This is an optimization exercise on Yosys and OpenROAD, whose aim is small area, not a production implementation. The RTL was checked by simulation tests, not by an equivalence proof against the original design. Some runs may be left out. An edit can pass the tests and still lose a function that they never use.

### flow/flow/run.sh
#!/bin/bash
# Standard ORFS layout (standard.sh) with these changes:
#  - Yosys's generic synth pass runs with -noabc, so its internal ABC pre-mapping does not
#    scramble the polarity of the full-adder logic before extract_fa (fewer inverters);
#  - the port buffers that buffer_ports inserts on every input and output are buf_1;
#  - clock tree: clkbuf_8 buffers, sink clusters of up to 18 flip-flops, no dummy loads;
#  - the largest buffers and inverters are added to the platform's don't-use list, so the
#    enable net's buffer tree is built from smaller buffers.
set -euo pipefail
DU="sky130_fd_sc_hd__probe_p_8 sky130_fd_sc_hd__probec_p_8 sky130_fd_sc_hd__lpflow_bleeder_1 sky130_fd_sc_hd__lpflow_clkbufkapwr_1 sky130_fd_sc_hd__lpflow_clkbufkapwr_16 sky130_fd_sc_hd__lpflow_clkbufkapwr_2 sky130_fd_sc_hd__lpflow_clkbufkapwr_4 sky130_fd_sc_hd__lpflow_clkbufkapwr_8 sky130_fd_sc_hd__lpflow_clkinvkapwr_1 sky130_fd_sc_hd__lpflow_clkinvkapwr_16 sky130_fd_sc_hd__lpflow_clkinvkapwr_2 sky130_fd_sc_hd__lpflow_clkinvkapwr_4 sky130_fd_sc_hd__lpflow_clkinvkapwr_8 sky130_fd_sc_hd__lpflow_decapkapwr_12 sky130_fd_sc_hd__lpflow_decapkapwr_3 sky130_fd_sc_hd__lpflow_decapkapwr_4 sky130_fd_sc_hd__lpflow_decapkapwr_6 sky130_fd_sc_hd__lpflow_decapkapwr_8 sky130_fd_sc_hd__lpflow_inputiso0n_1 sky130_fd_sc_hd__lpflow_inputiso0p_1 sky130_fd_sc_hd__lpflow_inputiso1n_1 sky130_fd_sc_hd__lpflow_inputiso1p_1 sky130_fd_sc_hd__lpflow_inputisolatch_1 sky130_fd_sc_hd__lpflow_isobufsrc_1 sky130_fd_sc_hd__lpflow_isobufsrc_16 sky130_fd_sc_hd__lpflow_isobufsrc_2 sky130_fd_sc_hd__lpflow_isobufsrc_4 sky130_fd_sc_hd__lpflow_isobufsrc_8 sky130_fd_sc_hd__lpflow_isobufsrckapwr_16 sky130_fd_sc_hd__lpflow_lsbuf_lh_hl_isowell_tap_1 sky130_fd_sc_hd__lpflow_lsbuf_lh_hl_isowell_tap_2 sky130_fd_sc_hd__lpflow_lsbuf_lh_hl_isowell_tap_4 sky130_fd_sc_hd__lpflow_lsbuf_lh_isowell_4 sky130_fd_sc_hd__lpflow_lsbuf_lh_isowell_tap_1 sky130_fd_sc_hd__lpflow_lsbuf_lh_isowell_tap_2 sky130_fd_sc_hd__lpflow_lsbuf_lh_isowell_tap_4"
DU="$DU sky130_fd_sc_hd__buf_12 sky130_fd_sc_hd__buf_16 sky130_fd_sc_hd__bufbuf_8 sky130_fd_sc_hd__bufbuf_16 sky130_fd_sc_hd__bufinv_8 sky130_fd_sc_hd__bufinv_16 sky130_fd_sc_hd__inv_12 sky130_fd_sc_hd__inv_16"
bash standard.sh "SYNTH_ARGS=-noabc" \
  "BUFFER_PORTS_ARGS=-buffer_cell sky130_fd_sc_hd__buf_1" \
  "CTS_ARGS=-sink_clustering_enable -repair_clock_nets -dont_use_dummy_load -buf_list sky130_fd_sc_hd__clkbuf_8 -sink_clustering_size 18 -sink_clustering_max_diameter 100" \
  "DONT_USE_CELLS=$DU" \
  finish > standard.log 2>&1
### flow/standard.sh
#!/bin/bash
# synth_recipe.tcl (not shown) runs the flow's synth.tcl, then flattens the netlist and writes it again
# the make line also repeats each setting of config.mk as NAME=value (left out here)
make -C /OpenROAD-flow-scripts/flow DESIGN_CONFIG=/design/flow/config.mk WORK_HOME=/design/flow/orfs CLKGATE_MAP_FILE= SYNTH_SCRIPT=/design/flow/synth_recipe.tcl "${@:-finish}"
### flow/config.mk
export PLATFORM = sky130hd
export DESIGN_NAME = bdot256
export DESIGN_NICKNAME = bdot256
export VERILOG_FILES = /design/flow/design.v
export SDC_FILE = /design/flow/constraint.sdc
export NUM_CORES = 4
export LEC_CHECK = 0
export CAP_MARGIN = 20
export CORE_MARGIN = 2
export CORE_UTILIZATION = 45
export GPL_TIMING_DRIVEN = 0
export PLACE_DENSITY = 0.6
export SLEW_MARGIN = 20
### flow/constraint.sdc
create_clock -name core_clock -period 5.0 [get_ports {clk}]
set_input_delay 1.0000 -clock core_clock [delete_from_list [all_inputs] [get_ports {clk}]]
set_output_delay 1.0000 -clock core_clock [all_outputs]
set_load 0.01 [all_outputs]
### flow/design.v
module shiftReg # ( 
  parameter DATA_WIDTH = 16,
  parameter MAX_FANOUT = 256
) (
  clk,
  rst,
  ena,
  in_data,
  out_data
);
  input   wire                       clk;
  input   wire                       rst;
  input   wire                       ena;
  input   wire   [DATA_WIDTH-1:0]    in_data;
  output         [DATA_WIDTH-1:0]    out_data;
  reg [DATA_WIDTH-1:0] out_data;
  always @(posedge clk) begin
    if(rst) begin
      out_data <= 0;
    end else if(ena) begin
      out_data <= in_data;
    end 
  end
endmodule
module nBit_mLength_shiftRegister #(
  parameter DATA_WIDTH = 16,
  parameter DELAY_LENGTH = 1,
  parameter MAX_FANOUT = 256
) (
  clk,
  rst,
  ena,
  data_in,
  data_out
);
  input   wire                        clk;
  input   wire                        rst;
  input   wire                        ena;
  input   wire    [DATA_WIDTH-1:0]    data_in;
  output  wire    [DATA_WIDTH-1:0]    data_out;
  wire [DATA_WIDTH-1:0] shift_mem [0:DELAY_LENGTH+1];
  generate
    if(DELAY_LENGTH <= 0) begin
      assign data_out = data_in;
    end else begin
      assign data_out     = shift_mem[DELAY_LENGTH];
      assign shift_mem[0] = data_in;
    end
  endgenerate
  genvar i;
  generate
    for (i=0; i<DELAY_LENGTH; i=i+1) begin
      shiftReg # ( DATA_WIDTH, MAX_FANOUT ) PIPELINE_REG (
        .clk        (clk),
        .rst        (rst),
        .ena        (ena),
        .in_data    (shift_mem[i]),
        .out_data   (shift_mem[i+1])
      );
    end
  endgenerate
endmodule	
module bdot256 #(
  parameter DATA_WIDTH = 1,
  parameter ACCU_WIDTH = 32,
  parameter VECTOR_LENGTH = 256,
  parameter MULT_LATENCY = 3,
  parameter INPUT_DELAY = 1,
  parameter TREE_DELAY = 1,
  parameter OUT_DELAY = 1,
  parameter ROW_NUM = 1
) (
  input  wire         clk,
  input  wire         rst,
  input  wire         ena,
  input  wire [31:0]  acc_reg,
  input  wire [255:0] a_in,
  input  wire [255:0] b_in,
  output wire [31:0]  result
);
  wire en = ena & ~rst;
  wire [255:0] x = a_in ~^ b_in;
  wire fs0 = x[0] ^ x[100] ^ x[101];
  wire fc0 = (x[0] & x[100]) | (x[0] & x[101]) | (x[100] & x[101]);
  wire fs1 = x[102] ^ x[103] ^ x[104];
  wire fc1 = (x[102] & x[103]) | (x[102] & x[104]) | (x[103] & x[104]);
  wire fs2 = x[105] ^ x[106] ^ x[107];
  wire fc2 = (x[105] & x[106]) | (x[105] & x[107]) | (x[106] & x[107]);
  wire fs3 = x[108] ^ x[109] ^ x[10];
  wire fc3 = (x[108] & x[109]) | (x[108] & x[10]) | (x[109] & x[10]);
  wire fs4 = x[110] ^ x[111] ^ x[112];
  wire fc4 = (x[110] & x[111]) | (x[110] & x[112]) | (x[111] & x[112]);
  wire fs5 = x[113] ^ x[114] ^ x[115];
  wire fc5 = (x[113] & x[114]) | (x[113] & x[115]) | (x[114] & x[115]);
  wire fs6 = x[116] ^ x[117] ^ x[118];
  wire fc6 = (x[116] & x[117]) | (x[116] & x[118]) | (x[117] & x[118]);
  wire fs7 = x[119] ^ x[11] ^ x[120];
  wire fc7 = (x[119] & x[11]) | (x[119] & x[120]) | (x[11] & x[120]);
  wire fs8 = x[121] ^ x[122] ^ x[123];
  wire fc8 = (x[121] & x[122]) | (x[121] & x[123]) | (x[122] & x[123]);
  wire fs9 = x[124] ^ x[125] ^ x[126];
  wire fc9 = (x[124] & x[125]) | (x[124] & x[126]) | (x[125] & x[126]);
  wire fs10 = x[127] ^ x[128] ^ x[129];
  wire fc10 = (x[127] & x[128]) | (x[127] & x[129]) | (x[128] & x[129]);
  wire fs11 = x[12] ^ x[130] ^ x[131];
  wire fc11 = (x[12] & x[130]) | (x[12] & x[131]) | (x[130] & x[131]);
  wire fs12 = x[132] ^ x[133] ^ x[134];
  wire fc12 = (x[132] & x[133]) | (x[132] & x[134]) | (x[133] & x[134]);
  wire fs13 = x[135] ^ x[136] ^ x[137];
  wire fc13 = (x[135] & x[136]) | (x[135] & x[137]) | (x[136] & x[137]);
  wire fs14 = x[138] ^ x[139] ^ x[13];
  wire fc14 = (x[138] & x[139]) | (x[138] & x[13]) | (x[139] & x[13]);
  wire fs15 = x[140] ^ x[141] ^ x[142];
  wire fc15 = (x[140] & x[141]) | (x[140] & x[142]) | (x[141] & x[142]);
  wire fs16 = x[143] ^ x[144] ^ x[145];
  wire fc16 = (x[143] & x[144]) | (x[143] & x[145]) | (x[144] & x[145]);
  wire fs17 = x[146] ^ x[147] ^ x[148];
  wire fc17 = (x[146] & x[147]) | (x[146] & x[148]) | (x[147] & x[148]);
  wire fs18 = x[149] ^ x[14] ^ x[150];
  wire fc18 = (x[149] & x[14]) | (x[149] & x[150]) | (x[14] & x[150]);
  wire fs19 = x[151] ^ x[152] ^ x[153];
  wire fc19 = (x[151] & x[152]) | (x[151] & x[153]) | (x[152] & x[153]);
  wire fs20 = x[154] ^ x[155] ^ x[156];
  wire fc20 = (x[154] & x[155]) | (x[154] & x[156]) | (x[155] & x[156]);
  wire fs21 = x[157] ^ x[158] ^ x[159];
  wire fc21 = (x[157] & x[158]) | (x[157] & x[159]) | (x[158] & x[159]);
  wire fs22 = x[15] ^ x[160] ^ x[161];
  wire fc22 = (x[15] & x[160]) | (x[15] & x[161]) | (x[160] & x[161]);
  wire fs23 = x[162] ^ x[163] ^ x[164];
  wire fc23 = (x[162] & x[163]) | (x[162] & x[164]) | (x[163] & x[164]);
  wire fs24 = x[165] ^ x[166] ^ x[167];
  wire fc24 = (x[165] & x[166]) | (x[165] & x[167]) | (x[166] & x[167]);
  wire fs25 = x[168] ^ x[169] ^ x[16];
  wire fc25 = (x[168] & x[169]) | (x[168] & x[16]) | (x[169] & x[16]);
  wire fs26 = x[170] ^ x[171] ^ x[172];
  wire fc26 = (x[170] & x[171]) | (x[170] & x[172]) | (x[171] & x[172]);
  wire fs27 = x[173] ^ x[174] ^ x[175];
  wire fc27 = (x[173] & x[174]) | (x[173] & x[175]) | (x[174] & x[175]);
  wire fs28 = x[176] ^ x[177] ^ x[178];
  wire fc28 = (x[176] & x[177]) | (x[176] & x[178]) | (x[177] & x[178]);
  wire fs29 = x[179] ^ x[17] ^ x[180];
  wire fc29 = (x[179] & x[17]) | (x[179] & x[180]) | (x[17] & x[180]);
  wire fs30 = x[181] ^ x[182] ^ x[183];
  wire fc30 = (x[181] & x[182]) | (x[181] & x[183]) | (x[182] & x[183]);
  wire fs31 = x[184] ^ x[185] ^ x[186];
  wire fc31 = (x[184] & x[185]) | (x[184] & x[186]) | (x[185] & x[186]);
  wire fs32 = x[187] ^ x[188] ^ x[189];
  wire fc32 = (x[187] & x[188]) | (x[187] & x[189]) | (x[188] & x[189]);
  wire fs33 = x[18] ^ x[190] ^ x[191];
  wire fc33 = (x[18] & x[190]) | (x[18] & x[191]) | (x[190] & x[191]);
  wire fs34 = x[192] ^ x[193] ^ x[194];
  wire fc34 = (x[192] & x[193]) | (x[192] & x[194]) | (x[193] & x[194]);
  wire fs35 = x[195] ^ x[196] ^ x[197];
  wire fc35 = (x[195] & x[196]) | (x[195] & x[197]) | (x[196] & x[197]);
  wire fs36 = x[198] ^ x[199] ^ x[19];
  wire fc36 = (x[198] & x[199]) | (x[198] & x[19]) | (x[199] & x[19]);
  wire fs37 = x[1] ^ x[200] ^ x[201];
  wire fc37 = (x[1] & x[200]) | (x[1] & x[201]) | (x[200] & x[201]);
  wire fs38 = x[202] ^ x[203] ^ x[204];
  wire fc38 = (x[202] & x[203]) | (x[202] & x[204]) | (x[203] & x[204]);
  wire fs39 = x[205] ^ x[206] ^ x[207];
  wire fc39 = (x[205] & x[206]) | (x[205] & x[207]) | (x[206] & x[207]);
  wire fs40 = x[208] ^ x[209] ^ x[20];
  wire fc40 = (x[208] & x[209]) | (x[208] & x[20]) | (x[209] & x[20]);
  wire fs41 = x[210] ^ x[211] ^ x[212];
  wire fc41 = (x[210] & x[211]) | (x[210] & x[212]) | (x[211] & x[212]);
  wire fs42 = x[213] ^ x[214] ^ x[215];
  wire fc42 = (x[213] & x[214]) | (x[213] & x[215]) | (x[214] & x[215]);
  wire fs43 = x[216] ^ x[217] ^ x[218];
  wire fc43 = (x[216] & x[217]) | (x[216] & x[218]) | (x[217] & x[218]);
  wire fs44 = x[219] ^ x[21] ^ x[220];
  wire fc44 = (x[219] & x[21]) | (x[219] & x[220]) | (x[21] & x[220]);
  wire fs45 = x[221] ^ x[222] ^ x[223];
  wire fc45 = (x[221] & x[222]) | (x[221] & x[223]) | (x[222] & x[223]);
  wire fs46 = x[224] ^ x[225] ^ x[226];
  wire fc46 = (x[224] & x[225]) | (x[224] & x[226]) | (x[225] & x[226]);
  wire fs47 = x[227] ^ x[228] ^ x[229];
  wire fc47 = (x[227] & x[228]) | (x[227] & x[229]) | (x[228] & x[229]);
  wire fs48 = x[22] ^ x[230] ^ x[231];
  wire fc48 = (x[22] & x[230]) | (x[22] & x[231]) | (x[230] & x[231]);
  wire fs49 = x[232] ^ x[233] ^ x[234];
  wire fc49 = (x[232] & x[233]) | (x[232] & x[234]) | (x[233] & x[234]);
  wire fs50 = x[235] ^ x[236] ^ x[237];
  wire fc50 = (x[235] & x[236]) | (x[235] & x[237]) | (x[236] & x[237]);
  wire fs51 = x[238] ^ x[239] ^ x[23];
  wire fc51 = (x[238] & x[239]) | (x[238] & x[23]) | (x[239] & x[23]);
  wire fs52 = x[240] ^ x[241] ^ x[242];
  wire fc52 = (x[240] & x[241]) | (x[240] & x[242]) | (x[241] & x[242]);
  wire fs53 = x[243] ^ x[244] ^ x[245];
  wire fc53 = (x[243] & x[244]) | (x[243] & x[245]) | (x[244] & x[245]);
  wire fs54 = x[246] ^ x[247] ^ x[248];
  wire fc54 = (x[246] & x[247]) | (x[246] & x[248]) | (x[247] & x[248]);
  wire fs55 = x[249] ^ x[24] ^ x[250];
  wire fc55 = (x[249] & x[24]) | (x[249] & x[250]) | (x[24] & x[250]);
  wire fs56 = x[251] ^ x[252] ^ x[253];
  wire fc56 = (x[251] & x[252]) | (x[251] & x[253]) | (x[252] & x[253]);
  wire fs57 = x[254] ^ x[255] ^ x[25];
  wire fc57 = (x[254] & x[255]) | (x[254] & x[25]) | (x[255] & x[25]);
  wire fs58 = x[26] ^ x[27] ^ x[28];
  wire fc58 = (x[26] & x[27]) | (x[26] & x[28]) | (x[27] & x[28]);
  wire fs59 = x[29] ^ x[2] ^ x[30];
  wire fc59 = (x[29] & x[2]) | (x[29] & x[30]) | (x[2] & x[30]);
  wire fs60 = x[31] ^ x[32] ^ x[33];
  wire fc60 = (x[31] & x[32]) | (x[31] & x[33]) | (x[32] & x[33]);
  wire fs61 = x[34] ^ x[35] ^ x[36];
  wire fc61 = (x[34] & x[35]) | (x[34] & x[36]) | (x[35] & x[36]);
  wire fs62 = x[37] ^ x[38] ^ x[39];
  wire fc62 = (x[37] & x[38]) | (x[37] & x[39]) | (x[38] & x[39]);
  wire fs63 = x[3] ^ x[40] ^ x[41];
  wire fc63 = (x[3] & x[40]) | (x[3] & x[41]) | (x[40] & x[41]);
  wire fs64 = x[42] ^ x[43] ^ x[44];
  wire fc64 = (x[42] & x[43]) | (x[42] & x[44]) | (x[43] & x[44]);
  wire fs65 = x[45] ^ x[46] ^ x[47];
  wire fc65 = (x[45] & x[46]) | (x[45] & x[47]) | (x[46] & x[47]);
  wire fs66 = x[48] ^ x[49] ^ x[4];
  wire fc66 = (x[48] & x[49]) | (x[48] & x[4]) | (x[49] & x[4]);
  wire fs67 = x[50] ^ x[51] ^ x[52];
  wire fc67 = (x[50] & x[51]) | (x[50] & x[52]) | (x[51] & x[52]);
  wire fs68 = x[53] ^ x[54] ^ x[55];
  wire fc68 = (x[53] & x[54]) | (x[53] & x[55]) | (x[54] & x[55]);
  wire fs69 = x[56] ^ x[57] ^ x[58];
  wire fc69 = (x[56] & x[57]) | (x[56] & x[58]) | (x[57] & x[58]);
  wire fs70 = x[59] ^ x[5] ^ x[60];
  wire fc70 = (x[59] & x[5]) | (x[59] & x[60]) | (x[5] & x[60]);
  wire fs71 = x[61] ^ x[62] ^ x[63];
  wire fc71 = (x[61] & x[62]) | (x[61] & x[63]) | (x[62] & x[63]);
  wire fs72 = x[64] ^ x[65] ^ x[66];
  wire fc72 = (x[64] & x[65]) | (x[64] & x[66]) | (x[65] & x[66]);
  wire fs73 = x[67] ^ x[68] ^ x[69];
  wire fc73 = (x[67] & x[68]) | (x[67] & x[69]) | (x[68] & x[69]);
  wire fs74 = x[6] ^ x[70] ^ x[71];
  wire fc74 = (x[6] & x[70]) | (x[6] & x[71]) | (x[70] & x[71]);
  wire fs75 = x[72] ^ x[73] ^ x[74];
  wire fc75 = (x[72] & x[73]) | (x[72] & x[74]) | (x[73] & x[74]);
  wire fs76 = x[75] ^ x[76] ^ x[77];
  wire fc76 = (x[75] & x[76]) | (x[75] & x[77]) | (x[76] & x[77]);
  wire fs77 = x[78] ^ x[79] ^ x[7];
  wire fc77 = (x[78] & x[79]) | (x[78] & x[7]) | (x[79] & x[7]);
  wire fs78 = x[80] ^ x[81] ^ x[82];
  wire fc78 = (x[80] & x[81]) | (x[80] & x[82]) | (x[81] & x[82]);
  wire fs79 = x[83] ^ x[84] ^ x[85];
  wire fc79 = (x[83] & x[84]) | (x[83] & x[85]) | (x[84] & x[85]);
  wire fs80 = x[86] ^ x[87] ^ x[88];
  wire fc80 = (x[86] & x[87]) | (x[86] & x[88]) | (x[87] & x[88]);
  wire fs81 = x[89] ^ x[8] ^ x[90];
  wire fc81 = (x[89] & x[8]) | (x[89] & x[90]) | (x[8] & x[90]);
  wire fs82 = x[91] ^ x[92] ^ x[93];
  wire fc82 = (x[91] & x[92]) | (x[91] & x[93]) | (x[92] & x[93]);
  wire fs83 = x[94] ^ x[95] ^ x[96];
  wire fc83 = (x[94] & x[95]) | (x[94] & x[96]) | (x[95] & x[96]);
  wire fs84 = x[97] ^ x[98] ^ x[99];
  wire fc84 = (x[97] & x[98]) | (x[97] & x[99]) | (x[98] & x[99]);
  wire fs85 = x[9] ^ fs0 ^ fs1;
  wire fc85 = (x[9] & fs0) | (x[9] & fs1) | (fs0 & fs1);
  wire fs86 = fs10 ^ fs11 ^ fs12;
  wire fc86 = (fs10 & fs11) | (fs10 & fs12) | (fs11 & fs12);
  wire fs87 = fs13 ^ fs14 ^ fs15;
  wire fc87 = (fs13 & fs14) | (fs13 & fs15) | (fs14 & fs15);
  wire fs88 = fs16 ^ fs17 ^ fs18;
  wire fc88 = (fs16 & fs17) | (fs16 & fs18) | (fs17 & fs18);
  wire fs89 = fs19 ^ fs2 ^ fs20;
  wire fc89 = (fs19 & fs2) | (fs19 & fs20) | (fs2 & fs20);
  wire fs90 = fs21 ^ fs22 ^ fs23;
  wire fc90 = (fs21 & fs22) | (fs21 & fs23) | (fs22 & fs23);
  wire fs91 = fs24 ^ fs25 ^ fs26;
  wire fc91 = (fs24 & fs25) | (fs24 & fs26) | (fs25 & fs26);
  wire fs92 = fs27 ^ fs28 ^ fs29;
  wire fc92 = (fs27 & fs28) | (fs27 & fs29) | (fs28 & fs29);
  wire fs93 = fs3 ^ fs30 ^ fs31;
  wire fc93 = (fs3 & fs30) | (fs3 & fs31) | (fs30 & fs31);
  wire fs94 = fs32 ^ fs33 ^ fs34;
  wire fc94 = (fs32 & fs33) | (fs32 & fs34) | (fs33 & fs34);
  wire fs95 = fs35 ^ fs36 ^ fs37;
  wire fc95 = (fs35 & fs36) | (fs35 & fs37) | (fs36 & fs37);
  wire fs96 = fs38 ^ fs39 ^ fs4;
  wire fc96 = (fs38 & fs39) | (fs38 & fs4) | (fs39 & fs4);
  wire fs97 = fs40 ^ fs41 ^ fs42;
  wire fc97 = (fs40 & fs41) | (fs40 & fs42) | (fs41 & fs42);
  wire fs98 = fs43 ^ fs44 ^ fs45;
  wire fc98 = (fs43 & fs44) | (fs43 & fs45) | (fs44 & fs45);
  wire fs99 = fs46 ^ fs47 ^ fs48;
  wire fc99 = (fs46 & fs47) | (fs46 & fs48) | (fs47 & fs48);
  wire fs100 = fs49 ^ fs5 ^ fs50;
  wire fc100 = (fs49 & fs5) | (fs49 & fs50) | (fs5 & fs50);
  wire fs101 = fs51 ^ fs52 ^ fs53;
  wire fc101 = (fs51 & fs52) | (fs51 & fs53) | (fs52 & fs53);
  wire fs102 = fs54 ^ fs55 ^ fs56;
  wire fc102 = (fs54 & fs55) | (fs54 & fs56) | (fs55 & fs56);
  wire fs103 = fs57 ^ fs58 ^ fs59;
  wire fc103 = (fs57 & fs58) | (fs57 & fs59) | (fs58 & fs59);
  wire fs104 = fs6 ^ fs60 ^ fs61;
  wire fc104 = (fs6 & fs60) | (fs6 & fs61) | (fs60 & fs61);
  wire fs105 = fs62 ^ fs63 ^ fs64;
  wire fc105 = (fs62 & fs63) | (fs62 & fs64) | (fs63 & fs64);
  wire fs106 = fs65 ^ fs66 ^ fs67;
  wire fc106 = (fs65 & fs66) | (fs65 & fs67) | (fs66 & fs67);
  wire fs107 = fs68 ^ fs69 ^ fs7;
  wire fc107 = (fs68 & fs69) | (fs68 & fs7) | (fs69 & fs7);
  wire fs108 = fs70 ^ fs71 ^ fs72;
  wire fc108 = (fs70 & fs71) | (fs70 & fs72) | (fs71 & fs72);
  wire fs109 = fs73 ^ fs74 ^ fs75;
  wire fc109 = (fs73 & fs74) | (fs73 & fs75) | (fs74 & fs75);
  wire fs110 = fs76 ^ fs77 ^ fs78;
  wire fc110 = (fs76 & fs77) | (fs76 & fs78) | (fs77 & fs78);
  wire fs111 = fs79 ^ fs8 ^ fs80;
  wire fc111 = (fs79 & fs8) | (fs79 & fs80) | (fs8 & fs80);
  wire fs112 = fs81 ^ fs82 ^ fs83;
  wire fc112 = (fs81 & fs82) | (fs81 & fs83) | (fs82 & fs83);
  wire fs113 = fs84 ^ fs9 ^ fs100;
  wire fc113 = (fs84 & fs9) | (fs84 & fs100) | (fs9 & fs100);
  wire fs114 = fs101 ^ fs102 ^ fs103;
  wire fc114 = (fs101 & fs102) | (fs101 & fs103) | (fs102 & fs103);
  wire fs115 = fs104 ^ fs105 ^ fs106;
  wire fc115 = (fs104 & fs105) | (fs104 & fs106) | (fs105 & fs106);
  wire fs116 = fs107 ^ fs108 ^ fs109;
  wire fc116 = (fs107 & fs108) | (fs107 & fs109) | (fs108 & fs109);
  wire fs117 = fs110 ^ fs111 ^ fs112;
  wire fc117 = (fs110 & fs111) | (fs110 & fs112) | (fs111 & fs112);
  wire fs118 = fs85 ^ fs86 ^ fs87;
  wire fc118 = (fs85 & fs86) | (fs85 & fs87) | (fs86 & fs87);
  wire fs119 = fs88 ^ fs89 ^ fs90;
  wire fc119 = (fs88 & fs89) | (fs88 & fs90) | (fs89 & fs90);
  wire fs120 = fs91 ^ fs92 ^ fs93;
  wire fc120 = (fs91 & fs92) | (fs91 & fs93) | (fs92 & fs93);
  wire fs121 = fs94 ^ fs95 ^ fs96;
  wire fc121 = (fs94 & fs95) | (fs94 & fs96) | (fs95 & fs96);
  wire fs122 = fs97 ^ fs98 ^ fs99;
  wire fc122 = (fs97 & fs98) | (fs97 & fs99) | (fs98 & fs99);
  wire fs123 = fs113 ^ fs114 ^ fs115;
  wire fc123 = (fs113 & fs114) | (fs113 & fs115) | (fs114 & fs115);
  wire fs124 = fs116 ^ fs117 ^ fs118;
  wire fc124 = (fs116 & fs117) | (fs116 & fs118) | (fs117 & fs118);
  wire fs125 = fs119 ^ fs120 ^ fs121;
  wire fc125 = (fs119 & fs120) | (fs119 & fs121) | (fs120 & fs121);
  wire fs126 = fs122 ^ fs123 ^ fs124;
  wire fc126 = (fs122 & fs123) | (fs122 & fs124) | (fs123 & fs124);
  wire fs127 = fc0 ^ fc1 ^ fc10;
  wire fc127 = (fc0 & fc1) | (fc0 & fc10) | (fc1 & fc10);
  wire fs128 = fc11 ^ fc12 ^ fc13;
  wire fc128 = (fc11 & fc12) | (fc11 & fc13) | (fc12 & fc13);
  wire fs129 = fc14 ^ fc15 ^ fc16;
  wire fc129 = (fc14 & fc15) | (fc14 & fc16) | (fc15 & fc16);
  wire fs130 = fc17 ^ fc18 ^ fc19;
  wire fc130 = (fc17 & fc18) | (fc17 & fc19) | (fc18 & fc19);
  wire fs131 = fc2 ^ fc20 ^ fc21;
  wire fc131 = (fc2 & fc20) | (fc2 & fc21) | (fc20 & fc21);
  wire fs132 = fc22 ^ fc23 ^ fc24;
  wire fc132 = (fc22 & fc23) | (fc22 & fc24) | (fc23 & fc24);
  wire fs133 = fc25 ^ fc26 ^ fc27;
  wire fc133 = (fc25 & fc26) | (fc25 & fc27) | (fc26 & fc27);
  wire fs134 = fc28 ^ fc29 ^ fc3;
  wire fc134 = (fc28 & fc29) | (fc28 & fc3) | (fc29 & fc3);
  wire fs135 = fc30 ^ fc31 ^ fc32;
  wire fc135 = (fc30 & fc31) | (fc30 & fc32) | (fc31 & fc32);
  wire fs136 = fc33 ^ fc34 ^ fc35;
  wire fc136 = (fc33 & fc34) | (fc33 & fc35) | (fc34 & fc35);
  wire fs137 = fc36 ^ fc37 ^ fc38;
  wire fc137 = (fc36 & fc37) | (fc36 & fc38) | (fc37 & fc38);
  wire fs138 = fc39 ^ fc4 ^ fc40;
  wire fc138 = (fc39 & fc4) | (fc39 & fc40) | (fc4 & fc40);
  wire fs139 = fc41 ^ fc42 ^ fc43;
  wire fc139 = (fc41 & fc42) | (fc41 & fc43) | (fc42 & fc43);
  wire fs140 = fc44 ^ fc45 ^ fc46;
  wire fc140 = (fc44 & fc45) | (fc44 & fc46) | (fc45 & fc46);
  wire fs141 = fc47 ^ fc48 ^ fc49;
  wire fc141 = (fc47 & fc48) | (fc47 & fc49) | (fc48 & fc49);
  wire fs142 = fc5 ^ fc50 ^ fc51;
  wire fc142 = (fc5 & fc50) | (fc5 & fc51) | (fc50 & fc51);
  wire fs143 = fc52 ^ fc53 ^ fc54;
  wire fc143 = (fc52 & fc53) | (fc52 & fc54) | (fc53 & fc54);
  wire fs144 = fc55 ^ fc56 ^ fc57;
  wire fc144 = (fc55 & fc56) | (fc55 & fc57) | (fc56 & fc57);
  wire fs145 = fc58 ^ fc59 ^ fc6;
  wire fc145 = (fc58 & fc59) | (fc58 & fc6) | (fc59 & fc6);
  wire fs146 = fc60 ^ fc61 ^ fc62;
  wire fc146 = (fc60 & fc61) | (fc60 & fc62) | (fc61 & fc62);
  wire fs147 = fc63 ^ fc64 ^ fc65;
  wire fc147 = (fc63 & fc64) | (fc63 & fc65) | (fc64 & fc65);
  wire fs148 = fc66 ^ fc67 ^ fc68;
  wire fc148 = (fc66 & fc67) | (fc66 & fc68) | (fc67 & fc68);
  wire fs149 = fc69 ^ fc7 ^ fc70;
  wire fc149 = (fc69 & fc7) | (fc69 & fc70) | (fc7 & fc70);
  wire fs150 = fc71 ^ fc72 ^ fc73;
  wire fc150 = (fc71 & fc72) | (fc71 & fc73) | (fc72 & fc73);
  wire fs151 = fc74 ^ fc75 ^ fc76;
  wire fc151 = (fc74 & fc75) | (fc74 & fc76) | (fc75 & fc76);
  wire fs152 = fc77 ^ fc78 ^ fc79;
  wire fc152 = (fc77 & fc78) | (fc77 & fc79) | (fc78 & fc79);
  wire fs153 = fc8 ^ fc80 ^ fc81;
  wire fc153 = (fc8 & fc80) | (fc8 & fc81) | (fc80 & fc81);
  wire fs154 = fc82 ^ fc83 ^ fc84;
  wire fc154 = (fc82 & fc83) | (fc82 & fc84) | (fc83 & fc84);
  wire fs155 = fc9 ^ fc100 ^ fc101;
  wire fc155 = (fc9 & fc100) | (fc9 & fc101) | (fc100 & fc101);
  wire fs156 = fc102 ^ fc103 ^ fc104;
  wire fc156 = (fc102 & fc103) | (fc102 & fc104) | (fc103 & fc104);
  wire fs157 = fc105 ^ fc106 ^ fc107;
  wire fc157 = (fc105 & fc106) | (fc105 & fc107) | (fc106 & fc107);
  wire fs158 = fc108 ^ fc109 ^ fc110;
  wire fc158 = (fc108 & fc109) | (fc108 & fc110) | (fc109 & fc110);
  wire fs159 = fc111 ^ fc112 ^ fc85;
  wire fc159 = (fc111 & fc112) | (fc111 & fc85) | (fc112 & fc85);
  wire fs160 = fc86 ^ fc87 ^ fc88;
  wire fc160 = (fc86 & fc87) | (fc86 & fc88) | (fc87 & fc88);
  wire fs161 = fc89 ^ fc90 ^ fc91;
  wire fc161 = (fc89 & fc90) | (fc89 & fc91) | (fc90 & fc91);
  wire fs162 = fc92 ^ fc93 ^ fc94;
  wire fc162 = (fc92 & fc93) | (fc92 & fc94) | (fc93 & fc94);
  wire fs163 = fc95 ^ fc96 ^ fc97;
  wire fc163 = (fc95 & fc96) | (fc95 & fc97) | (fc96 & fc97);
  wire fs164 = fc98 ^ fc99 ^ fs127;
  wire fc164 = (fc98 & fc99) | (fc98 & fs127) | (fc99 & fs127);
  wire fs165 = fs128 ^ fs129 ^ fs130;
  wire fc165 = (fs128 & fs129) | (fs128 & fs130) | (fs129 & fs130);
  wire fs166 = fs131 ^ fs132 ^ fs133;
  wire fc166 = (fs131 & fs132) | (fs131 & fs133) | (fs132 & fs133);
  wire fs167 = fs134 ^ fs135 ^ fs136;
  wire fc167 = (fs134 & fs135) | (fs134 & fs136) | (fs135 & fs136);
  wire fs168 = fs137 ^ fs138 ^ fs139;
  wire fc168 = (fs137 & fs138) | (fs137 & fs139) | (fs138 & fs139);
  wire fs169 = fs140 ^ fs141 ^ fs142;
  wire fc169 = (fs140 & fs141) | (fs140 & fs142) | (fs141 & fs142);
  wire fs170 = fs143 ^ fs144 ^ fs145;
  wire fc170 = (fs143 & fs144) | (fs143 & fs145) | (fs144 & fs145);
  wire fs171 = fs146 ^ fs147 ^ fs148;
  wire fc171 = (fs146 & fs147) | (fs146 & fs148) | (fs147 & fs148);
  wire fs172 = fs149 ^ fs150 ^ fs151;
  wire fc172 = (fs149 & fs150) | (fs149 & fs151) | (fs150 & fs151);
  wire fs173 = fs152 ^ fs153 ^ fs154;
  wire fc173 = (fs152 & fs153) | (fs152 & fs154) | (fs153 & fs154);
  wire fs174 = fc113 ^ fc114 ^ fc115;
  wire fc174 = (fc113 & fc114) | (fc113 & fc115) | (fc114 & fc115);
  wire fs175 = fc116 ^ fc117 ^ fc118;
  wire fc175 = (fc116 & fc117) | (fc116 & fc118) | (fc117 & fc118);
  wire fs176 = fc119 ^ fc120 ^ fc121;
  wire fc176 = (fc119 & fc120) | (fc119 & fc121) | (fc120 & fc121);
  wire fs177 = fc122 ^ fs155 ^ fs156;
  wire fc177 = (fc122 & fs155) | (fc122 & fs156) | (fs155 & fs156);
  wire fs178 = fs157 ^ fs158 ^ fs159;
  wire fc178 = (fs157 & fs158) | (fs157 & fs159) | (fs158 & fs159);
  wire fs179 = fs160 ^ fs161 ^ fs162;
  wire fc179 = (fs160 & fs161) | (fs160 & fs162) | (fs161 & fs162);
  wire fs180 = fs163 ^ fs164 ^ fs165;
  wire fc180 = (fs163 & fs164) | (fs163 & fs165) | (fs164 & fs165);
  wire fs181 = fs166 ^ fs167 ^ fs168;
  wire fc181 = (fs166 & fs167) | (fs166 & fs168) | (fs167 & fs168);
  wire fs182 = fs169 ^ fs170 ^ fs171;
  wire fc182 = (fs169 & fs170) | (fs169 & fs171) | (fs170 & fs171);
  wire fs183 = fs172 ^ fs173 ^ fc123;
  wire fc183 = (fs172 & fs173) | (fs172 & fc123) | (fs173 & fc123);
  wire fs184 = fc124 ^ fc125 ^ fs174;
  wire fc184 = (fc124 & fc125) | (fc124 & fs174) | (fc125 & fs174);
  wire fs185 = fs175 ^ fs176 ^ fs177;
  wire fc185 = (fs175 & fs176) | (fs175 & fs177) | (fs176 & fs177);
  wire fs186 = fs178 ^ fs179 ^ fs180;
  wire fc186 = (fs178 & fs179) | (fs178 & fs180) | (fs179 & fs180);
  wire fs187 = fs181 ^ fs182 ^ fc126;
  wire fc187 = (fs181 & fs182) | (fs181 & fc126) | (fs182 & fc126);
  wire fs188 = fs183 ^ fs184 ^ fs185;
  wire fc188 = (fs183 & fs184) | (fs183 & fs185) | (fs184 & fs185);
  wire fs189 = fs186 ^ fs187 ^ fs188;
  wire fc189 = (fs186 & fs187) | (fs186 & fs188) | (fs187 & fs188);
  wire fs190 = fc127 ^ fc128 ^ fc129;
  wire fc190 = (fc127 & fc128) | (fc127 & fc129) | (fc128 & fc129);
  wire fs191 = fc130 ^ fc131 ^ fc132;
  wire fc191 = (fc130 & fc131) | (fc130 & fc132) | (fc131 & fc132);
  wire fs192 = fc133 ^ fc134 ^ fc135;
  wire fc192 = (fc133 & fc134) | (fc133 & fc135) | (fc134 & fc135);
  wire fs193 = fc136 ^ fc137 ^ fc138;
  wire fc193 = (fc136 & fc137) | (fc136 & fc138) | (fc137 & fc138);
  wire fs194 = fc139 ^ fc140 ^ fc141;
  wire fc194 = (fc139 & fc140) | (fc139 & fc141) | (fc140 & fc141);
  wire fs195 = fc142 ^ fc143 ^ fc144;
  wire fc195 = (fc142 & fc143) | (fc142 & fc144) | (fc143 & fc144);
  wire fs196 = fc145 ^ fc146 ^ fc147;
  wire fc196 = (fc145 & fc146) | (fc145 & fc147) | (fc146 & fc147);
  wire fs197 = fc148 ^ fc149 ^ fc150;
  wire fc197 = (fc148 & fc149) | (fc148 & fc150) | (fc149 & fc150);
  wire fs198 = fc151 ^ fc152 ^ fc153;
  wire fc198 = (fc151 & fc152) | (fc151 & fc153) | (fc152 & fc153);
  wire fs199 = fc154 ^ fc155 ^ fc156;
  wire fc199 = (fc154 & fc155) | (fc154 & fc156) | (fc155 & fc156);
  wire fs200 = fc157 ^ fc158 ^ fc159;
  wire fc200 = (fc157 & fc158) | (fc157 & fc159) | (fc158 & fc159);
  wire fs201 = fc160 ^ fc161 ^ fc162;
  wire fc201 = (fc160 & fc161) | (fc160 & fc162) | (fc161 & fc162);
  wire fs202 = fc163 ^ fc164 ^ fc165;
  wire fc202 = (fc163 & fc164) | (fc163 & fc165) | (fc164 & fc165);
  wire fs203 = fc166 ^ fc167 ^ fc168;
  wire fc203 = (fc166 & fc167) | (fc166 & fc168) | (fc167 & fc168);
  wire fs204 = fc169 ^ fc170 ^ fc171;
  wire fc204 = (fc169 & fc170) | (fc169 & fc171) | (fc170 & fc171);
  wire fs205 = fc172 ^ fc173 ^ fs190;
  wire fc205 = (fc172 & fc173) | (fc172 & fs190) | (fc173 & fs190);
  wire fs206 = fs191 ^ fs192 ^ fs193;
  wire fc206 = (fs191 & fs192) | (fs191 & fs193) | (fs192 & fs193);
  wire fs207 = fs194 ^ fs195 ^ fs196;
  wire fc207 = (fs194 & fs195) | (fs194 & fs196) | (fs195 & fs196);
  wire fs208 = fs197 ^ fs198 ^ fc174;
  wire fc208 = (fs197 & fs198) | (fs197 & fc174) | (fs198 & fc174);
  wire fs209 = fc175 ^ fc176 ^ fc177;
  wire fc209 = (fc175 & fc176) | (fc175 & fc177) | (fc176 & fc177);
  wire fs210 = fc178 ^ fc179 ^ fc180;
  wire fc210 = (fc178 & fc179) | (fc178 & fc180) | (fc179 & fc180);
  wire fs211 = fc181 ^ fc182 ^ fs199;
  wire fc211 = (fc181 & fc182) | (fc181 & fs199) | (fc182 & fs199);
  wire fs212 = fs200 ^ fs201 ^ fs202;
  wire fc212 = (fs200 & fs201) | (fs200 & fs202) | (fs201 & fs202);
  wire fs213 = fs203 ^ fs204 ^ fs205;
  wire fc213 = (fs203 & fs204) | (fs203 & fs205) | (fs204 & fs205);
  wire fs214 = fs206 ^ fs207 ^ fc183;
  wire fc214 = (fs206 & fs207) | (fs206 & fc183) | (fs207 & fc183);
  wire fs215 = fc184 ^ fc185 ^ fc186;
  wire fc215 = (fc184 & fc185) | (fc184 & fc186) | (fc185 & fc186);
  wire fs216 = fs208 ^ fs209 ^ fs210;
  wire fc216 = (fs208 & fs209) | (fs208 & fs210) | (fs209 & fs210);
  wire fs217 = fs211 ^ fs212 ^ fs213;
  wire fc217 = (fs211 & fs212) | (fs211 & fs213) | (fs212 & fs213);
  wire fs218 = fs214 ^ fs215 ^ fs216;
  wire fc218 = (fs214 & fs215) | (fs214 & fs216) | (fs215 & fs216);
  wire fs219 = fs217 ^ fc187 ^ fc188;
  wire fc219 = (fs217 & fc187) | (fs217 & fc188) | (fc187 & fc188);
  wire fs220 = fc190 ^ fc191 ^ fc192;
  wire fc220 = (fc190 & fc191) | (fc190 & fc192) | (fc191 & fc192);
  wire fs221 = fc193 ^ fc194 ^ fc195;
  wire fc221 = (fc193 & fc194) | (fc193 & fc195) | (fc194 & fc195);
  wire fs222 = fc196 ^ fc197 ^ fc198;
  wire fc222 = (fc196 & fc197) | (fc196 & fc198) | (fc197 & fc198);
  wire fs223 = fc199 ^ fc200 ^ fc201;
  wire fc223 = (fc199 & fc200) | (fc199 & fc201) | (fc200 & fc201);
  wire fs224 = fc202 ^ fc203 ^ fc204;
  wire fc224 = (fc202 & fc203) | (fc202 & fc204) | (fc203 & fc204);
  wire fs225 = fc205 ^ fc206 ^ fc207;
  wire fc225 = (fc205 & fc206) | (fc205 & fc207) | (fc206 & fc207);
  wire fs226 = fs220 ^ fs221 ^ fs222;
  wire fc226 = (fs220 & fs221) | (fs220 & fs222) | (fs221 & fs222);
  wire fs227 = fc208 ^ fc209 ^ fc210;
  wire fc227 = (fc208 & fc209) | (fc208 & fc210) | (fc209 & fc210);
  wire fs228 = fc211 ^ fc212 ^ fc213;
  wire fc228 = (fc211 & fc212) | (fc211 & fc213) | (fc212 & fc213);
  wire fs229 = fs223 ^ fs224 ^ fs225;
  wire fc229 = (fs223 & fs224) | (fs223 & fs225) | (fs224 & fs225);
  wire fs230 = fs226 ^ fc214 ^ fc215;
  wire fc230 = (fs226 & fc214) | (fs226 & fc215) | (fc214 & fc215);
  wire fs231 = fc216 ^ fc217 ^ fs227;
  wire fc231 = (fc216 & fc217) | (fc216 & fs227) | (fc217 & fs227);
  wire fs232 = fc220 ^ fc221 ^ fc222;
  wire fc232 = (fc220 & fc221) | (fc220 & fc222) | (fc221 & fc222);
  wire fs233 = fc223 ^ fc224 ^ fc225;
  wire fc233 = (fc223 & fc224) | (fc223 & fc225) | (fc224 & fc225);
  wire fs234 = fc226 ^ fs232 ^ fc227;
  wire fc234 = (fc226 & fs232) | (fc226 & fc227) | (fs232 & fc227);
  wire fs235 = fc228 ^ fc229 ^ fs233;
  wire fc235 = (fc228 & fc229) | (fc228 & fs233) | (fc229 & fs233);
  reg [19:0] pa;
  always @(posedge clk) if (en) pa <= {fc235, fc234, fc233, fc232, fs235, fs234, fc231, fc230, fs231, fs230, fc219, fc218, fs229, fs228, fs219, fc189, fs218, fs189, fs126, fs125};
  wire fs236 = pa[10] ^ pa[11];
  wire fc236 = pa[10] & pa[11];
  wire fs237 = pa[6] ^ pa[7] ^ pa[8];
  wire fc237 = (pa[6] & pa[7]) | (pa[6] & pa[8]) | (pa[7] & pa[8]);
  wire fs238 = pa[12] ^ pa[13] ^ pa[14];
  wire fc238 = (pa[12] & pa[13]) | (pa[12] & pa[14]) | (pa[13] & pa[14]);
  wire fs239 = pa[15] ^ fc236;
  wire fc239 = pa[15] & fc236;
  wire fs240 = pa[16] ^ pa[17] ^ pa[18];
  wire fc240 = (pa[16] & pa[17]) | (pa[16] & pa[18]) | (pa[17] & pa[18]);
  wire fs241 = pa[19] ^ acc_reg[6];
  wire fc241 = pa[19] & acc_reg[6];
  wire fs242 = pa[3] ^ pa[4];
  wire fc242 = pa[3] & pa[4];
  wire fs243 = pa[9] ^ fs236 ^ fs237;
  wire fc243 = (pa[9] & fs236) | (pa[9] & fs237) | (fs236 & fs237);
  wire fs244 = fc237 ^ fs238 ^ fs239;
  wire fc244 = (fc237 & fs238) | (fc237 & fs239) | (fs238 & fs239);
  wire fs245 = fc238 ^ fc239 ^ fs240;
  wire fc245 = (fc238 & fc239) | (fc238 & fs240) | (fc239 & fs240);
  wire fs246 = fc240 ^ acc_reg[7];
  wire fc246 = fc240 & acc_reg[7];
  wire fs247 = pa[0] ^ pa[1];
  wire fc247 = pa[0] & pa[1];
  wire fs248 = pa[2] ^ acc_reg[2];
  wire fc248 = pa[2] & acc_reg[2];
  wire fs249 = pa[5] ^ fs242 ^ acc_reg[3];
  wire fc249 = (pa[5] & fs242) | (pa[5] & acc_reg[3]) | (fs242 & acc_reg[3]);
  wire fs250 = fc242 ^ acc_reg[4] ^ fs243;
  wire fc250 = (fc242 & acc_reg[4]) | (fc242 & fs243) | (acc_reg[4] & fs243);
  wire fs251 = acc_reg[5] ^ fc243 ^ fs244;
  wire fc251 = (acc_reg[5] & fc243) | (acc_reg[5] & fs244) | (fc243 & fs244);
  wire fs252 = fc244 ^ fs245 ^ fs241;
  wire fc252 = (fc244 & fs245) | (fc244 & fs241) | (fs245 & fs241);
  wire fs253 = fc245 ^ fc241 ^ fs246;
  wire fc253 = (fc245 & fc241) | (fc245 & fs246) | (fc241 & fs246);
  wire fs254 = ~(acc_reg[8] ^ fc246);
  wire fc254 = acc_reg[8] | fc246;
  wire fs255 = acc_reg[9] ^ 1'b1;
  wire fc255 = acc_reg[9] & 1'b1;
  wire fs256 = acc_reg[10] ^ 1'b1;
  wire fc256 = acc_reg[10] & 1'b1;
  wire [11:0] sx = {1'b0, fc256, fc255, fs255, fc253, fc252, fc251, fc250, fc249, fc248, fc247, fs247};
  wire [11:0] sy = {1'b0, 1'b0, fs256, fc254, fs254, fs253, fs252, fs251, fs250, fs249, fs248, acc_reg[1]};
  wire [11:0] s = sx + sy;               
  wire [20:0] hi = acc_reg[31:11];
  wire inc = s[11];
  wire dec = ~s[11] & ~s[10];
  wire [20:0] hi_ones, hi_zeros;
  genvar j;
  generate for (j = 0; j <= 20; j = j + 1) begin : g_hi
    if (j == 0) begin : g0
      assign hi_ones[j] = 1'b1;
      assign hi_zeros[j] = 1'b1;
    end else begin : gj
      assign hi_ones[j] = &hi[j-1:0];
      assign hi_zeros[j] = ~|hi[j-1:0];
    end
  end endgenerate
  wire [20:0] hi_new = hi ^ (({21{inc}} & hi_ones) | ({21{dec}} & hi_zeros));
  wire [31:0] r1 = {hi_new, s[9:0], acc_reg[0]};
  reg [31:0] d1, d2, d3, d4, d5, d6, d7, d8;
  always @(posedge clk) if (en) begin
    d1 <= r1; d2 <= d1; d3 <= d2; d4 <= d3;
    d5 <= d4; d6 <= d5; d7 <= d6; d8 <= d7;
  end
  assign result = d8;
endmodule
Fig. 1: run 1, the metal 2 layer
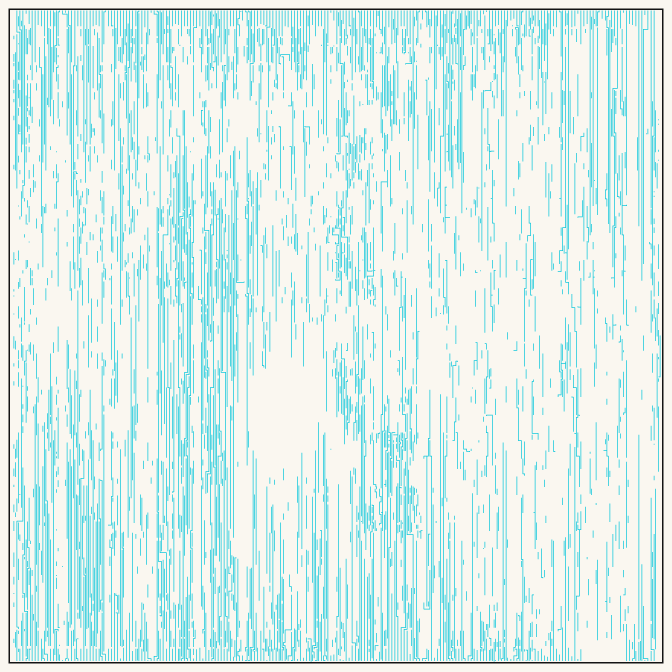
The layer carries 23.6 mm of wire. The longest straight run is 81.4 µm. 2079 nets have wire on it. The layer holds 50% of the routed length. The wires run mostly vertical.

Fig. 2: run 1, cell area per tile
The die is cut into 20 by 20 equal tiles; dark blue is low, red is high, 0 to 100% covered.
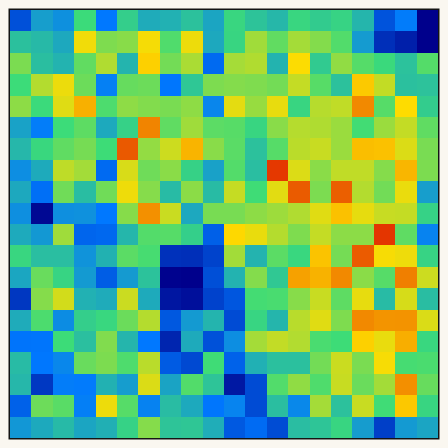
The emptiest ninth of the die: south. The fullest tile reaches 94%. The densest ninth of the die: east. 7.5% of the tiles are over 75% full. The mean over all tiles is 50%.

Fig. 3: run 1, placed cells, one color a class
The bar under the picture is 50 µm long. Fill, decap, tap and diode cells in gray.
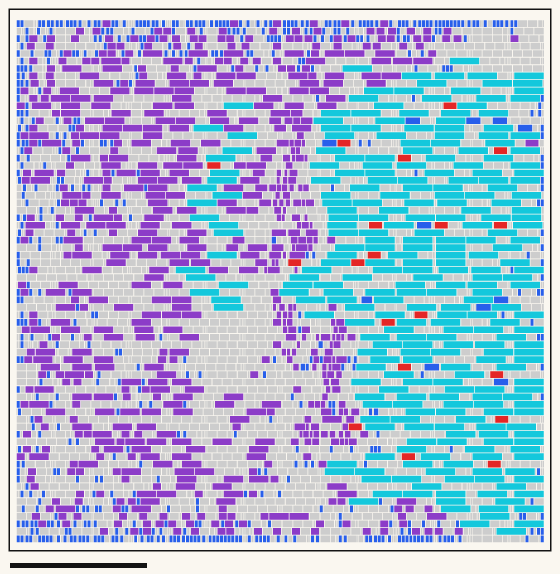
Key: red = cells driving clock nets [cells 19]; blue = other buffers and delay cells [cells 591]; cyan = flops [cells 276]; purple = all other logic [cells 668]

==> run 1: how the worst min path moves through the flow <==
stage               startpoint  endpoint  cells past startpoint
CTS                     d3[13]    d4[13]                      0
detailed placement      d1[19]    d2[19]                      0
global route            d1[18]    d2[18]                      0
global placement        d3[13]    d4[13]                      0
floorplan                d1[0]     d2[0]                      0
finish                  d3[13]    d4[13]                      0
==> run 1: critical path, cell delays in order <==
cell	delay [ps]
buf_1	80
xnor2_1	480
fa_1	530
fa_1	530
fa_1	630
fa_1	480
fa_1	410
fa_1	590
fa_1	420
==> run 1: synth_stat cells, drive strengths merged (2+ instances only) <==
cell type and instances:
o21ai 9, o21a 3, nand2 9, a211oi 4, nand4 5, and3 5
or4 2, or2 2, a22oi 3, edfxtp 276, xnor2 275, nand3 9
fa 248, nor3b 2, nor3 9, ha 19, nor4 2, xor2 10
a31oi 2, a21o 3, nor2 16, buf 5, o21bai 2, inv 8
a21oi 9
==> summary.json, run 1 <==
{
  "run_status": {"value": "no timing/DRC/antenna violations"},
  "path_max_fanout": {"value": 1},
  "wl_met1": {"value": 18.5, "unit": "mm"},
  "post_route_cells_drive_above_1_share": {"value": 2.96, "unit": "%"},
  "timing.setup.critical_path_class": {"value": "in2reg"},
  "finalClockSkew": {"value": 79.3, "unit": "ps"},
  "clock-root-buffer": {"value": "clkbuf_8"},
  "grt_max_degree": {"value": 31},
  "signal_buffers": {"value": 591},
  "postCtsSetupBuffers": {"value": 0},
  "combinational_family_with_the_most_area_after_synthesis": {"value": "adder cells"},
  "die_area": {"value": 0.0387, "unit": "mm²"},
  "ys_dominant_reg_cell": {"value": "edfxtp_1"},
  "timing.setup.tns": {"value": 0, "unit": "ps"},
  "comb.multi_input.count": {"value": 660},
  "detailed_route_vias_per_instance": {"value": 4.79},
  "port_buffer_count": {"value": 575},
  "grt_util_met1": {"value": 32.4, "unit": "%"},
  "holdBufCountCts": {"value": 0},
  "most-common-layout-cells": {"value": "buf_1 (575), edfxtp_1 (276), xnor2_1 (274), fa_1 (248)"},
  "max_freq": {"value": 0.205, "unit": "GHz"},
  "timing.final.max_slew_violations": {"value": 0},
  "fin_crit": {"value": 4880, "unit": "ps"},
  "tritoncts": {"value": "done"},
  "antenna_found_initial": {"value": 32},
  "drt_iter0_drc": {"value": 548},
  "numClockSinks": {"value": 276},
  "min_period_over_period": {"value": 97.7, "unit": "%"},
  "max-slew-margin-rel": {"value": 51.9, "unit": "%"},
  "setup_viol_count_final": {"value": 0},
  "layout_commonest_cell": {"value": "buf_1"},
  "setup_ws": {"value": 117, "unit": "ps"},
  "drtAntennaViolNets": {"value": 0},
  "worstMarginPinSlew": {"value": 720, "unit": "ps"},
  "finalHoldWorstSlack": {"value": 378, "unit": "ps"},
  "start_util": {"value": 45.7, "unit": "%"},
  "synth-adder-area-share": {"value": 31.1, "unit": "%"},
  "num-clock-buffers": {"value": 19},
  "antenna_cells": {"value": 21},
  "synth_cells": {"value": 950},
  "grt_overflow": {"value": 0},
  "synth-edff-count": {"value": 276},
  "place_area": {"value": 0.0196, "unit": "mm²"},
  "final-seq-area": {"value": 0.00829, "unit": "mm²"},
  "grt_setup_unrepaired": {"value": "no"},
  "layoutNonFillerInstCount": {"value": 2043},
  "topRoutingLayerUsed": {"value": "met5"},
  "seq_area_frac_synth": {"value": 49.6, "unit": "%"},
  "cts_resized": {"value": 0},
  "synth_top_cells_by_area": {"value": "edfxtp_1 (50%), fa_1 (30%), xnor2_1 (14%)"},
  "postRouteWirelength": {"value": 46.7, "unit": "mm"},
  "ff_latch_count_synth": {"value": 276},
  "final_area": {"value": 0.0199, "unit": "mm²"},
  "drc_errors": {"value": 0},
  "detailroute.via_count": {"value": 9784},
  "area_delta_synth_final": {"value": 19.2, "unit": "%"},
  "timing.critical_path.from": {"value": "a_in[75]"},
  "nNonClkInverters": {"value": 8},
  "dieWidth": {"value": 197, "unit": "µm"},
  "rr_worst_depth": {"value": 12},
  "syn_area_per_cell": {"value": 17.6, "unit": "µm²"},
  "cts_inserted_buffers": {"value": 19},
  "synth_fp_nets": {"value": 1764},
  "first_pass_iteration_count_of_the_detailed_router": {"value": 5},
  "globalRouteMet3Util": {"value": 6.11, "unit": "%"},
  "worst_hold_path_type": {"value": "reg2reg"},
  "post_synth_xor_area_fraction": {"value": 15.0, "unit": "%"},
  "yosysUniqueCellTypes": {"value": 45},
  "dp_hpwl": {"value": 42.4, "unit": "mm"},
  "wl_met2": {"value": 23.6, "unit": "mm"},
  "clock_cell_area_share": {"value": 1.31, "unit": "%"},
  "core_region_area": {"value": 0.0366, "unit": "mm²"},
  "post_synthesis_cell_area": {"value": 0.0167, "unit": "mm²"},
  "synth.largest_area_cell": {"value": "edfxtp_1"},
  "layout.area.top_class": {"value": "multi-input combinational cells"},
  "endpoint_kind": {"value": "flip-flop"},
  "boundaryPins": {"value": 579},
  "netlist.area_leader.share": {"value": 49.6, "unit": "%"},
  "seq-cell-share": {"value": 41.6, "unit": "%"},
  "dieHeight": {"value": 197, "unit": "µm"},
  "ys_async_sr_fraction": {"value": 0, "unit": "%"},
  "global_route.usage.total": {"value": 24.3, "unit": "%"},
  "timing.critical_path.from_type": {"value": "input port"},
  "flops_and_latches": {"value": 276},
  "compound_gate_portion_of_the_synthesized_area": {"value": 1.66, "unit": "%"},
  "clkSlewWorstSetupHoldPaths": {"value": 100, "unit": "ps"}
}
==> run 2: changes to the inputs <==
--- a/flow/flow/run.sh
+++ b/flow/flow/run.sh
@@ -8,7 +8,7 @@
 #    enable net's buffer tree is built from smaller buffers.
 set -euo pipefail
 DU="sky130_fd_sc_hd__probe_p_8 sky130_fd_sc_hd__probec_p_8 sky130_fd_sc_hd__lpflow_bleeder_1 sky130_fd_sc_hd__lpflow_clkbufkapwr_1 sky130_fd_sc_hd__lpflow_clkbufkapwr_16 sky130_fd_sc_hd__lpflow_clkbufkapwr_2 sky130_fd_sc_hd__lpflow_clkbufkapwr_4 sky130_fd_sc_hd__lpflow_clkbufkapwr_8 sky130_fd_sc_hd__lpflow_clkinvkapwr_1 sky130_fd_sc_hd__lpflow_clkinvkapwr_16 sky130_fd_sc_hd__lpflow_clkinvkapwr_2 sky130_fd_sc_hd__lpflow_clkinvkapwr_4 sky130_fd_sc_hd__lpflow_clkinvkapwr_8 sky130_fd_sc_hd__lpflow_decapkapwr_12 sky130_fd_sc_hd__lpflow_decapkapwr_3 sky130_fd_sc_hd__lpflow_decapkapwr_4 sky130_fd_sc_hd__lpflow_decapkapwr_6 sky130_fd_sc_hd__lpflow_decapkapwr_8 sky130_fd_sc_hd__lpflow_inputiso0n_1 sky130_fd_sc_hd__lpflow_inputiso0p_1 sky130_fd_sc_hd__lpflow_inputiso1n_1 sky130_fd_sc_hd__lpflow_inputiso1p_1 sky130_fd_sc_hd__lpflow_inputisolatch_1 sky130_fd_sc_hd__lpflow_isobufsrc_1 sky130_fd_sc_hd__lpflow_isobufsrc_16 sky130_fd_sc_hd__lpflow_isobufsrc_2 sky130_fd_sc_hd__lpflow_isobufsrc_4 sky130_fd_sc_hd__lpflow_isobufsrc_8 sky130_fd_sc_hd__lpflow_isobufsrckapwr_16 sky130_fd_sc_hd__lpflow_lsbuf_lh_hl_isowell_tap_1 sky130_fd_sc_hd__lpflow_lsbuf_lh_hl_isowell_tap_2 sky130_fd_sc_hd__lpflow_lsbuf_lh_hl_isowell_tap_4 sky130_fd_sc_hd__lpflow_lsbuf_lh_isowell_4 sky130_fd_sc_hd__lpflow_lsbuf_lh_isowell_tap_1 sky130_fd_sc_hd__lpflow_lsbuf_lh_isowell_tap_2 sky130_fd_sc_hd__lpflow_lsbuf_lh_isowell_tap_4"
-DU="$DU sky130_fd_sc_hd__buf_12 sky130_fd_sc_hd__buf_16 sky130_fd_sc_hd__bufbuf_8 sky130_fd_sc_hd__bufbuf_16 sky130_fd_sc_hd__bufinv_8 sky130_fd_sc_hd__bufinv_16 sky130_fd_sc_hd__inv_12 sky130_fd_sc_hd__inv_16"
+DU="$DU sky130_fd_sc_hd__buf_6 sky130_fd_sc_hd__buf_8 sky130_fd_sc_hd__buf_12 sky130_fd_sc_hd__buf_16 sky130_fd_sc_hd__bufbuf_8 sky130_fd_sc_hd__bufbuf_16 sky130_fd_sc_hd__bufinv_8 sky130_fd_sc_hd__bufinv_16 sky130_fd_sc_hd__inv_12 sky130_fd_sc_hd__inv_16"
 bash standard.sh "SYNTH_ARGS=-noabc" \
   "BUFFER_PORTS_ARGS=-buffer_cell sky130_fd_sc_hd__buf_1" \
   "CTS_ARGS=-sink_clustering_enable -repair_clock_nets -dont_use_dummy_load -buf_list sky130_fd_sc_hd__clkbuf_8 -sink_clustering_size 18 -sink_clustering_max_diameter 100" \
Fig. 4: run 2, routed metal, one color a layer
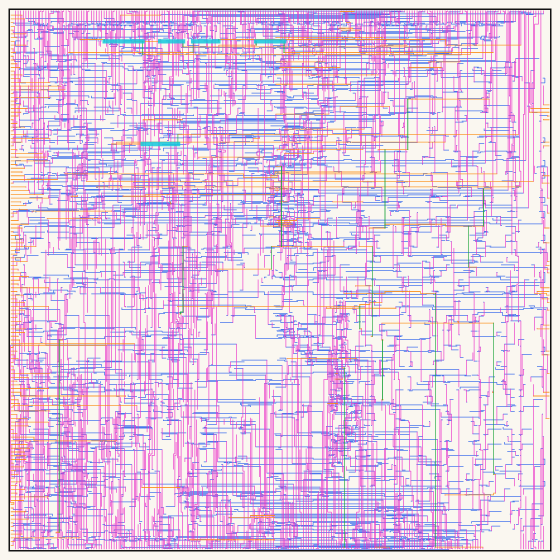
Key: magenta = met2 [wire length 24.8 mm]; green = met4 [wire length 505 µm]; orange = met3 [wire length 3180 µm]; cyan = met5 [wire length 54.3 µm]; blue = met1 [wire length 19900 µm]

Fig. 5: run 2, placed cells, one color a class
The bar under the picture is 50 µm long. Fill, decap, tap and diode cells in gray.
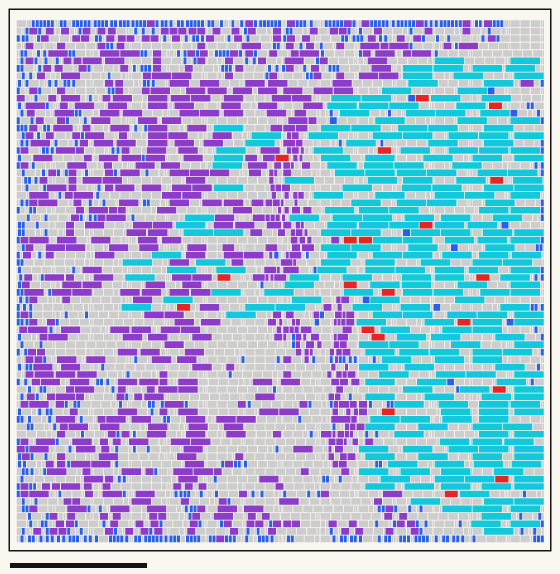
Key: cyan = flops [cells 276]; blue = other buffers and delay cells [cells 591]; red = cells driving clock nets [cells 20]; purple = all other logic [cells 668]

Fig. 6: run 2, routing congestion
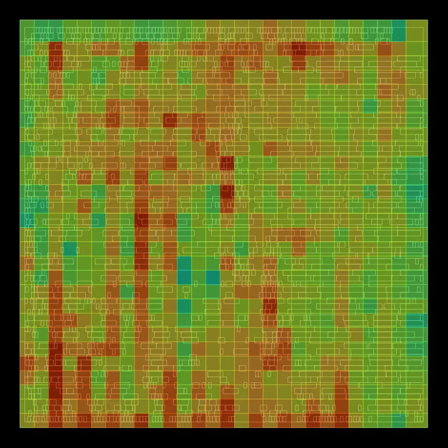
GRT met2 Usage: 43.3%
drt wl/cell: 23.9 µm

==> run 2 against run 1 <==
  * Still clean on timing, DRC and antenna
  * Clock skew is 13 ps higher
  * Register-to-register slack lost 30 ps
  * Clock-buffer cell count increased by 1
  * Area after synthesis is essentially flat
  * Critical endpoint unchanged
==> summary.json, run 2 <==
{
  "ys_async_sr_fraction": {"value": 0, "unit": "%", "change": "unchanged"},
  "tritoncts": {"value": "done"},
  "compound_gate_portion_of_the_synthesized_area": {"value": 1.66, "unit": "%", "change": "about the same"},
  "synth_cells": {"value": 950, "change": "unchanged"},
  "setup_ws": {"value": 212, "unit": "ps", "change": "+95.0 ps"},
  "finalHoldWorstSlack": {"value": 326, "unit": "ps", "change": "-52.9 ps"},
  "holdBufCountCts": {"value": 0, "change": "unchanged"},
  "synth_fp_nets": {"value": 1764, "change": "unchanged"},
  "synth_top_cells_by_area": {"value": "edfxtp_1 (50%), fa_1 (30%), xnor2_1 (14%)"},
  "first_pass_grt_wire_length": {"value": 68.1, "unit": "mm"},
  "core_region_area": {"value": 0.0366, "unit": "mm²", "change": "unchanged"},
  "endpoint_kind": {"value": "flip-flop"},
  "timing.critical_path.from_type": {"value": "input port"},
  "max_freq": {"value": 0.209, "unit": "GHz", "change": "+2.0%"},
  "worst_hold_path_type": {"value": "reg2reg"},
  "ys_dominant_reg_cell": {"value": "edfxtp_1"},
  "hp_start": {"value": "d2[28]"},
  "layout_commonest_cell": {"value": "buf_1"},
  "die_area": {"value": 0.0387, "unit": "mm²", "change": "about the same"},
  "postCtsSetupBuffers": {"value": 0, "change": "unchanged"},
  "place_area": {"value": 0.0195, "unit": "mm²", "change": "-0.41%"},
  "boundaryPins": {"value": 579, "change": "unchanged"},
  "clock-root-buffer": {"value": "clkbuf_8"},
  "fin_crit": {"value": 4790, "unit": "ps", "change": "-95.0 ps"},
  "synth-adder-area-share": {"value": 31.1, "unit": "%", "change": "about the same"},
  "vias_in_the_first_global_route": {"value": 10429},
  "timing.final.max_slew_violations": {"value": 0, "change": "unchanged"},
  "drc_errors": {"value": 0, "change": "unchanged"},
  "max-slew-margin-rel": {"value": 64.4, "unit": "%", "change": "+12 points"},
  "netlist.area_leader.share": {"value": 49.6, "unit": "%", "change": "about the same"},
  "path_max_fanout": {"value": 1, "change": "unchanged"},
  "grt_setup_unrepaired": {"value": "no"},
  "first_pass_iteration_count_of_the_detailed_router": {"value": 5, "change": "unchanged"},
  "yosys.cell_count.top_type": {"value": "edfxtp_1"},
  "detailroute.via_count": {"value": 9870, "change": "+0.88%"},
  "start_util": {"value": 45.6, "unit": "%", "change": "about the same"},
  "seq_area_frac_synth": {"value": 49.6, "unit": "%", "change": "about the same"},
  "post_synth_xor_area_fraction": {"value": 15.0, "unit": "%", "change": "about the same"},
  "detailed_route_vias_per_instance": {"value": 4.86, "change": "+1.5%"},
  "cts_resized": {"value": 0, "change": "unchanged"},
  "layoutNonFillerInstCount": {"value": 2031, "change": "-0.59%"},
  "combinational_family_with_the_most_area_after_synthesis": {"value": "adder cells"},
  "final_area": {"value": 0.0198, "unit": "mm²", "change": "-0.50%"},
  "clkSlewWorstSetupHoldPaths": {"value": 110, "unit": "ps", "change": "about the same"},
  "numClockSinks": {"value": 276, "change": "unchanged"},
  "post_synthesis_cell_area": {"value": 0.0167, "unit": "mm²", "change": "about the same"},
  "ff_latch_count_synth": {"value": 276, "change": "unchanged"},
  "worstMarginPinSlew": {"value": 529, "unit": "ps", "change": "-191 ps"},
  "synth.largest_area_cell": {"value": "edfxtp_1"},
  "drt_iter0_drc": {"value": 595, "change": "+8.6%"},
  "dp_hpwl": {"value": 43.8, "unit": "mm", "change": "+3.3%"},
  "antenna_found_initial": {"value": 16, "change": "-50%"},
  "postRouteWirelength": {"value": 48.5, "unit": "mm", "change": "+3.7%"},
  "area_delta_synth_final": {"value": 18.7, "unit": "%"},
  "yosysUniqueCellTypes": {"value": 45, "change": "unchanged"},
  "grt_overflow": {"value": 0, "change": "unchanged"},
  "global_route.usage.total": {"value": 25.3, "unit": "%", "change": "+1.0 points"},
  "drtAntennaViolNets": {"value": 0, "change": "unchanged"},
  "timing.setup.critical_path_class": {"value": "in2reg"},
  "timing.critical_path.from": {"value": "a_in[5]"},
  "post_route_cells_drive_above_1_share": {"value": 2.96, "unit": "%", "change": "about the same"},
  "min_period_over_period": {"value": 95.8, "unit": "%", "change": "-1.9 points"},
  "finalClockSkew": {"value": 91.9, "unit": "ps", "change": "+12.7 ps"},
  "port_buffer_count": {"value": 575, "change": "unchanged"},
  "leading_cell_types_by_count_after_synthesis": {"value": "edfxtp_1 (276), xnor2_1 (274), fa_1 (248)"},
  "syn_area_per_cell": {"value": 17.6, "unit": "µm²", "change": "about the same"},
  "grt_max_degree": {"value": 33, "change": "+6.5%"},
  "setup_viol_count_final": {"value": 0, "change": "unchanged"},
  "dieHeight": {"value": 197, "unit": "µm", "change": "about the same"},
  "run_status": {"value": "no timing/DRC/antenna violations"},
  "clockBufferDepth": {"value": 3},
  "synth-edff-count": {"value": 276, "change": "unchanged"}
}
[run 2: cell types whose count changed after synthesis, sizes merged]
cell and delta:
buf -1, clkbuf +1
[run 2: worst paths after layout]
path	to	cells after the start	slack, ps
worst min-delay path	d3[28]	0	330
worst max-delay path	pa[2]	9	210
worst min register to register	d3[28]	0	330
worst max register to register	d1[16]	12	690
[run 2: per-layer routing]
layer / track usage, % / wire length [µm] / vias up
li1: - / - / 4460
met1: 35.6 / 19900 / 5038
met2: 43.3 / 24800 / 321
met3: 3.94 / 3180 / 41
met5: 0 / 54 / -
met4: 3.17 / 504 / 10
[run 2: layout make-up]
type,count,area (µm²),share of cell area (%)
multi-input cells,660,8370,42.2
flip-flops and latches,276,8290,41.8
plain buffers,6,30.0,0.151
inverters,8,30.0,0.151
well taps,468,586,2.95
diodes,8,20.0,0.101
repair buffers,585,2230,11.3
clock buffers,20,275,1.39
[run 2: critical path, stage by stage]
cell,delay [ps]
buf_1,140
xnor2_1,370
fa_1,490
fa_1,580
fa_1,480
fa_1,470
fa_1,520
fa_1,580
fa_1,430
==> run 3: changes to the inputs <==
--- a/flow/flow/run.sh
+++ b/flow/flow/run.sh
@@ -3,7 +3,7 @@
 #  - Yosys's generic synth pass runs with -noabc, so its internal ABC pre-mapping does not
 #    scramble the polarity of the full-adder logic before extract_fa (fewer inverters);
 #  - the port buffers that buffer_ports inserts on every input and output are buf_1;
-#  - clock tree: clkbuf_8 buffers, sink clusters of up to 18 flip-flops, no dummy loads;
+#  - clock tree: clkbuf_8 buffers, sink clusters of up to 20 flip-flops, no dummy loads;
 #  - the largest buffers and inverters are added to the platform's don't-use list, so the
 #    enable net's buffer tree is built from smaller buffers.
 set -euo pipefail
@@ -11,6 +11,6 @@
 DU="$DU sky130_fd_sc_hd__buf_6 sky130_fd_sc_hd__buf_8 sky130_fd_sc_hd__buf_12 sky130_fd_sc_hd__buf_16 sky130_fd_sc_hd__bufbuf_8 sky130_fd_sc_hd__bufbuf_16 sky130_fd_sc_hd__bufinv_8 sky130_fd_sc_hd__bufinv_16 sky130_fd_sc_hd__inv_12 sky130_fd_sc_hd__inv_16"
 bash standard.sh "SYNTH_ARGS=-noabc" \
   "BUFFER_PORTS_ARGS=-buffer_cell sky130_fd_sc_hd__buf_1" \
-  "CTS_ARGS=-sink_clustering_enable -repair_clock_nets -dont_use_dummy_load -buf_list sky130_fd_sc_hd__clkbuf_8 -sink_clustering_size 18 -sink_clustering_max_diameter 100" \
+  "CTS_ARGS=-sink_clustering_enable -repair_clock_nets -dont_use_dummy_load -buf_list sky130_fd_sc_hd__clkbuf_8 -sink_clustering_size 20 -sink_clustering_max_diameter 60" \
   "DONT_USE_CELLS=$DU" \
   finish > standard.log 2>&1
Fig. 7: run 3, placed cells, one color a class
The bar under the picture is 50 µm long. Fill, decap, tap and diode cells in gray.
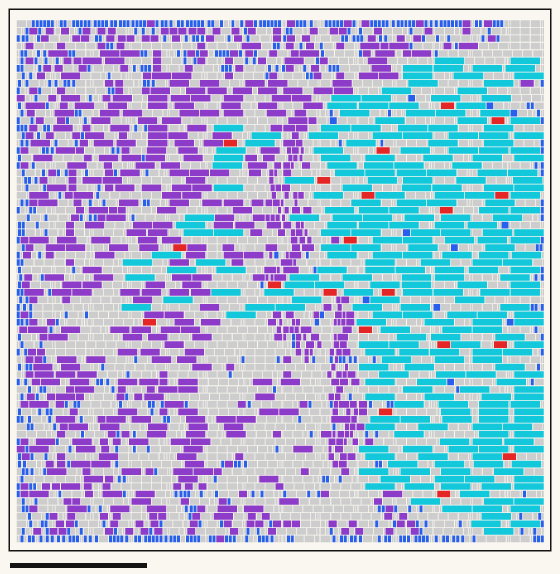
Key: cyan = flops [cells 276]; blue = other buffers and delay cells [cells 591]; red = cells driving clock nets [cells 20]; purple = all other logic [cells 668]

Fig. 8: run 3, routed metal, one color a layer
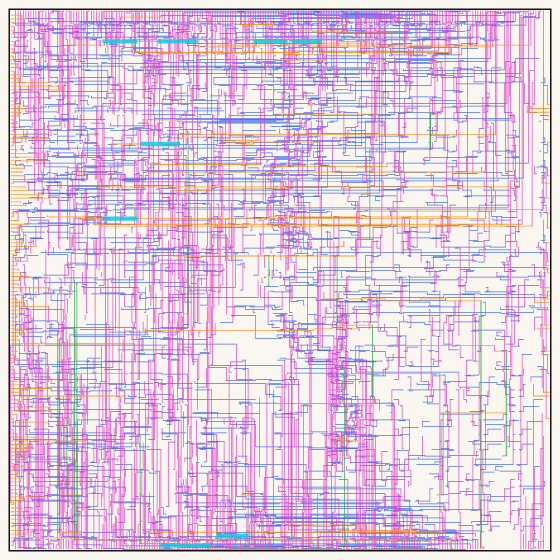
Key: cyan = met5 [wire length 93.8 µm]; green = met4 [wire length 875 µm]; orange = met3 [wire length 4030 µm]; magenta = met2 [wire length 24.4 mm]; blue = met1 [wire length 19000 µm]

Fig. 9: run 3, cell area per tile
The die is cut into 20 by 20 equal tiles; dark blue is low, red is high, 0 to 100% covered.
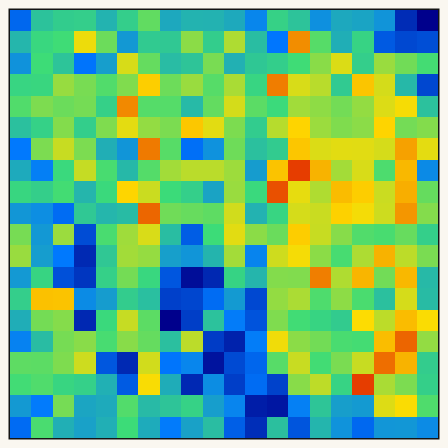
9.0% of the tiles are over 75% full. 0.50% of the tiles are nearly empty. The emptiest ninth of the die: south.

==> run 3 against run 2 <==
  * Design area about the same
  * Clock skew up 0.72 ps
==> summary.json, run 3 <==
{
  "run_status": {"value": "no timing/DRC/antenna violations"},
  "grt_max_degree": {"value": 33, "change": "unchanged"},
  "clock-root-buffer": {"value": "clkbuf_8"},
  "dp_hpwl": {"value": 43.8, "unit": "mm", "change": "unchanged"},
  "vias_in_the_first_global_route": {"value": 10425, "change": "-0.038%"},
  "compound_gate_portion_of_the_synthesized_area": {"value": 1.66, "unit": "%", "change": "unchanged"},
  "cts_resized": {"value": 0, "change": "unchanged"},
  "hold_path_depth": {"value": 0, "change": "unchanged"},
  "drtAntennaViolNets": {"value": 0, "change": "unchanged"},
  "setup_viol_count_final": {"value": 0, "change": "unchanged"},
  "holdBufCountCts": {"value": 0, "change": "unchanged"},
  "ys_async_sr_fraction": {"value": 0, "unit": "%", "change": "unchanged"},
  "timing.reg2reg.setup_slack": {"value": 780, "unit": "ps", "change": "+90 ps"},
  "syn_area_per_cell": {"value": 17.6, "unit": "µm²", "change": "unchanged"},
  "area_delta_synth_final": {"value": 18.8, "unit": "%", "change": "about the same"},
  "postRouteWirelength": {"value": 48.4, "unit": "mm", "change": "-0.15%"},
  "post_drt_wl_per_cell": {"value": 23.8, "unit": "µm", "change": "-0.40%"},
  "multiInputGateArea": {"value": 0.00837, "unit": "mm²", "change": "unchanged"},
  "netlist.area_leader.share": {"value": 49.6, "unit": "%", "change": "unchanged"},
  "worstMarginPinSlew": {"value": 582, "unit": "ps", "change": "+53.4 ps"},
  "synth-edff-count": {"value": 276, "change": "unchanged"},
  "rr_worst_depth": {"value": 11, "change": "-1"},
  "final_area": {"value": 0.0198, "unit": "mm²", "change": "about the same"},
  "die_area": {"value": 0.0387, "unit": "mm²", "change": "unchanged"},
  "postCtsSetupBuffers": {"value": 0, "change": "unchanged"},
  "timing.critical_path.from_type": {"value": "input port"},
  "final-seq-area": {"value": 0.00829, "unit": "mm²", "change": "unchanged"},
  "max-slew-margin-rel": {"value": 60.9, "unit": "%", "change": "-3.5 points"},
  "min_period_over_period": {"value": 97.5, "unit": "%", "change": "+1.8 points"},
  "crit_buf_inv": {"value": 1, "change": "unchanged"},
  "yosys.cell_count.top_type": {"value": "edfxtp_1"},
  "leading_cell_types_by_count_after_synthesis": {"value": "edfxtp_1 (276), xnor2_1 (274), fa_1 (248)"},
  "crit_family": {"value": "adder cells"},
  "numClockSinks": {"value": 276, "change": "unchanged"},
  "synth_cells": {"value": 950, "change": "unchanged"},
  "tritoncts": {"value": "done"},
  "max_freq": {"value": 0.205, "unit": "GHz", "change": "-1.8%"},
  "crit_path_max_incr_delay": {"value": 590, "unit": "ps", "change": "about the same"},
  "yosysUniqueCellTypes": {"value": 45, "change": "unchanged"},
  "synth_fp_nets": {"value": 1764, "change": "unchanged"},
  "post_route_cells_drive_above_1_share": {"value": 2.96, "unit": "%", "change": "unchanged"},
  "drt_iter0_drc": {"value": 616, "change": "+3.5%"},
  "timing.setup.critical_path_class": {"value": "in2reg"},
  "port_buffer_count": {"value": 575, "change": "unchanged"},
  "grt_setup_unrepaired": {"value": "no"},
  "endpoint_kind": {"value": "flip-flop"},
  "ys_dominant_reg_cell": {"value": "edfxtp_1"},
  "path_max_fanout": {"value": 1, "change": "unchanged"},
  "post_synthesis_cell_area": {"value": 0.0167, "unit": "mm²", "change": "unchanged"},
  "post_synth_xor_area_fraction": {"value": 15.0, "unit": "%", "change": "unchanged"},
  "clockBufferDepth": {"value": 3, "change": "unchanged"},
  "critical_path.slowest_cell": {"value": "fa_1"}
}
run 3: cell counts after synthesis:
No cell type changed its count.
run 3: metal layers:
| layer | wire, µm | vias up | track usage, % |
|---|---|---|---|
| li1 | - | 4472 | - |
| met5 | 93 | - | 0 |
| met2 | 24400 | 333 | 42.0 |
| met4 | 874 | 16 | 5.93 |
| met3 | 4030 | 60 | 5.82 |
| met1 | 19000 | 4962 | 34.2 |
run 3: final timing paths:
| path | startpoint | end |
|---|---|---|
| max | a_in[73] | pa[2] |
| min | d5[14] | d6[14] |
| max reg2reg | pa[12] | d1[25] |
| min reg2reg | d5[14] | d6[14] |
run 3: final cells by class:
type,instances,area share (%)
Multi-Input combinational cell,660,42.2
Sequential cell,276,41.8
Timing Repair Buffer,585,11.3
Tap cell,468,2.95
Clock buffer,20,1.39
Antenna cell,13,0.164
Buffer,6,0.151
Inverter,8,0.151
==> run 4: changes to the inputs <==
--- a/flow/flow/run.sh
+++ b/flow/flow/run.sh
@@ -11,6 +11,6 @@
 DU="$DU sky130_fd_sc_hd__buf_6 sky130_fd_sc_hd__buf_8 sky130_fd_sc_hd__buf_12 sky130_fd_sc_hd__buf_16 sky130_fd_sc_hd__bufbuf_8 sky130_fd_sc_hd__bufbuf_16 sky130_fd_sc_hd__bufinv_8 sky130_fd_sc_hd__bufinv_16 sky130_fd_sc_hd__inv_12 sky130_fd_sc_hd__inv_16"
 bash standard.sh "SYNTH_ARGS=-noabc" \
   "BUFFER_PORTS_ARGS=-buffer_cell sky130_fd_sc_hd__buf_1" \
-  "CTS_ARGS=-sink_clustering_enable -repair_clock_nets -dont_use_dummy_load -buf_list sky130_fd_sc_hd__clkbuf_8 -sink_clustering_size 20 -sink_clustering_max_diameter 60" \
+  "CTS_ARGS=-sink_clustering_enable -repair_clock_nets -dont_use_dummy_load -buf_list sky130_fd_sc_hd__clkbuf_8 -sink_clustering_size 20 -sink_clustering_max_diameter 100" \
   "DONT_USE_CELLS=$DU" \
   finish > standard.log 2>&1
--- a/flow/config.mk
+++ b/flow/config.mk
@@ -7,7 +7,7 @@
 export LEC_CHECK = 0
 export CAP_MARGIN = 20
 export CORE_MARGIN = 2
-export CORE_UTILIZATION = 45
+export CORE_UTILIZATION = 55
 export GPL_TIMING_DRIVEN = 0
-export PLACE_DENSITY = 0.6
+export PLACE_DENSITY = 0.7
 export SLEW_MARGIN = 20
Fig. 10: run 4, cell area per tile
The die is cut into 18 by 18 equal tiles; dark blue is low, red is high, 0 to 100% covered.
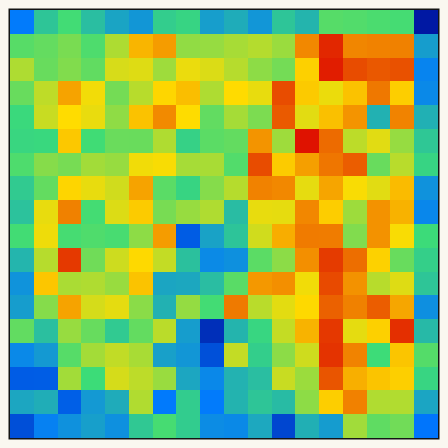
The mean over all tiles is 60%. 26% of the tiles are over 75% full. The fullest tile reaches 98%.

Fig. 11: run 4, routed metal, one color a layer
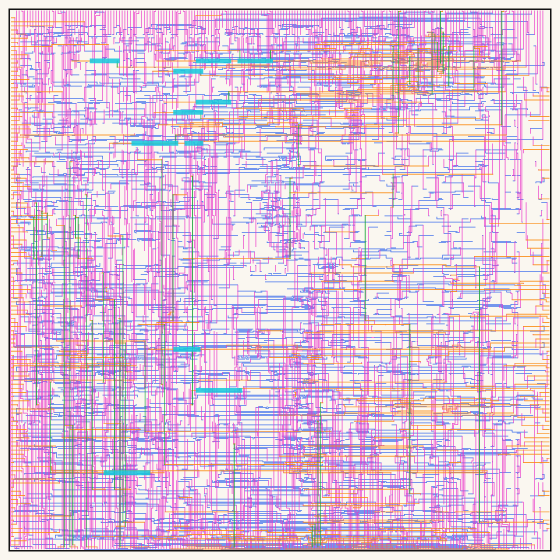
Key: blue = met1 [wire length 20.2 mm]; green = met4 [wire length 1790 µm]; cyan = met5 [wire length 109 µm]; orange = met3 [wire length 6200 µm]; magenta = met2 [wire length 25.1 mm]

Fig. 12: run 4, routing congestion
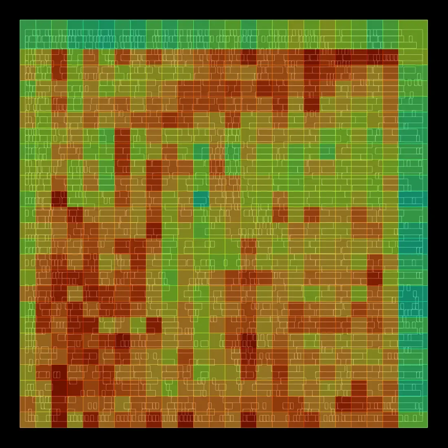
GRT Util Overall: 34.0%
met1 Use GR: 46.7%
GRT met2 Usage: 52.2%
utilization after layout: 66.3%
fraction of met3 tracks used by global routing: 10.7%

==> run 4 against run 3 <==
  * Critical endpoint is now pa[3]
  * Maximum frequency decreased by 1.1%
  * Register-to-register slack hardly changed
  * Global-route usage rose by 8.7 points
  * Clock-buffer cell count is 3 lower
  * Die area down 18%
==> summary.json, run 4 <==
{
  "timing.setup.critical_path_class": {"value": "in2reg"},
  "min_period_over_period": {"value": 98.7, "unit": "%", "change": "+1.1 points"},
  "postRouteWirelength": {"value": 53.4, "unit": "mm", "change": "+10%"},
  "min_delay_worst_endpoint": {"value": "d3[12]"},
  "grt_max_degree": {"value": 33, "change": "unchanged"},
  "finalHoldWorstSlack": {"value": 399, "unit": "ps"},
  "core_region_area": {"value": 0.0298, "unit": "mm²"},
  "post_route_cells_drive_above_1_share": {"value": 2.84, "unit": "%", "change": "-0.12 points"},
  "worstMarginPinSlew": {"value": 604, "unit": "ps", "change": "+21.9 ps"},
  "leading_cell_types_by_count_after_synthesis": {"value": "edfxtp_1 (276), xnor2_1 (274), fa_1 (248)"},
  "drt_iter0_drc": {"value": 937, "change": "+52%"},
  "netlist.area_leader.share": {"value": 49.6, "unit": "%", "change": "unchanged"},
  "final_area": {"value": 0.0197, "unit": "mm²", "change": "-0.52%"},
  "clockBufferDepth": {"value": 3, "change": "unchanged"},
  "layout_commonest_cell": {"value": "buf_1"},
  "post_drt_wl_per_cell": {"value": 27.1, "unit": "µm", "change": "+14%"},
  "rr_worst_depth": {"value": 12, "change": "+1"},
  "synth_cells": {"value": 950, "change": "unchanged"},
  "first_pass_iteration_count_of_the_detailed_router": {"value": 5},
  "postCtsSetupBuffers": {"value": 0, "change": "unchanged"},
  "gp_congestion": {"value": 1.09},
  "antenna_found_initial": {"value": 41},
  "final-seq-area": {"value": 0.00829, "unit": "mm²", "change": "unchanged"},
  "syn_area_per_cell": {"value": 17.6, "unit": "µm²", "change": "unchanged"},
  "dieHeight": {"value": 178, "unit": "µm"},
  "setup_ws": {"value": 67.4, "unit": "ps"},
  "most-common-layout-cells": {"value": "buf_1 (575), edfxtp_1 (276), xnor2_1 (273), fa_1 (248), ha_1 (19)"},
  "vias_in_the_first_global_route": {"value": 10778, "change": "+3.4%"},
  "die_area": {"value": 0.0318, "unit": "mm²", "change": "-18%"},
  "ys_async_sr_fraction": {"value": 0, "unit": "%", "change": "unchanged"},
  "timing.critical_path.from": {"value": "b_in[62]"},
  "tritoncts": {"value": "done"},
  "ys_dominant_reg_cell": {"value": "edfxtp_1"},
  "grt_setup_unrepaired": {"value": "no"},
  "endpoint_kind": {"value": "flip-flop"},
  "multiInputGateArea": {"value": 0.00838, "unit": "mm²", "change": "about the same"},
  "timing.reg2reg.setup_slack": {"value": 790, "unit": "ps", "change": "about the same"},
  "run_status": {"value": "no timing/DRC/antenna violations"},
  "holdBufCountCts": {"value": 0, "change": "unchanged"},
  "post_synthesis_cell_area": {"value": 0.0167, "unit": "mm²", "change": "unchanged"},
  "topRoutingLayerUsed": {"value": "met5"},
  "clkSlewWorstSetupHoldPaths": {"value": 110, "unit": "ps"},
  "hp_start": {"value": "d2[12]"},
  "area_delta_synth_final": {"value": 18.1, "unit": "%"},
  "crit_end": {"value": "pa[3]"},
  "max-slew-margin-rel": {"value": 59.4, "unit": "%", "change": "-1.5 points"},
  "wl_met1": {"value": 20.2, "unit": "mm", "change": "+6.2%"},
  "crit_required": {"value": 5260, "unit": "ps"},
  "port_buffer_count": {"value": 575, "change": "unchanged"},
  "grt_overflow": {"value": 0},
  "dr_wl_met3": {"value": 6.20, "unit": "mm", "change": "+54%"},
  "path_max_fanout": {"value": 1, "change": "unchanged"},
  "yosys.cell_count.top_type": {"value": "edfxtp_1"},
  "synth-edff-count": {"value": 276, "change": "unchanged"},
  "numClockSinks": {"value": 276, "change": "unchanged"},
  "wl_met2": {"value": 25.1, "unit": "mm", "change": "+2.8%"},
  "hold_path_depth": {"value": 0, "change": "unchanged"},
  "cts_resized": {"value": 0, "change": "unchanged"},
  "drtAntennaViolNets": {"value": 0, "change": "unchanged"},
  "yosysUniqueCellTypes": {"value": 45, "change": "unchanged"},
  "setup_viol_count_final": {"value": 0, "change": "unchanged"},
  "dp_hpwl": {"value": 48.2, "unit": "mm", "change": "+10%"},
  "max_freq": {"value": 0.203, "unit": "GHz", "change": "-1.1%"},
  "synth_fp_nets": {"value": 1764, "change": "unchanged"},
  "place_worst_setup_slack": {"value": -466, "unit": "ps"},
  "critical_register_to_register_path_startpoint": {"value": "pa[12]"},
  "timing.critical_path.from_type": {"value": "input port"},
  "capture_instance_of_the_worst_register_to_register_path": {"value": "d1[21]"},
  "clock-root-buffer": {"value": "clkbuf_8"}
}
## run 4: final cells by class
class	count	area share (%)
inverters	8	0.152
well taps	390	2.47
diodes	24	0.304
multi-input cells	660	42.4
flip-flops and latches	276	42.0
clock buffers	17	1.19
repair buffers	585	11.3
plain buffers	6	0.152
## run 4: kinds of logic (layout without fill, tap and decap cells)
group                      after synthesis  in the layout  synth area share (%)
xor gates and xnor gates               285            285                  15.0
DFF                                    276            276                  49.6
adders and majority gates              267            267                  31.1
and+or+nand+nor                         66             66                  2.22
AOI/OAI and AO/OA                       41             41                  1.66
buffers and inverters                   14            616                 0.359
muxes                                    1              1                0.0599
other                                    0             24                     0
## run 4: per-stage QoR
step	setup TNS, ps	instances
after global routing	0	1954
after detailed placement	-4280	1925
final	0	1966
after floorplan	-154850	950
after CTS	0	1942
after global placement	-525320	1915
## run 4: per-layer routing
metal / track usage [%] / vias up
li1: - / 4489
met5: 0 / -
met1: 46.7 / 5226
met2: 52.2 / 628
met4: 11.0 / 22
met3: 10.7 / 119
## run 4: critical path, stage by stage
cell	delay, ps
buf_1	90
xnor2_1	470
fa_1	550
fa_1	450
fa_1	590
fa_1	520
fa_1	510
fa_1	470
fa_1	530
==> run 5: changes to the inputs <==
==> flow/flow/run.sh (replaced) <==
#!/bin/bash
# Standard ORFS layout (standard.sh) with these changes:
#  - Yosys's generic synth pass runs with -noabc, so its internal ABC pre-mapping does not
#    scramble the polarity of the full-adder logic before extract_fa (fewer inverters);
#  - the port buffers that buffer_ports inserts on every input and output are buf_1;
#  - clock tree: clkbuf_8 buffers, sink clusters of up to 18 flip-flops, no dummy loads;
#  - the largest buffers and inverters are added to the platform's don't-use list, so the
#    enable net's buffer tree is built from smaller buffers;
#  - synthesis runs flow/synth.tcl: synth_recipe.tcl with a delay-relaxed ABC mapping script.
set -euo pipefail
DU="sky130_fd_sc_hd__probe_p_8 sky130_fd_sc_hd__probec_p_8 sky130_fd_sc_hd__lpflow_bleeder_1 sky130_fd_sc_hd__lpflow_clkbufkapwr_1 sky130_fd_sc_hd__lpflow_clkbufkapwr_16 sky130_fd_sc_hd__lpflow_clkbufkapwr_2 sky130_fd_sc_hd__lpflow_clkbufkapwr_4 sky130_fd_sc_hd__lpflow_clkbufkapwr_8 sky130_fd_sc_hd__lpflow_clkinvkapwr_1 sky130_fd_sc_hd__lpflow_clkinvkapwr_16 sky130_fd_sc_hd__lpflow_clkinvkapwr_2 sky130_fd_sc_hd__lpflow_clkinvkapwr_4 sky130_fd_sc_hd__lpflow_clkinvkapwr_8 sky130_fd_sc_hd__lpflow_decapkapwr_12 sky130_fd_sc_hd__lpflow_decapkapwr_3 sky130_fd_sc_hd__lpflow_decapkapwr_4 sky130_fd_sc_hd__lpflow_decapkapwr_6 sky130_fd_sc_hd__lpflow_decapkapwr_8 sky130_fd_sc_hd__lpflow_inputiso0n_1 sky130_fd_sc_hd__lpflow_inputiso0p_1 sky130_fd_sc_hd__lpflow_inputiso1n_1 sky130_fd_sc_hd__lpflow_inputiso1p_1 sky130_fd_sc_hd__lpflow_inputisolatch_1 sky130_fd_sc_hd__lpflow_isobufsrc_1 sky130_fd_sc_hd__lpflow_isobufsrc_16 sky130_fd_sc_hd__lpflow_isobufsrc_2 sky130_fd_sc_hd__lpflow_isobufsrc_4 sky130_fd_sc_hd__lpflow_isobufsrc_8 sky130_fd_sc_hd__lpflow_isobufsrckapwr_16 sky130_fd_sc_hd__lpflow_lsbuf_lh_hl_isowell_tap_1 sky130_fd_sc_hd__lpflow_lsbuf_lh_hl_isowell_tap_2 sky130_fd_sc_hd__lpflow_lsbuf_lh_hl_isowell_tap_4 sky130_fd_sc_hd__lpflow_lsbuf_lh_isowell_4 sky130_fd_sc_hd__lpflow_lsbuf_lh_isowell_tap_1 sky130_fd_sc_hd__lpflow_lsbuf_lh_isowell_tap_2 sky130_fd_sc_hd__lpflow_lsbuf_lh_isowell_tap_4"
DU="$DU sky130_fd_sc_hd__buf_6 sky130_fd_sc_hd__buf_8 sky130_fd_sc_hd__buf_12 sky130_fd_sc_hd__buf_16 sky130_fd_sc_hd__bufbuf_8 sky130_fd_sc_hd__bufbuf_16 sky130_fd_sc_hd__bufinv_8 sky130_fd_sc_hd__bufinv_16 sky130_fd_sc_hd__inv_12 sky130_fd_sc_hd__inv_16"
export FLOW_ABC_SCRIPT="$PWD/flow/abc_speed_relaxed.script"
bash standard.sh "SYNTH_ARGS=-noabc" "SYNTH_SCRIPT=$PWD/flow/synth.tcl" \
  "BUFFER_PORTS_ARGS=-buffer_cell sky130_fd_sc_hd__buf_1" \
  "CTS_ARGS=-sink_clustering_enable -repair_clock_nets -dont_use_dummy_load -buf_list sky130_fd_sc_hd__clkbuf_8 -sink_clustering_size 18 -sink_clustering_max_diameter 100" \
  "DONT_USE_CELLS=$DU" \
  finish > standard.log 2>&1
==> flow/flow/abc_speed_relaxed.script (new file) <==
&get -n
&st
&dch
&nf -R 50
&st
&syn2
&if -g -K 6
&synch2
&nf -R 50
&st
&syn2
&if -g -K 6
&synch2
&nf -R 50
&st
&syn2
&if -g -K 6
&synch2
&nf -R 50
&st
&syn2
&if -g -K 6
&synch2
&nf -R 50
&st
&syn2
&if -g -K 6
&synch2
&nf -R 50
&put
buffer -c
topo
stime -c
upsize -c
dnsize -c
==> flow/flow/synth.tcl (new file) <==
# The standard flow's synth_recipe.tcl, with ORFS's ABC mapping script swapped for
# flow/abc_speed_relaxed.script (ORFS's abc_speed.script with "&nf -R 50": the
# mapper may trade up to 50% of the best delay for area).
proc synth {args} { yosys synth -nofsm -noshare {*}$args }
proc abc {args} {
  set i [lsearch -exact $args -script]
  if {$i >= 0} { lset args [expr {$i + 1}] $::env(FLOW_ABC_SCRIPT) }
  yosys abc {*}$args
}
source $::env(SCRIPTS_DIR)/synth.tcl
# left out here: clear keep_hierarchy, flatten, clean up, hide names made inside functions, write 1_2_yosys.v
Fig. 13: run 5, the metal 2 layer
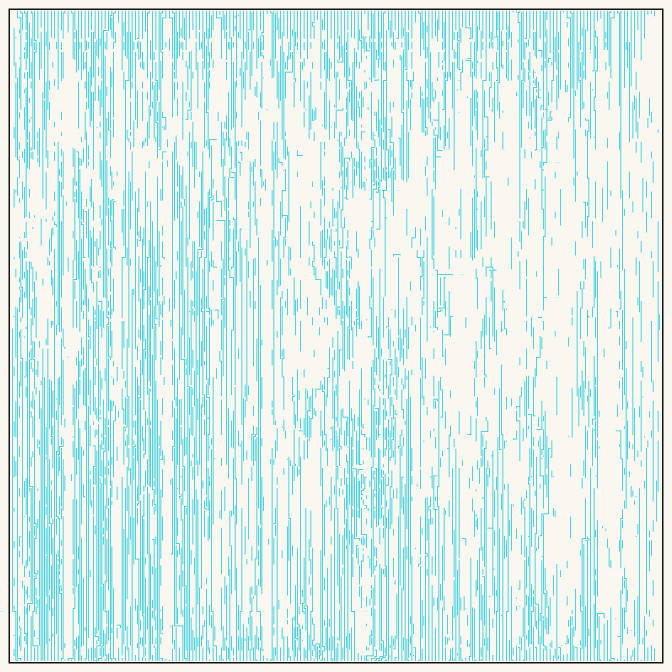
The wires run mostly vertical. The longest straight run is 112 µm. 2094 nets have wire on it. The layer carries 24.0 mm of wire. The layer holds 47% of the routed length.

Fig. 14: run 5, cell area per tile
The die is cut into 18 by 18 equal tiles; dark blue is low, red is high, 0 to 100% covered.
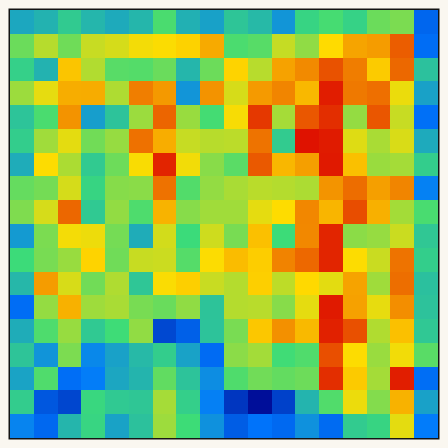
The fullest tile reaches 98%. The mean over all tiles is 61%. 26% of the tiles are over 75% full.

Fig. 15: run 5, routing congestion
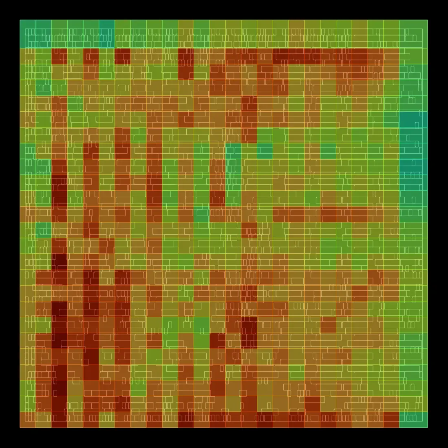
drt wl/cell: 26.0 µm
fraction of met3 tracks used by global routing: 10.9%
utilization after layout: 66.4%

==> run 5 against run 4 <==
  * Area after synthesis decreased by 0.43%
  * Register-to-register slack got worse by 310 ps
  * Critical path depth unchanged
  * Sequential share of layout area increased by 0.053 points
  * Critical path type unchanged
  * Largest cell class unchanged
  * Highest routed layer unchanged
==> summary.json, run 5 <==
{
  "max-slew-margin-rel": {"value": 52.4, "unit": "%", "change": "-7.1 points"},
  "endpoint_kind": {"value": "flip-flop"},
  "final_area": {"value": 0.0197, "unit": "mm²", "change": "-0.13%"},
  "vias_in_the_first_global_route": {"value": 10460, "change": "-3.0%"},
  "drtAntennaViolNets": {"value": 0, "change": "unchanged"},
  "timing.reg2reg.setup_slack": {"value": 480, "unit": "ps", "change": "-310 ps"},
  "drt_iter0_drc": {"value": 1033, "change": "+10%"},
  "global_route.usage.total": {"value": 33.2, "unit": "%", "change": "-0.83 points"},
  "clockBufferDepth": {"value": 3, "change": "unchanged"},
  "post-place-cells": {"value": 1916, "change": "-0.47%"},
  "capture_instance_of_the_worst_register_to_register_path": {"value": "d1[31]"},
  "path_max_fanout": {"value": 1, "change": "unchanged"},
  "critical_register_to_register_path_startpoint": {"value": "pa[6]"},
  "tritoncts": {"value": "done"},
  "netlist.area_leader.share": {"value": 49.8, "unit": "%", "change": "+0.21 points"},
  "setup_viol_count_final": {"value": 0, "change": "unchanged"},
  "postRouteWirelength": {"value": 51.2, "unit": "mm", "change": "-4.0%"},
  "core_region_area": {"value": 0.0297, "unit": "mm²", "change": "-0.26%"},
  "hp_start": {"value": "d2[23]"},
  "syn_area_per_cell": {"value": 17.7, "unit": "µm²", "change": "+0.42%"},
  "synth_fp_nets": {"value": 1756, "change": "-0.45%"},
  "holdBufCountCts": {"value": 0, "change": "unchanged"},
  "first_pass_iteration_count_of_the_detailed_router": {"value": 5, "change": "unchanged"},
  "die_area": {"value": 0.0317, "unit": "mm²", "change": "-0.41%"},
  "grt_setup_unrepaired": {"value": "no"},
  "clkSlewWorstSetupHoldPaths": {"value": 110, "unit": "ps", "change": "about the same"},
  "wl_met1": {"value": 19.6, "unit": "mm", "change": "-3.2%"},
  "run_status": {"value": "no timing/DRC/antenna violations"},
  "post_synthesis_cell_area": {"value": 0.0166, "unit": "mm²", "change": "-0.43%"},
  "min_delay_worst_endpoint": {"value": "d3[23]"},
  "leading_cell_types_by_count_after_synthesis": {"value": "edfxtp_1 (276), xnor2_1 (272), fa_1 (248)"},
  "min_period_over_period": {"value": 98.2, "unit": "%", "change": "-0.43 points"},
  "dr_wl_met3": {"value": 6.04, "unit": "mm", "change": "-2.6%"},
  "clock-root-buffer": {"value": "clkbuf_8"},
  "dieHeight": {"value": 178, "unit": "µm", "change": "-0.21%"},
  "synth_cells": {"value": 942, "change": "-0.84%"},
  "rr_worst_depth": {"value": 14, "change": "+2"},
  "layout_commonest_cell": {"value": "buf_1"},
  "antenna_found_initial": {"value": 41, "change": "unchanged"},
  "setup_ws": {"value": 89.1, "unit": "ps", "change": "+21.6 ps"},
  "timing.critical_path.from_type": {"value": "input port"},
  "timing.setup.tns": {"value": 0, "unit": "ps", "change": "unchanged"},
  "yosysUniqueCellTypes": {"value": 40, "change": "-11%"},
  "ys_async_sr_fraction": {"value": 0, "unit": "%", "change": "unchanged"},
  "place_worst_setup_slack": {"value": -429, "unit": "ps", "change": "+37.5 ps"},
  "post_route_cells_drive_above_1_share": {"value": 2.65, "unit": "%", "change": "-0.18 points"},
  "postCtsSetupBuffers": {"value": 0, "change": "unchanged"},
  "gp_congestion": {"value": 1.04, "change": "-4.6%"},
  "timing.setup.critical_path_class": {"value": "in2reg"},
  "ys_dominant_reg_cell": {"value": "edfxtp_1"},
  "grt_util_met1": {"value": 46.4, "unit": "%", "change": "-0.32 points"},
  "finalHoldWorstSlack": {"value": 414, "unit": "ps", "change": "+15.3 ps"},
  "wl_met2": {"value": 24.0, "unit": "mm", "change": "-4.3%"},
  "dp_hpwl": {"value": 46.1, "unit": "mm", "change": "-4.3%"},
  "most-common-layout-cells": {"value": "buf_1 (574), edfxtp_1 (276), xnor2_1 (271), fa_1 (248)"},
  "numClockSinks": {"value": 276, "change": "unchanged"},
  "topRoutingLayerUsed": {"value": "met5"},
  "grt-busiest-layer": {"value": "met2"}
}
==> run 5: layout make-up <==
type | instances | area, µm² | share of cell area [%]
diodes | 33 | 82.6 | 0.419
plain buffers | 5 | 23.8 | 0.121
repair buffers | 584 | 2230 | 11.3
well taps | 390 | 488 | 2.47
flip-flops and latches | 276 | 8290 | 42.0
clock buffers | 19 | 262 | 1.33
multi-input cells | 652 | 8310 | 42.1
inverters | 9 | 33.8 | 0.171
==> run 5: kinds of logic (layout without fill, tap and decap cells) <==
kind of cell | after synthesis | count (layout) | synth area share, %
mux | 1 | 1 | 0.0602
flops | 276 | 276 | 49.8
other cells | 0 | 33 | 0
compound gates | 38 | 38 | 1.45
xor+xnor | 285 | 285 | 15.0
fa+ha+maj | 267 | 267 | 31.3
simple gates | 61 | 61 | 2.08
buf+inv | 14 | 617 | 0.346
==> run 5: per-stage QoR <==
stage,utilization (%)
detailed placement,65.2
global placement,64.9
floorplan,-
global route,66.2
finish,66.4
CTS,66.0
==> run 5: critical path, cell delays in order <==
cell and delay (ps):
buf_1 80, xnor2_1 580, fa_1 540, fa_1 440, fa_1 470, fa_1 610
fa_1 450, fa_1 570, fa_1 420
==> run 6: changes to the inputs <==
==> flow/flow/abc_speed_relaxed.script (replaced) <==
&get -n
&st
&dch
&nf -R 100
&st
&syn2
&if -g -K 6
&synch2
&nf -R 100
&st
&syn2
&if -g -K 6
&synch2
&nf -R 100
&st
&syn2
&if -g -K 6
&synch2
&nf -R 100
&st
&syn2
&if -g -K 6
&synch2
&nf -R 100
&st
&syn2
&if -g -K 6
&synch2
&nf -R 100
&put
dnsize -c
--- a/flow/flow/synth.tcl
+++ b/flow/flow/synth.tcl
@@ -1,6 +1,6 @@
 # The standard flow's synth_recipe.tcl, with ORFS's ABC mapping script swapped for
-# flow/abc_speed_relaxed.script (ORFS's abc_speed.script with "&nf -R 50": the
-# mapper may trade up to 50% of the best delay for area).
+# flow/abc_speed_relaxed.script (ORFS's abc_speed.script with "&nf -R 100" and without its final
+# buffer and upsize steps: the mapper may trade up to 100% of the best delay for area).
 proc synth {args} { yosys synth -nofsm -noshare {*}$args }
 proc abc {args} {
   set i [lsearch -exact $args -script]
Fig. 16: run 6, routed metal, one color a layer
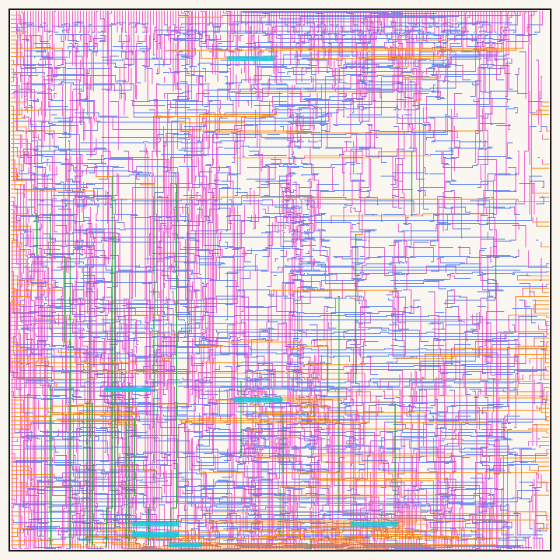
Key: cyan = met5 [wire length 92.9 µm]; orange = met3 [wire length 5430 µm]; blue = met1 [wire length 19200 µm]; magenta = met2 [wire length 24.4 mm]; green = met4 [wire length 1310 µm]

Fig. 17: run 6, routing congestion
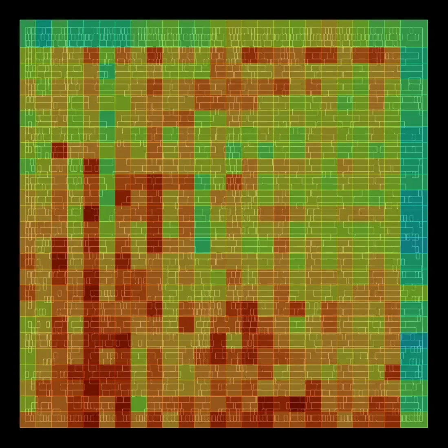
GRT met2 Usage: 49.7%
utilization after layout: 66.2%
drt wl/cell: 25.8 µm
GRT Util Overall: 32.5%

Fig. 18: run 6, cell area per tile
The die is cut into 18 by 18 equal tiles; dark blue is low, red is high, 0 to 100% covered.
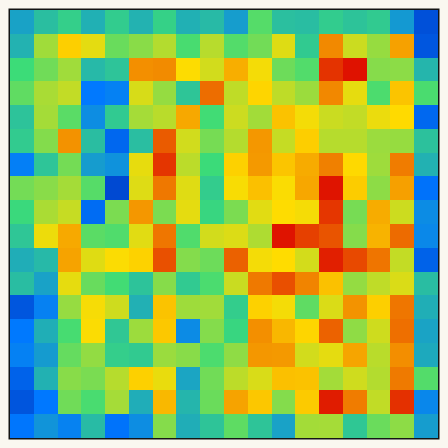
The emptiest ninth of the die: south-west. The mean over all tiles is 61%. 25% of the tiles are over 75% full.

==> run 6 against run 5 <==
  * Still clean
  * Worst hold slack worse by 32 ps
  * Critical endpoint is now pa[2]
  * Clock skew increased by 46 ps
  * Design area fell by 0.51%
  * Clock-buffer cell count is the same
  * Sequential cell count stayed put
  * Via count shrank 0.32%
  * Die area fell by 0.53%
  * Final cell count decreased by 0.66%
  * Critical path depth unchanged
  * Area after synthesis decreased by 0.54%
==> summary.json, run 6 <==
{
  "post_synth_xor_area_fraction": {"value": 15.1, "unit": "%", "change": "+0.13 points"},
  "leading_cell_types_by_count_after_synthesis": {"value": "edfxtp_1 (276), xnor2_1 (272), fa_1 (248)"},
  "synth_cells": {"value": 935, "change": "-0.74%"},
  "timing.setup.critical_path_class": {"value": "in2reg"},
  "most-common-layout-cells": {"value": "buf_1 (578), edfxtp_1 (276), xnor2_1 (271), fa_1 (248)"},
  "die_area": {"value": 0.0315, "unit": "mm²", "change": "-0.53%"},
  "fp-row-count": {"value": 63},
  "tritoncts": {"value": "done"},
  "final_net_count": {"value": 2358},
  "dp_hpwl": {"value": 45.5, "unit": "mm", "change": "-1.4%"},
  "globalRouteMet3Util": {"value": 9.47, "unit": "%", "change": "-1.4 points"},
  "drtAntennaViolNets": {"value": 0, "change": "unchanged"},
  "grt_setup_unrepaired": {"value": "no"},
  "wl_met2": {"value": 24.4, "unit": "mm", "change": "+1.6%"},
  "dr_wl_met3": {"value": 5.43, "unit": "mm", "change": "-10%"},
  "postCtsSetupBuffers": {"value": 0, "change": "unchanged"},
  "max_freq": {"value": 0.205, "unit": "GHz"},
  "finalClockSkew": {"value": 64.5, "unit": "ps"},
  "synth-adder-area-share": {"value": 31.4, "unit": "%", "change": "+0.17 points"},
  "place_worst_setup_slack": {"value": -445, "unit": "ps", "change": "-16.1 ps"},
  "setup_ws": {"value": 132, "unit": "ps", "change": "+42.7 ps"},
  "first_pass_iteration_count_of_the_detailed_router": {"value": 5, "change": "unchanged"},
  "grt_util_met1": {"value": 44.8, "unit": "%", "change": "-1.6 points"},
  "yosys.area_share.simple": {"value": 1.79, "unit": "%", "change": "-0.28 points"},
  "ys_dominant_reg_cell": {"value": "edfxtp_1"},
  "netlist.area_leader.share": {"value": 50.1, "unit": "%", "change": "+0.27 points"},
  "wl_met1": {"value": 19.2, "unit": "mm", "change": "-1.7%"},
  "numClockSinks": {"value": 276, "change": "unchanged"},
  "yosysUniqueCellTypes": {"value": 29, "change": "-28%"},
  "drt_iter0_drc": {"value": 913, "change": "-12%"},
  "compound_gate_portion_of_the_synthesized_area": {"value": 1.24, "unit": "%", "change": "-0.21 points"},
  "post_synthesis_cell_area": {"value": 0.0166, "unit": "mm²", "change": "-0.54%"},
  "synth_fp_nets": {"value": 1749, "change": "-0.40%"},
  "area_delta_synth_final": {"value": 18.5, "unit": "%"},
  "clkSlewWorstSetupHoldPaths": {"value": 110, "unit": "ps", "change": "about the same"},
  "clockBufferDepth": {"value": 3, "change": "unchanged"},
  "combinational_family_with_the_most_area_after_synthesis": {"value": "adder cells"},
  "antenna_found_initial": {"value": 38, "change": "-7.3%"},
  "path_max_fanout": {"value": 1, "change": "unchanged"},
  "clock_insertion_delay_at_the_later_pin_of_the_skew_report": {"value": 550, "unit": "ps"},
  "place_area": {"value": 0.0193, "unit": "mm²"},
  "timing.critical_path.from_type": {"value": "input port"},
  "timing.setup.tns": {"value": 0, "unit": "ps", "change": "unchanged"},
  "post_route_cells_drive_above_1_share": {"value": 2.01, "unit": "%", "change": "-0.64 points"},
  "crit_family": {"value": "adder cells"},
  "grt-busiest-layer": {"value": "met2"},
  "path_cells": {"value": "buf_1 > xnor2_1 > fa_1 > fa_1 > fa_1 > fa_1 > fa_1 > fa_1 > fa_1"},
  "htree_levels": {"value": 1},
  "postRouteWirelength": {"value": 50.4, "unit": "mm", "change": "-1.6%"},
  "critPathMostFrequentCell": {"value": "fa_1"},
  "crit_buf_inv": {"value": 1, "change": "unchanged"},
  "critical_path.slowest_cell": {"value": "fa_1"},
  "min_period_over_period": {"value": 97.4, "unit": "%", "change": "-0.85 points"},
  "syn_area_per_cell": {"value": 17.7, "unit": "µm²", "change": "+0.20%"},
  "vias_in_the_first_global_route": {"value": 10626, "change": "+1.6%"},
  "core_region_area": {"value": 0.0296, "unit": "mm²", "change": "-0.27%"},
  "topRoutingLayerUsed": {"value": "met5"},
  "endpoint_kind": {"value": "flip-flop"},
  "synth_mux_area_share": {"value": 0.121, "unit": "%", "change": "+0.061 points"},
  "ys_async_sr_fraction": {"value": 0, "unit": "%", "change": "unchanged"},
  "holdBufCountCts": {"value": 0, "change": "unchanged"},
  "run_status": {"value": "no timing/DRC/antenna violations"},
  "final_area": {"value": 0.0196, "unit": "mm²", "change": "-0.51%"},
  "gp_congestion": {"value": 1.05, "change": "+1.1%"},
  "setup_viol_count_final": {"value": 0, "change": "unchanged"},
  "crit_path_max_incr_delay": {"value": 580, "unit": "ps", "change": "-30 ps"},
  "cts_inserted_buffers": {"value": 19},
  "layout_commonest_cell": {"value": "buf_1"},
  "dieHeight": {"value": 177, "unit": "µm", "change": "-0.27%"},
  "max-slew-margin-rel": {"value": 54.7, "unit": "%", "change": "+2.3 points"},
  "clock-root-buffer": {"value": "clkbuf_8"}
}
run 6: cell types whose count changed after synthesis, moves of 2 or more:
cell	delta
nand3_1	-3
nor2_1	-2
clkinv_1	+9
o21ai_1	-5
o21ai_0	+5
inv_1	-9
nor4_1	+2
nor3_1	+3
nor2b_1	+2
nand2_1	+4
clkbuf_1	-3
run 6: final timing paths:
kind	start	end	slack, ps	cells past startpoint
max	a_in[49]	pa[2]	130	9
min	d1[28]	d2[28]	380	0
max reg2reg	pa[12]	d1[31]	310	15
min reg2reg	d1[28]	d2[28]	380	0
run 6: through the flow:
step,std cells,hold slack [ps]
floorplan,935,400
CTS,1932,376
global route,1947,382
global placement,1903,400
detailed placement,1913,405
finish,1955,382
run 6: area by class of cell:
| cell class | count | area, µm² | share of cell area, % |
|---|---|---|---|
| Tap cell | 390 | 488 | 2.49 |
| Clock buffer | 19 | 262 | 1.33 |
| Multi-Input combinational cell | 650 | 8240 | 42.0 |
| Timing Repair Buffer | 588 | 2240 | 11.4 |
| Antenna cell | 23 | 57.6 | 0.293 |
| Inverter | 9 | 33.8 | 0.172 |
| Sequential cell | 276 | 8290 | 42.2 |
==> run 7: changes to the inputs <==
--- a/flow/flow/run.sh
+++ b/flow/flow/run.sh
@@ -3,7 +3,7 @@
 #  - Yosys's generic synth pass runs with -noabc, so its internal ABC pre-mapping does not
 #    scramble the polarity of the full-adder logic before extract_fa (fewer inverters);
 #  - the port buffers that buffer_ports inserts on every input and output are buf_1;
-#  - clock tree: clkbuf_8 buffers, sink clusters of up to 18 flip-flops, no dummy loads;
+#  - clock tree: clkbuf_16 buffers, sink clusters of up to 30 flip-flops, no dummy loads;
 #  - the largest buffers and inverters are added to the platform's don't-use list, so the
 #    enable net's buffer tree is built from smaller buffers;
 #  - synthesis runs flow/synth.tcl: synth_recipe.tcl with a delay-relaxed ABC mapping script.
@@ -13,6 +13,6 @@
 export FLOW_ABC_SCRIPT="$PWD/flow/abc_speed_relaxed.script"
 bash standard.sh "SYNTH_ARGS=-noabc" "SYNTH_SCRIPT=$PWD/flow/synth.tcl" \
   "BUFFER_PORTS_ARGS=-buffer_cell sky130_fd_sc_hd__buf_1" \
-  "CTS_ARGS=-sink_clustering_enable -repair_clock_nets -dont_use_dummy_load -buf_list sky130_fd_sc_hd__clkbuf_8 -sink_clustering_size 18 -sink_clustering_max_diameter 100" \
+  "CTS_ARGS=-sink_clustering_enable -repair_clock_nets -dont_use_dummy_load -buf_list sky130_fd_sc_hd__clkbuf_16 -sink_clustering_size 30 -sink_clustering_max_diameter 100" \
   "DONT_USE_CELLS=$DU" \
   finish > standard.log 2>&1
Fig. 19: run 7, placed cells, one color a class
The bar under the picture is 50 µm long. Fill, decap, tap and diode cells in gray.
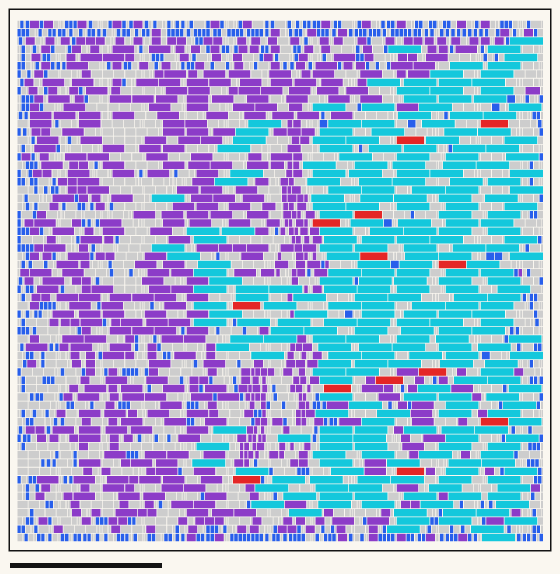
Key: red = cells driving clock nets [cells 13]; purple = all other logic [cells 659]; blue = other buffers and delay cells [cells 588]; cyan = flops [cells 276]

Fig. 20: run 7, cell area per tile
The die is cut into 18 by 18 equal tiles; dark blue is low, red is high, 0 to 100% covered.
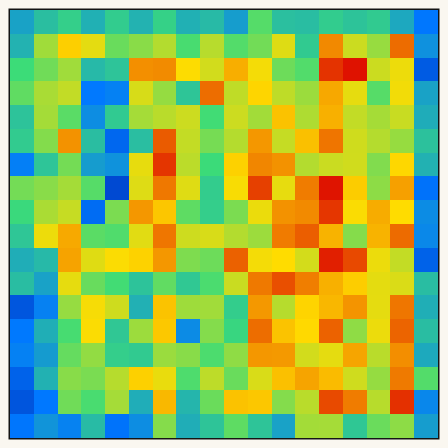
The emptiest ninth of the die: south-west. 25% of the tiles are over 75% full. The mean over all tiles is 61%. The fullest tile reaches 98%.

Fig. 21: run 7, routed metal, one color a layer
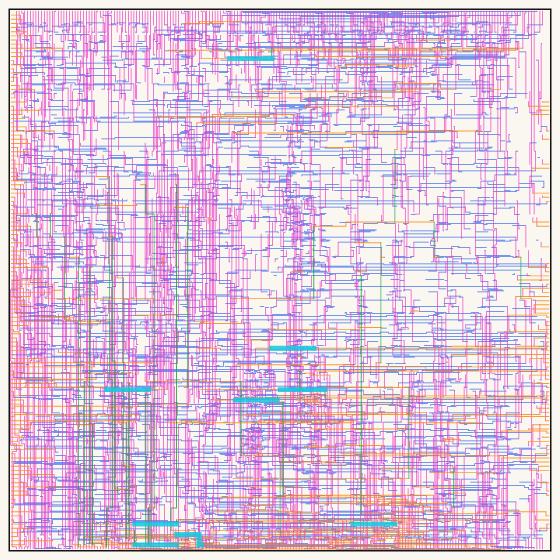
Key: green = met4 [wire length 1410 µm]; blue = met1 [wire length 19700 µm]; magenta = met2 [wire length 24.4 mm]; orange = met3 [wire length 4740 µm]; cyan = met5 [wire length 123 µm]

==> run 7 against run 6 <==
  * Still clean on timing, DRC and antenna
  * Sequential share of layout area fell by 0.12 points
  * Die area did not move
  * Via count decreased by 0.53%
  * Design area grew 0.27%
  * Wire length decreased by 0.12%
  * Non-clock buffer count is the same
  * Critical path type unchanged
  * Highest routed layer unchanged
==> summary.json, run 7 <==
{
  "run_status": {"value": "no timing/DRC/antenna violations"},
  "cp_num_cells": {"value": 9, "change": "unchanged"},
  "post-place-cells": {"value": 1913, "change": "unchanged"},
  "final_net_count": {"value": 2352, "change": "-0.25%"},
  "netlist.area_leader.share": {"value": 50.1, "unit": "%", "change": "unchanged"},
  "multi_input_area_share": {"value": 41.9, "unit": "%", "change": "-0.11 points"},
  "timing.critical_path.from": {"value": "a_in[49]"},
  "ys_async_sr_fraction": {"value": 0, "unit": "%", "change": "unchanged"},
  "compound_gate_portion_of_the_synthesized_area": {"value": 1.24, "unit": "%", "change": "unchanged"},
  "timing.reg2reg.setup_slack": {"value": 270, "unit": "ps", "change": "-40 ps"},
  "syn_area_per_cell": {"value": 17.7, "unit": "µm²", "change": "unchanged"},
  "layout.area.top_class": {"value": "flip-flops and latches"},
  "signal_buffers": {"value": 588, "change": "unchanged"},
  "endpoint_kind": {"value": "flip-flop"},
  "hold_path_depth": {"value": 0, "change": "unchanged"},
  "clock-root-buffer": {"value": "clkbuf_16"},
  "dieHeight": {"value": 177, "unit": "µm", "change": "unchanged"},
  "post_drt_wl_per_cell": {"value": 25.9, "unit": "µm", "change": "+0.39%"},
  "path_cells": {"value": "buf_1 > xnor2_1 > fa_1 > fa_1 > fa_1 > fa_1 > fa_1 > fa_1 > fa_1"},
  "synth-adder-area-share": {"value": 31.4, "unit": "%", "change": "unchanged"},
  "core_region_area": {"value": 0.0296, "unit": "mm²", "change": "unchanged"},
  "post-route-util": {"value": 66.4, "unit": "%", "change": "+0.18 points"},
  "multiInputGateArea": {"value": 0.00824, "unit": "mm²", "change": "unchanged"},
  "cts_inserted_buffers": {"value": 13, "change": "-6"},
  "comb.multi_input.count": {"value": 650, "change": "unchanged"},
  "antenna_cells": {"value": 19, "change": "-17%"},
  "nNonClkInverters": {"value": 9, "change": "unchanged"},
  "max_freq": {"value": 0.202, "unit": "GHz", "change": "-1.4%"},
  "critPathMostFrequentCell": {"value": "fa_1"},
  "flops_and_latches": {"value": 276, "change": "unchanged"},
  "gp_congestion": {"value": 1.05, "change": "unchanged"},
  "num-clock-buffers": {"value": 13, "change": "-6"},
  "layoutNonFillerInstCount": {"value": 1945, "change": "-0.51%"},
  "timing.critical_path.from_type": {"value": "input port"},
  "setup_viol_count_final": {"value": 0, "change": "unchanged"},
  "rr_worst_depth": {"value": 15, "change": "unchanged"},
  "global_route.usage.total": {"value": 32.5, "unit": "%", "change": "about the same"},
  "crit_buf_inv": {"value": 1, "change": "unchanged"},
  "combinational_family_with_the_most_area_after_synthesis": {"value": "adder cells"},
  "timing.setup.tns": {"value": 0, "unit": "ps", "change": "unchanged"},
  "leading_cell_types_by_count_after_synthesis": {"value": "edfxtp_1 (276), xnor2_1 (272), fa_1 (248)"},
  "layout_commonest_cell": {"value": "buf_1"},
  "ys_dominant_reg_cell": {"value": "edfxtp_1"},
  "grt_setup_unrepaired": {"value": "no"},
  "drt_iter0_drc": {"value": 853, "change": "-6.6%"},
  "critical_register_to_register_path_startpoint": {"value": "pa[12]"},
  "floorplan.tapcells": {"value": 390, "change": "unchanged"},
  "synth_fp_nets": {"value": 1749, "change": "unchanged"},
  "hp_start": {"value": "d1[23]"},
  "area_delta_synth_final": {"value": 18.9, "unit": "%"},
  "clkSlewWorstSetupHoldPaths": {"value": 100, "unit": "ps", "change": "about the same"}
}
## run 7: cell counts after synthesis
Identical to the previous run, type by type.
## run 7: stage by stage
step | instance area (µm²) | setup slack (ps)
5_1_grt | 19700 | 38.7
2_1_floorplan | 16600 | -561
6_report | 19700 | 61.6
3_3_place_gp | 19200 | -1880
4_1_cts | 19600 | 61.9
3_5_place_dp | 19300 | -445
## run 7: per-layer routing
layer | share of wire [%] | wire (µm) | track usage [%] | up-vias
met5 | 0.24 | 123 | 0 | -
met4 | 2.8 | 1410 | 11.3 | 18
met3 | 9.4 | 4740 | 8.80 | 82
met2 | 48 | 24400 | 50.2 | 517
met1 | 39 | 19700 | 45.0 | 5158
li1 | - | - | - | 4413
## run 7: worst max-delay path by stage
stage / to / slack, ps
final: pa[2] / 60
after global routing: pa[5] / 40
after CTS: pa[3] / 60
after detailed placement: pa[3] / -440
after global placement: d1[22] / -1880
after floorplan: d1[0] / -560
## run 7: what timing repair did
action | CTS | global route
setup endpoints to repair | 0 | 2
endpoints found under the hold margin | 0 | 0
gates resized for setup | 0 | 1

==> static timing again, ports no longer ideal <==
No port has a modelled driver above. Below, the same layouts with a new extraction and two added sets of constraints.
Step 1: set_driving_cell puts a clkbuf_16 on clk and a buf_2 on each other input, an assumption about the parent block.
Step 2 adds t to the input delays and takes it off the output delays; t is the mean of the earliest and latest rising clock arrival at the registers after step 1. Input paths then give back, and output paths get back, about the clock's delay inside the block.
Slacks: ideal / step 1 / step 2; pairs: ideal / step 1.
run	t (ns)	setup WS [ns]	slew at the worst register clock pin (ns)	worst slew at a driven data input, ns	pins driven straight from the clock port
run 1	0.523	0.117 / 0.138 / -0.385	0.11 / 0.11	0.23	1
run 2	0.537	0.212 / 0.225 / -0.312	0.11 / 0.11	0.22	1
run 3	0.548	0.123 / 0.142 / -0.406	0.11 / 0.11	0.24	1
run 4	0.550	0.067 / 0.093 / -0.458	0.12 / 0.12	0.24	1
run 5	0.544	0.089 / 0.109 / -0.435	0.11 / 0.11	0.27	1
run 6	0.560	0.132 / 0.155 / -0.405	0.11 / 0.11	0.23	1
run 7	0.498	0.062 / 0.092 / -0.406	0.11 / 0.11	0.21	1
With both steps, setup timing fails in every run listed, where it was met with ideal ports. The setup slack of run 6, which loses most, moves by +0.023 ns with the drivers and by -0.537 ns with both steps.
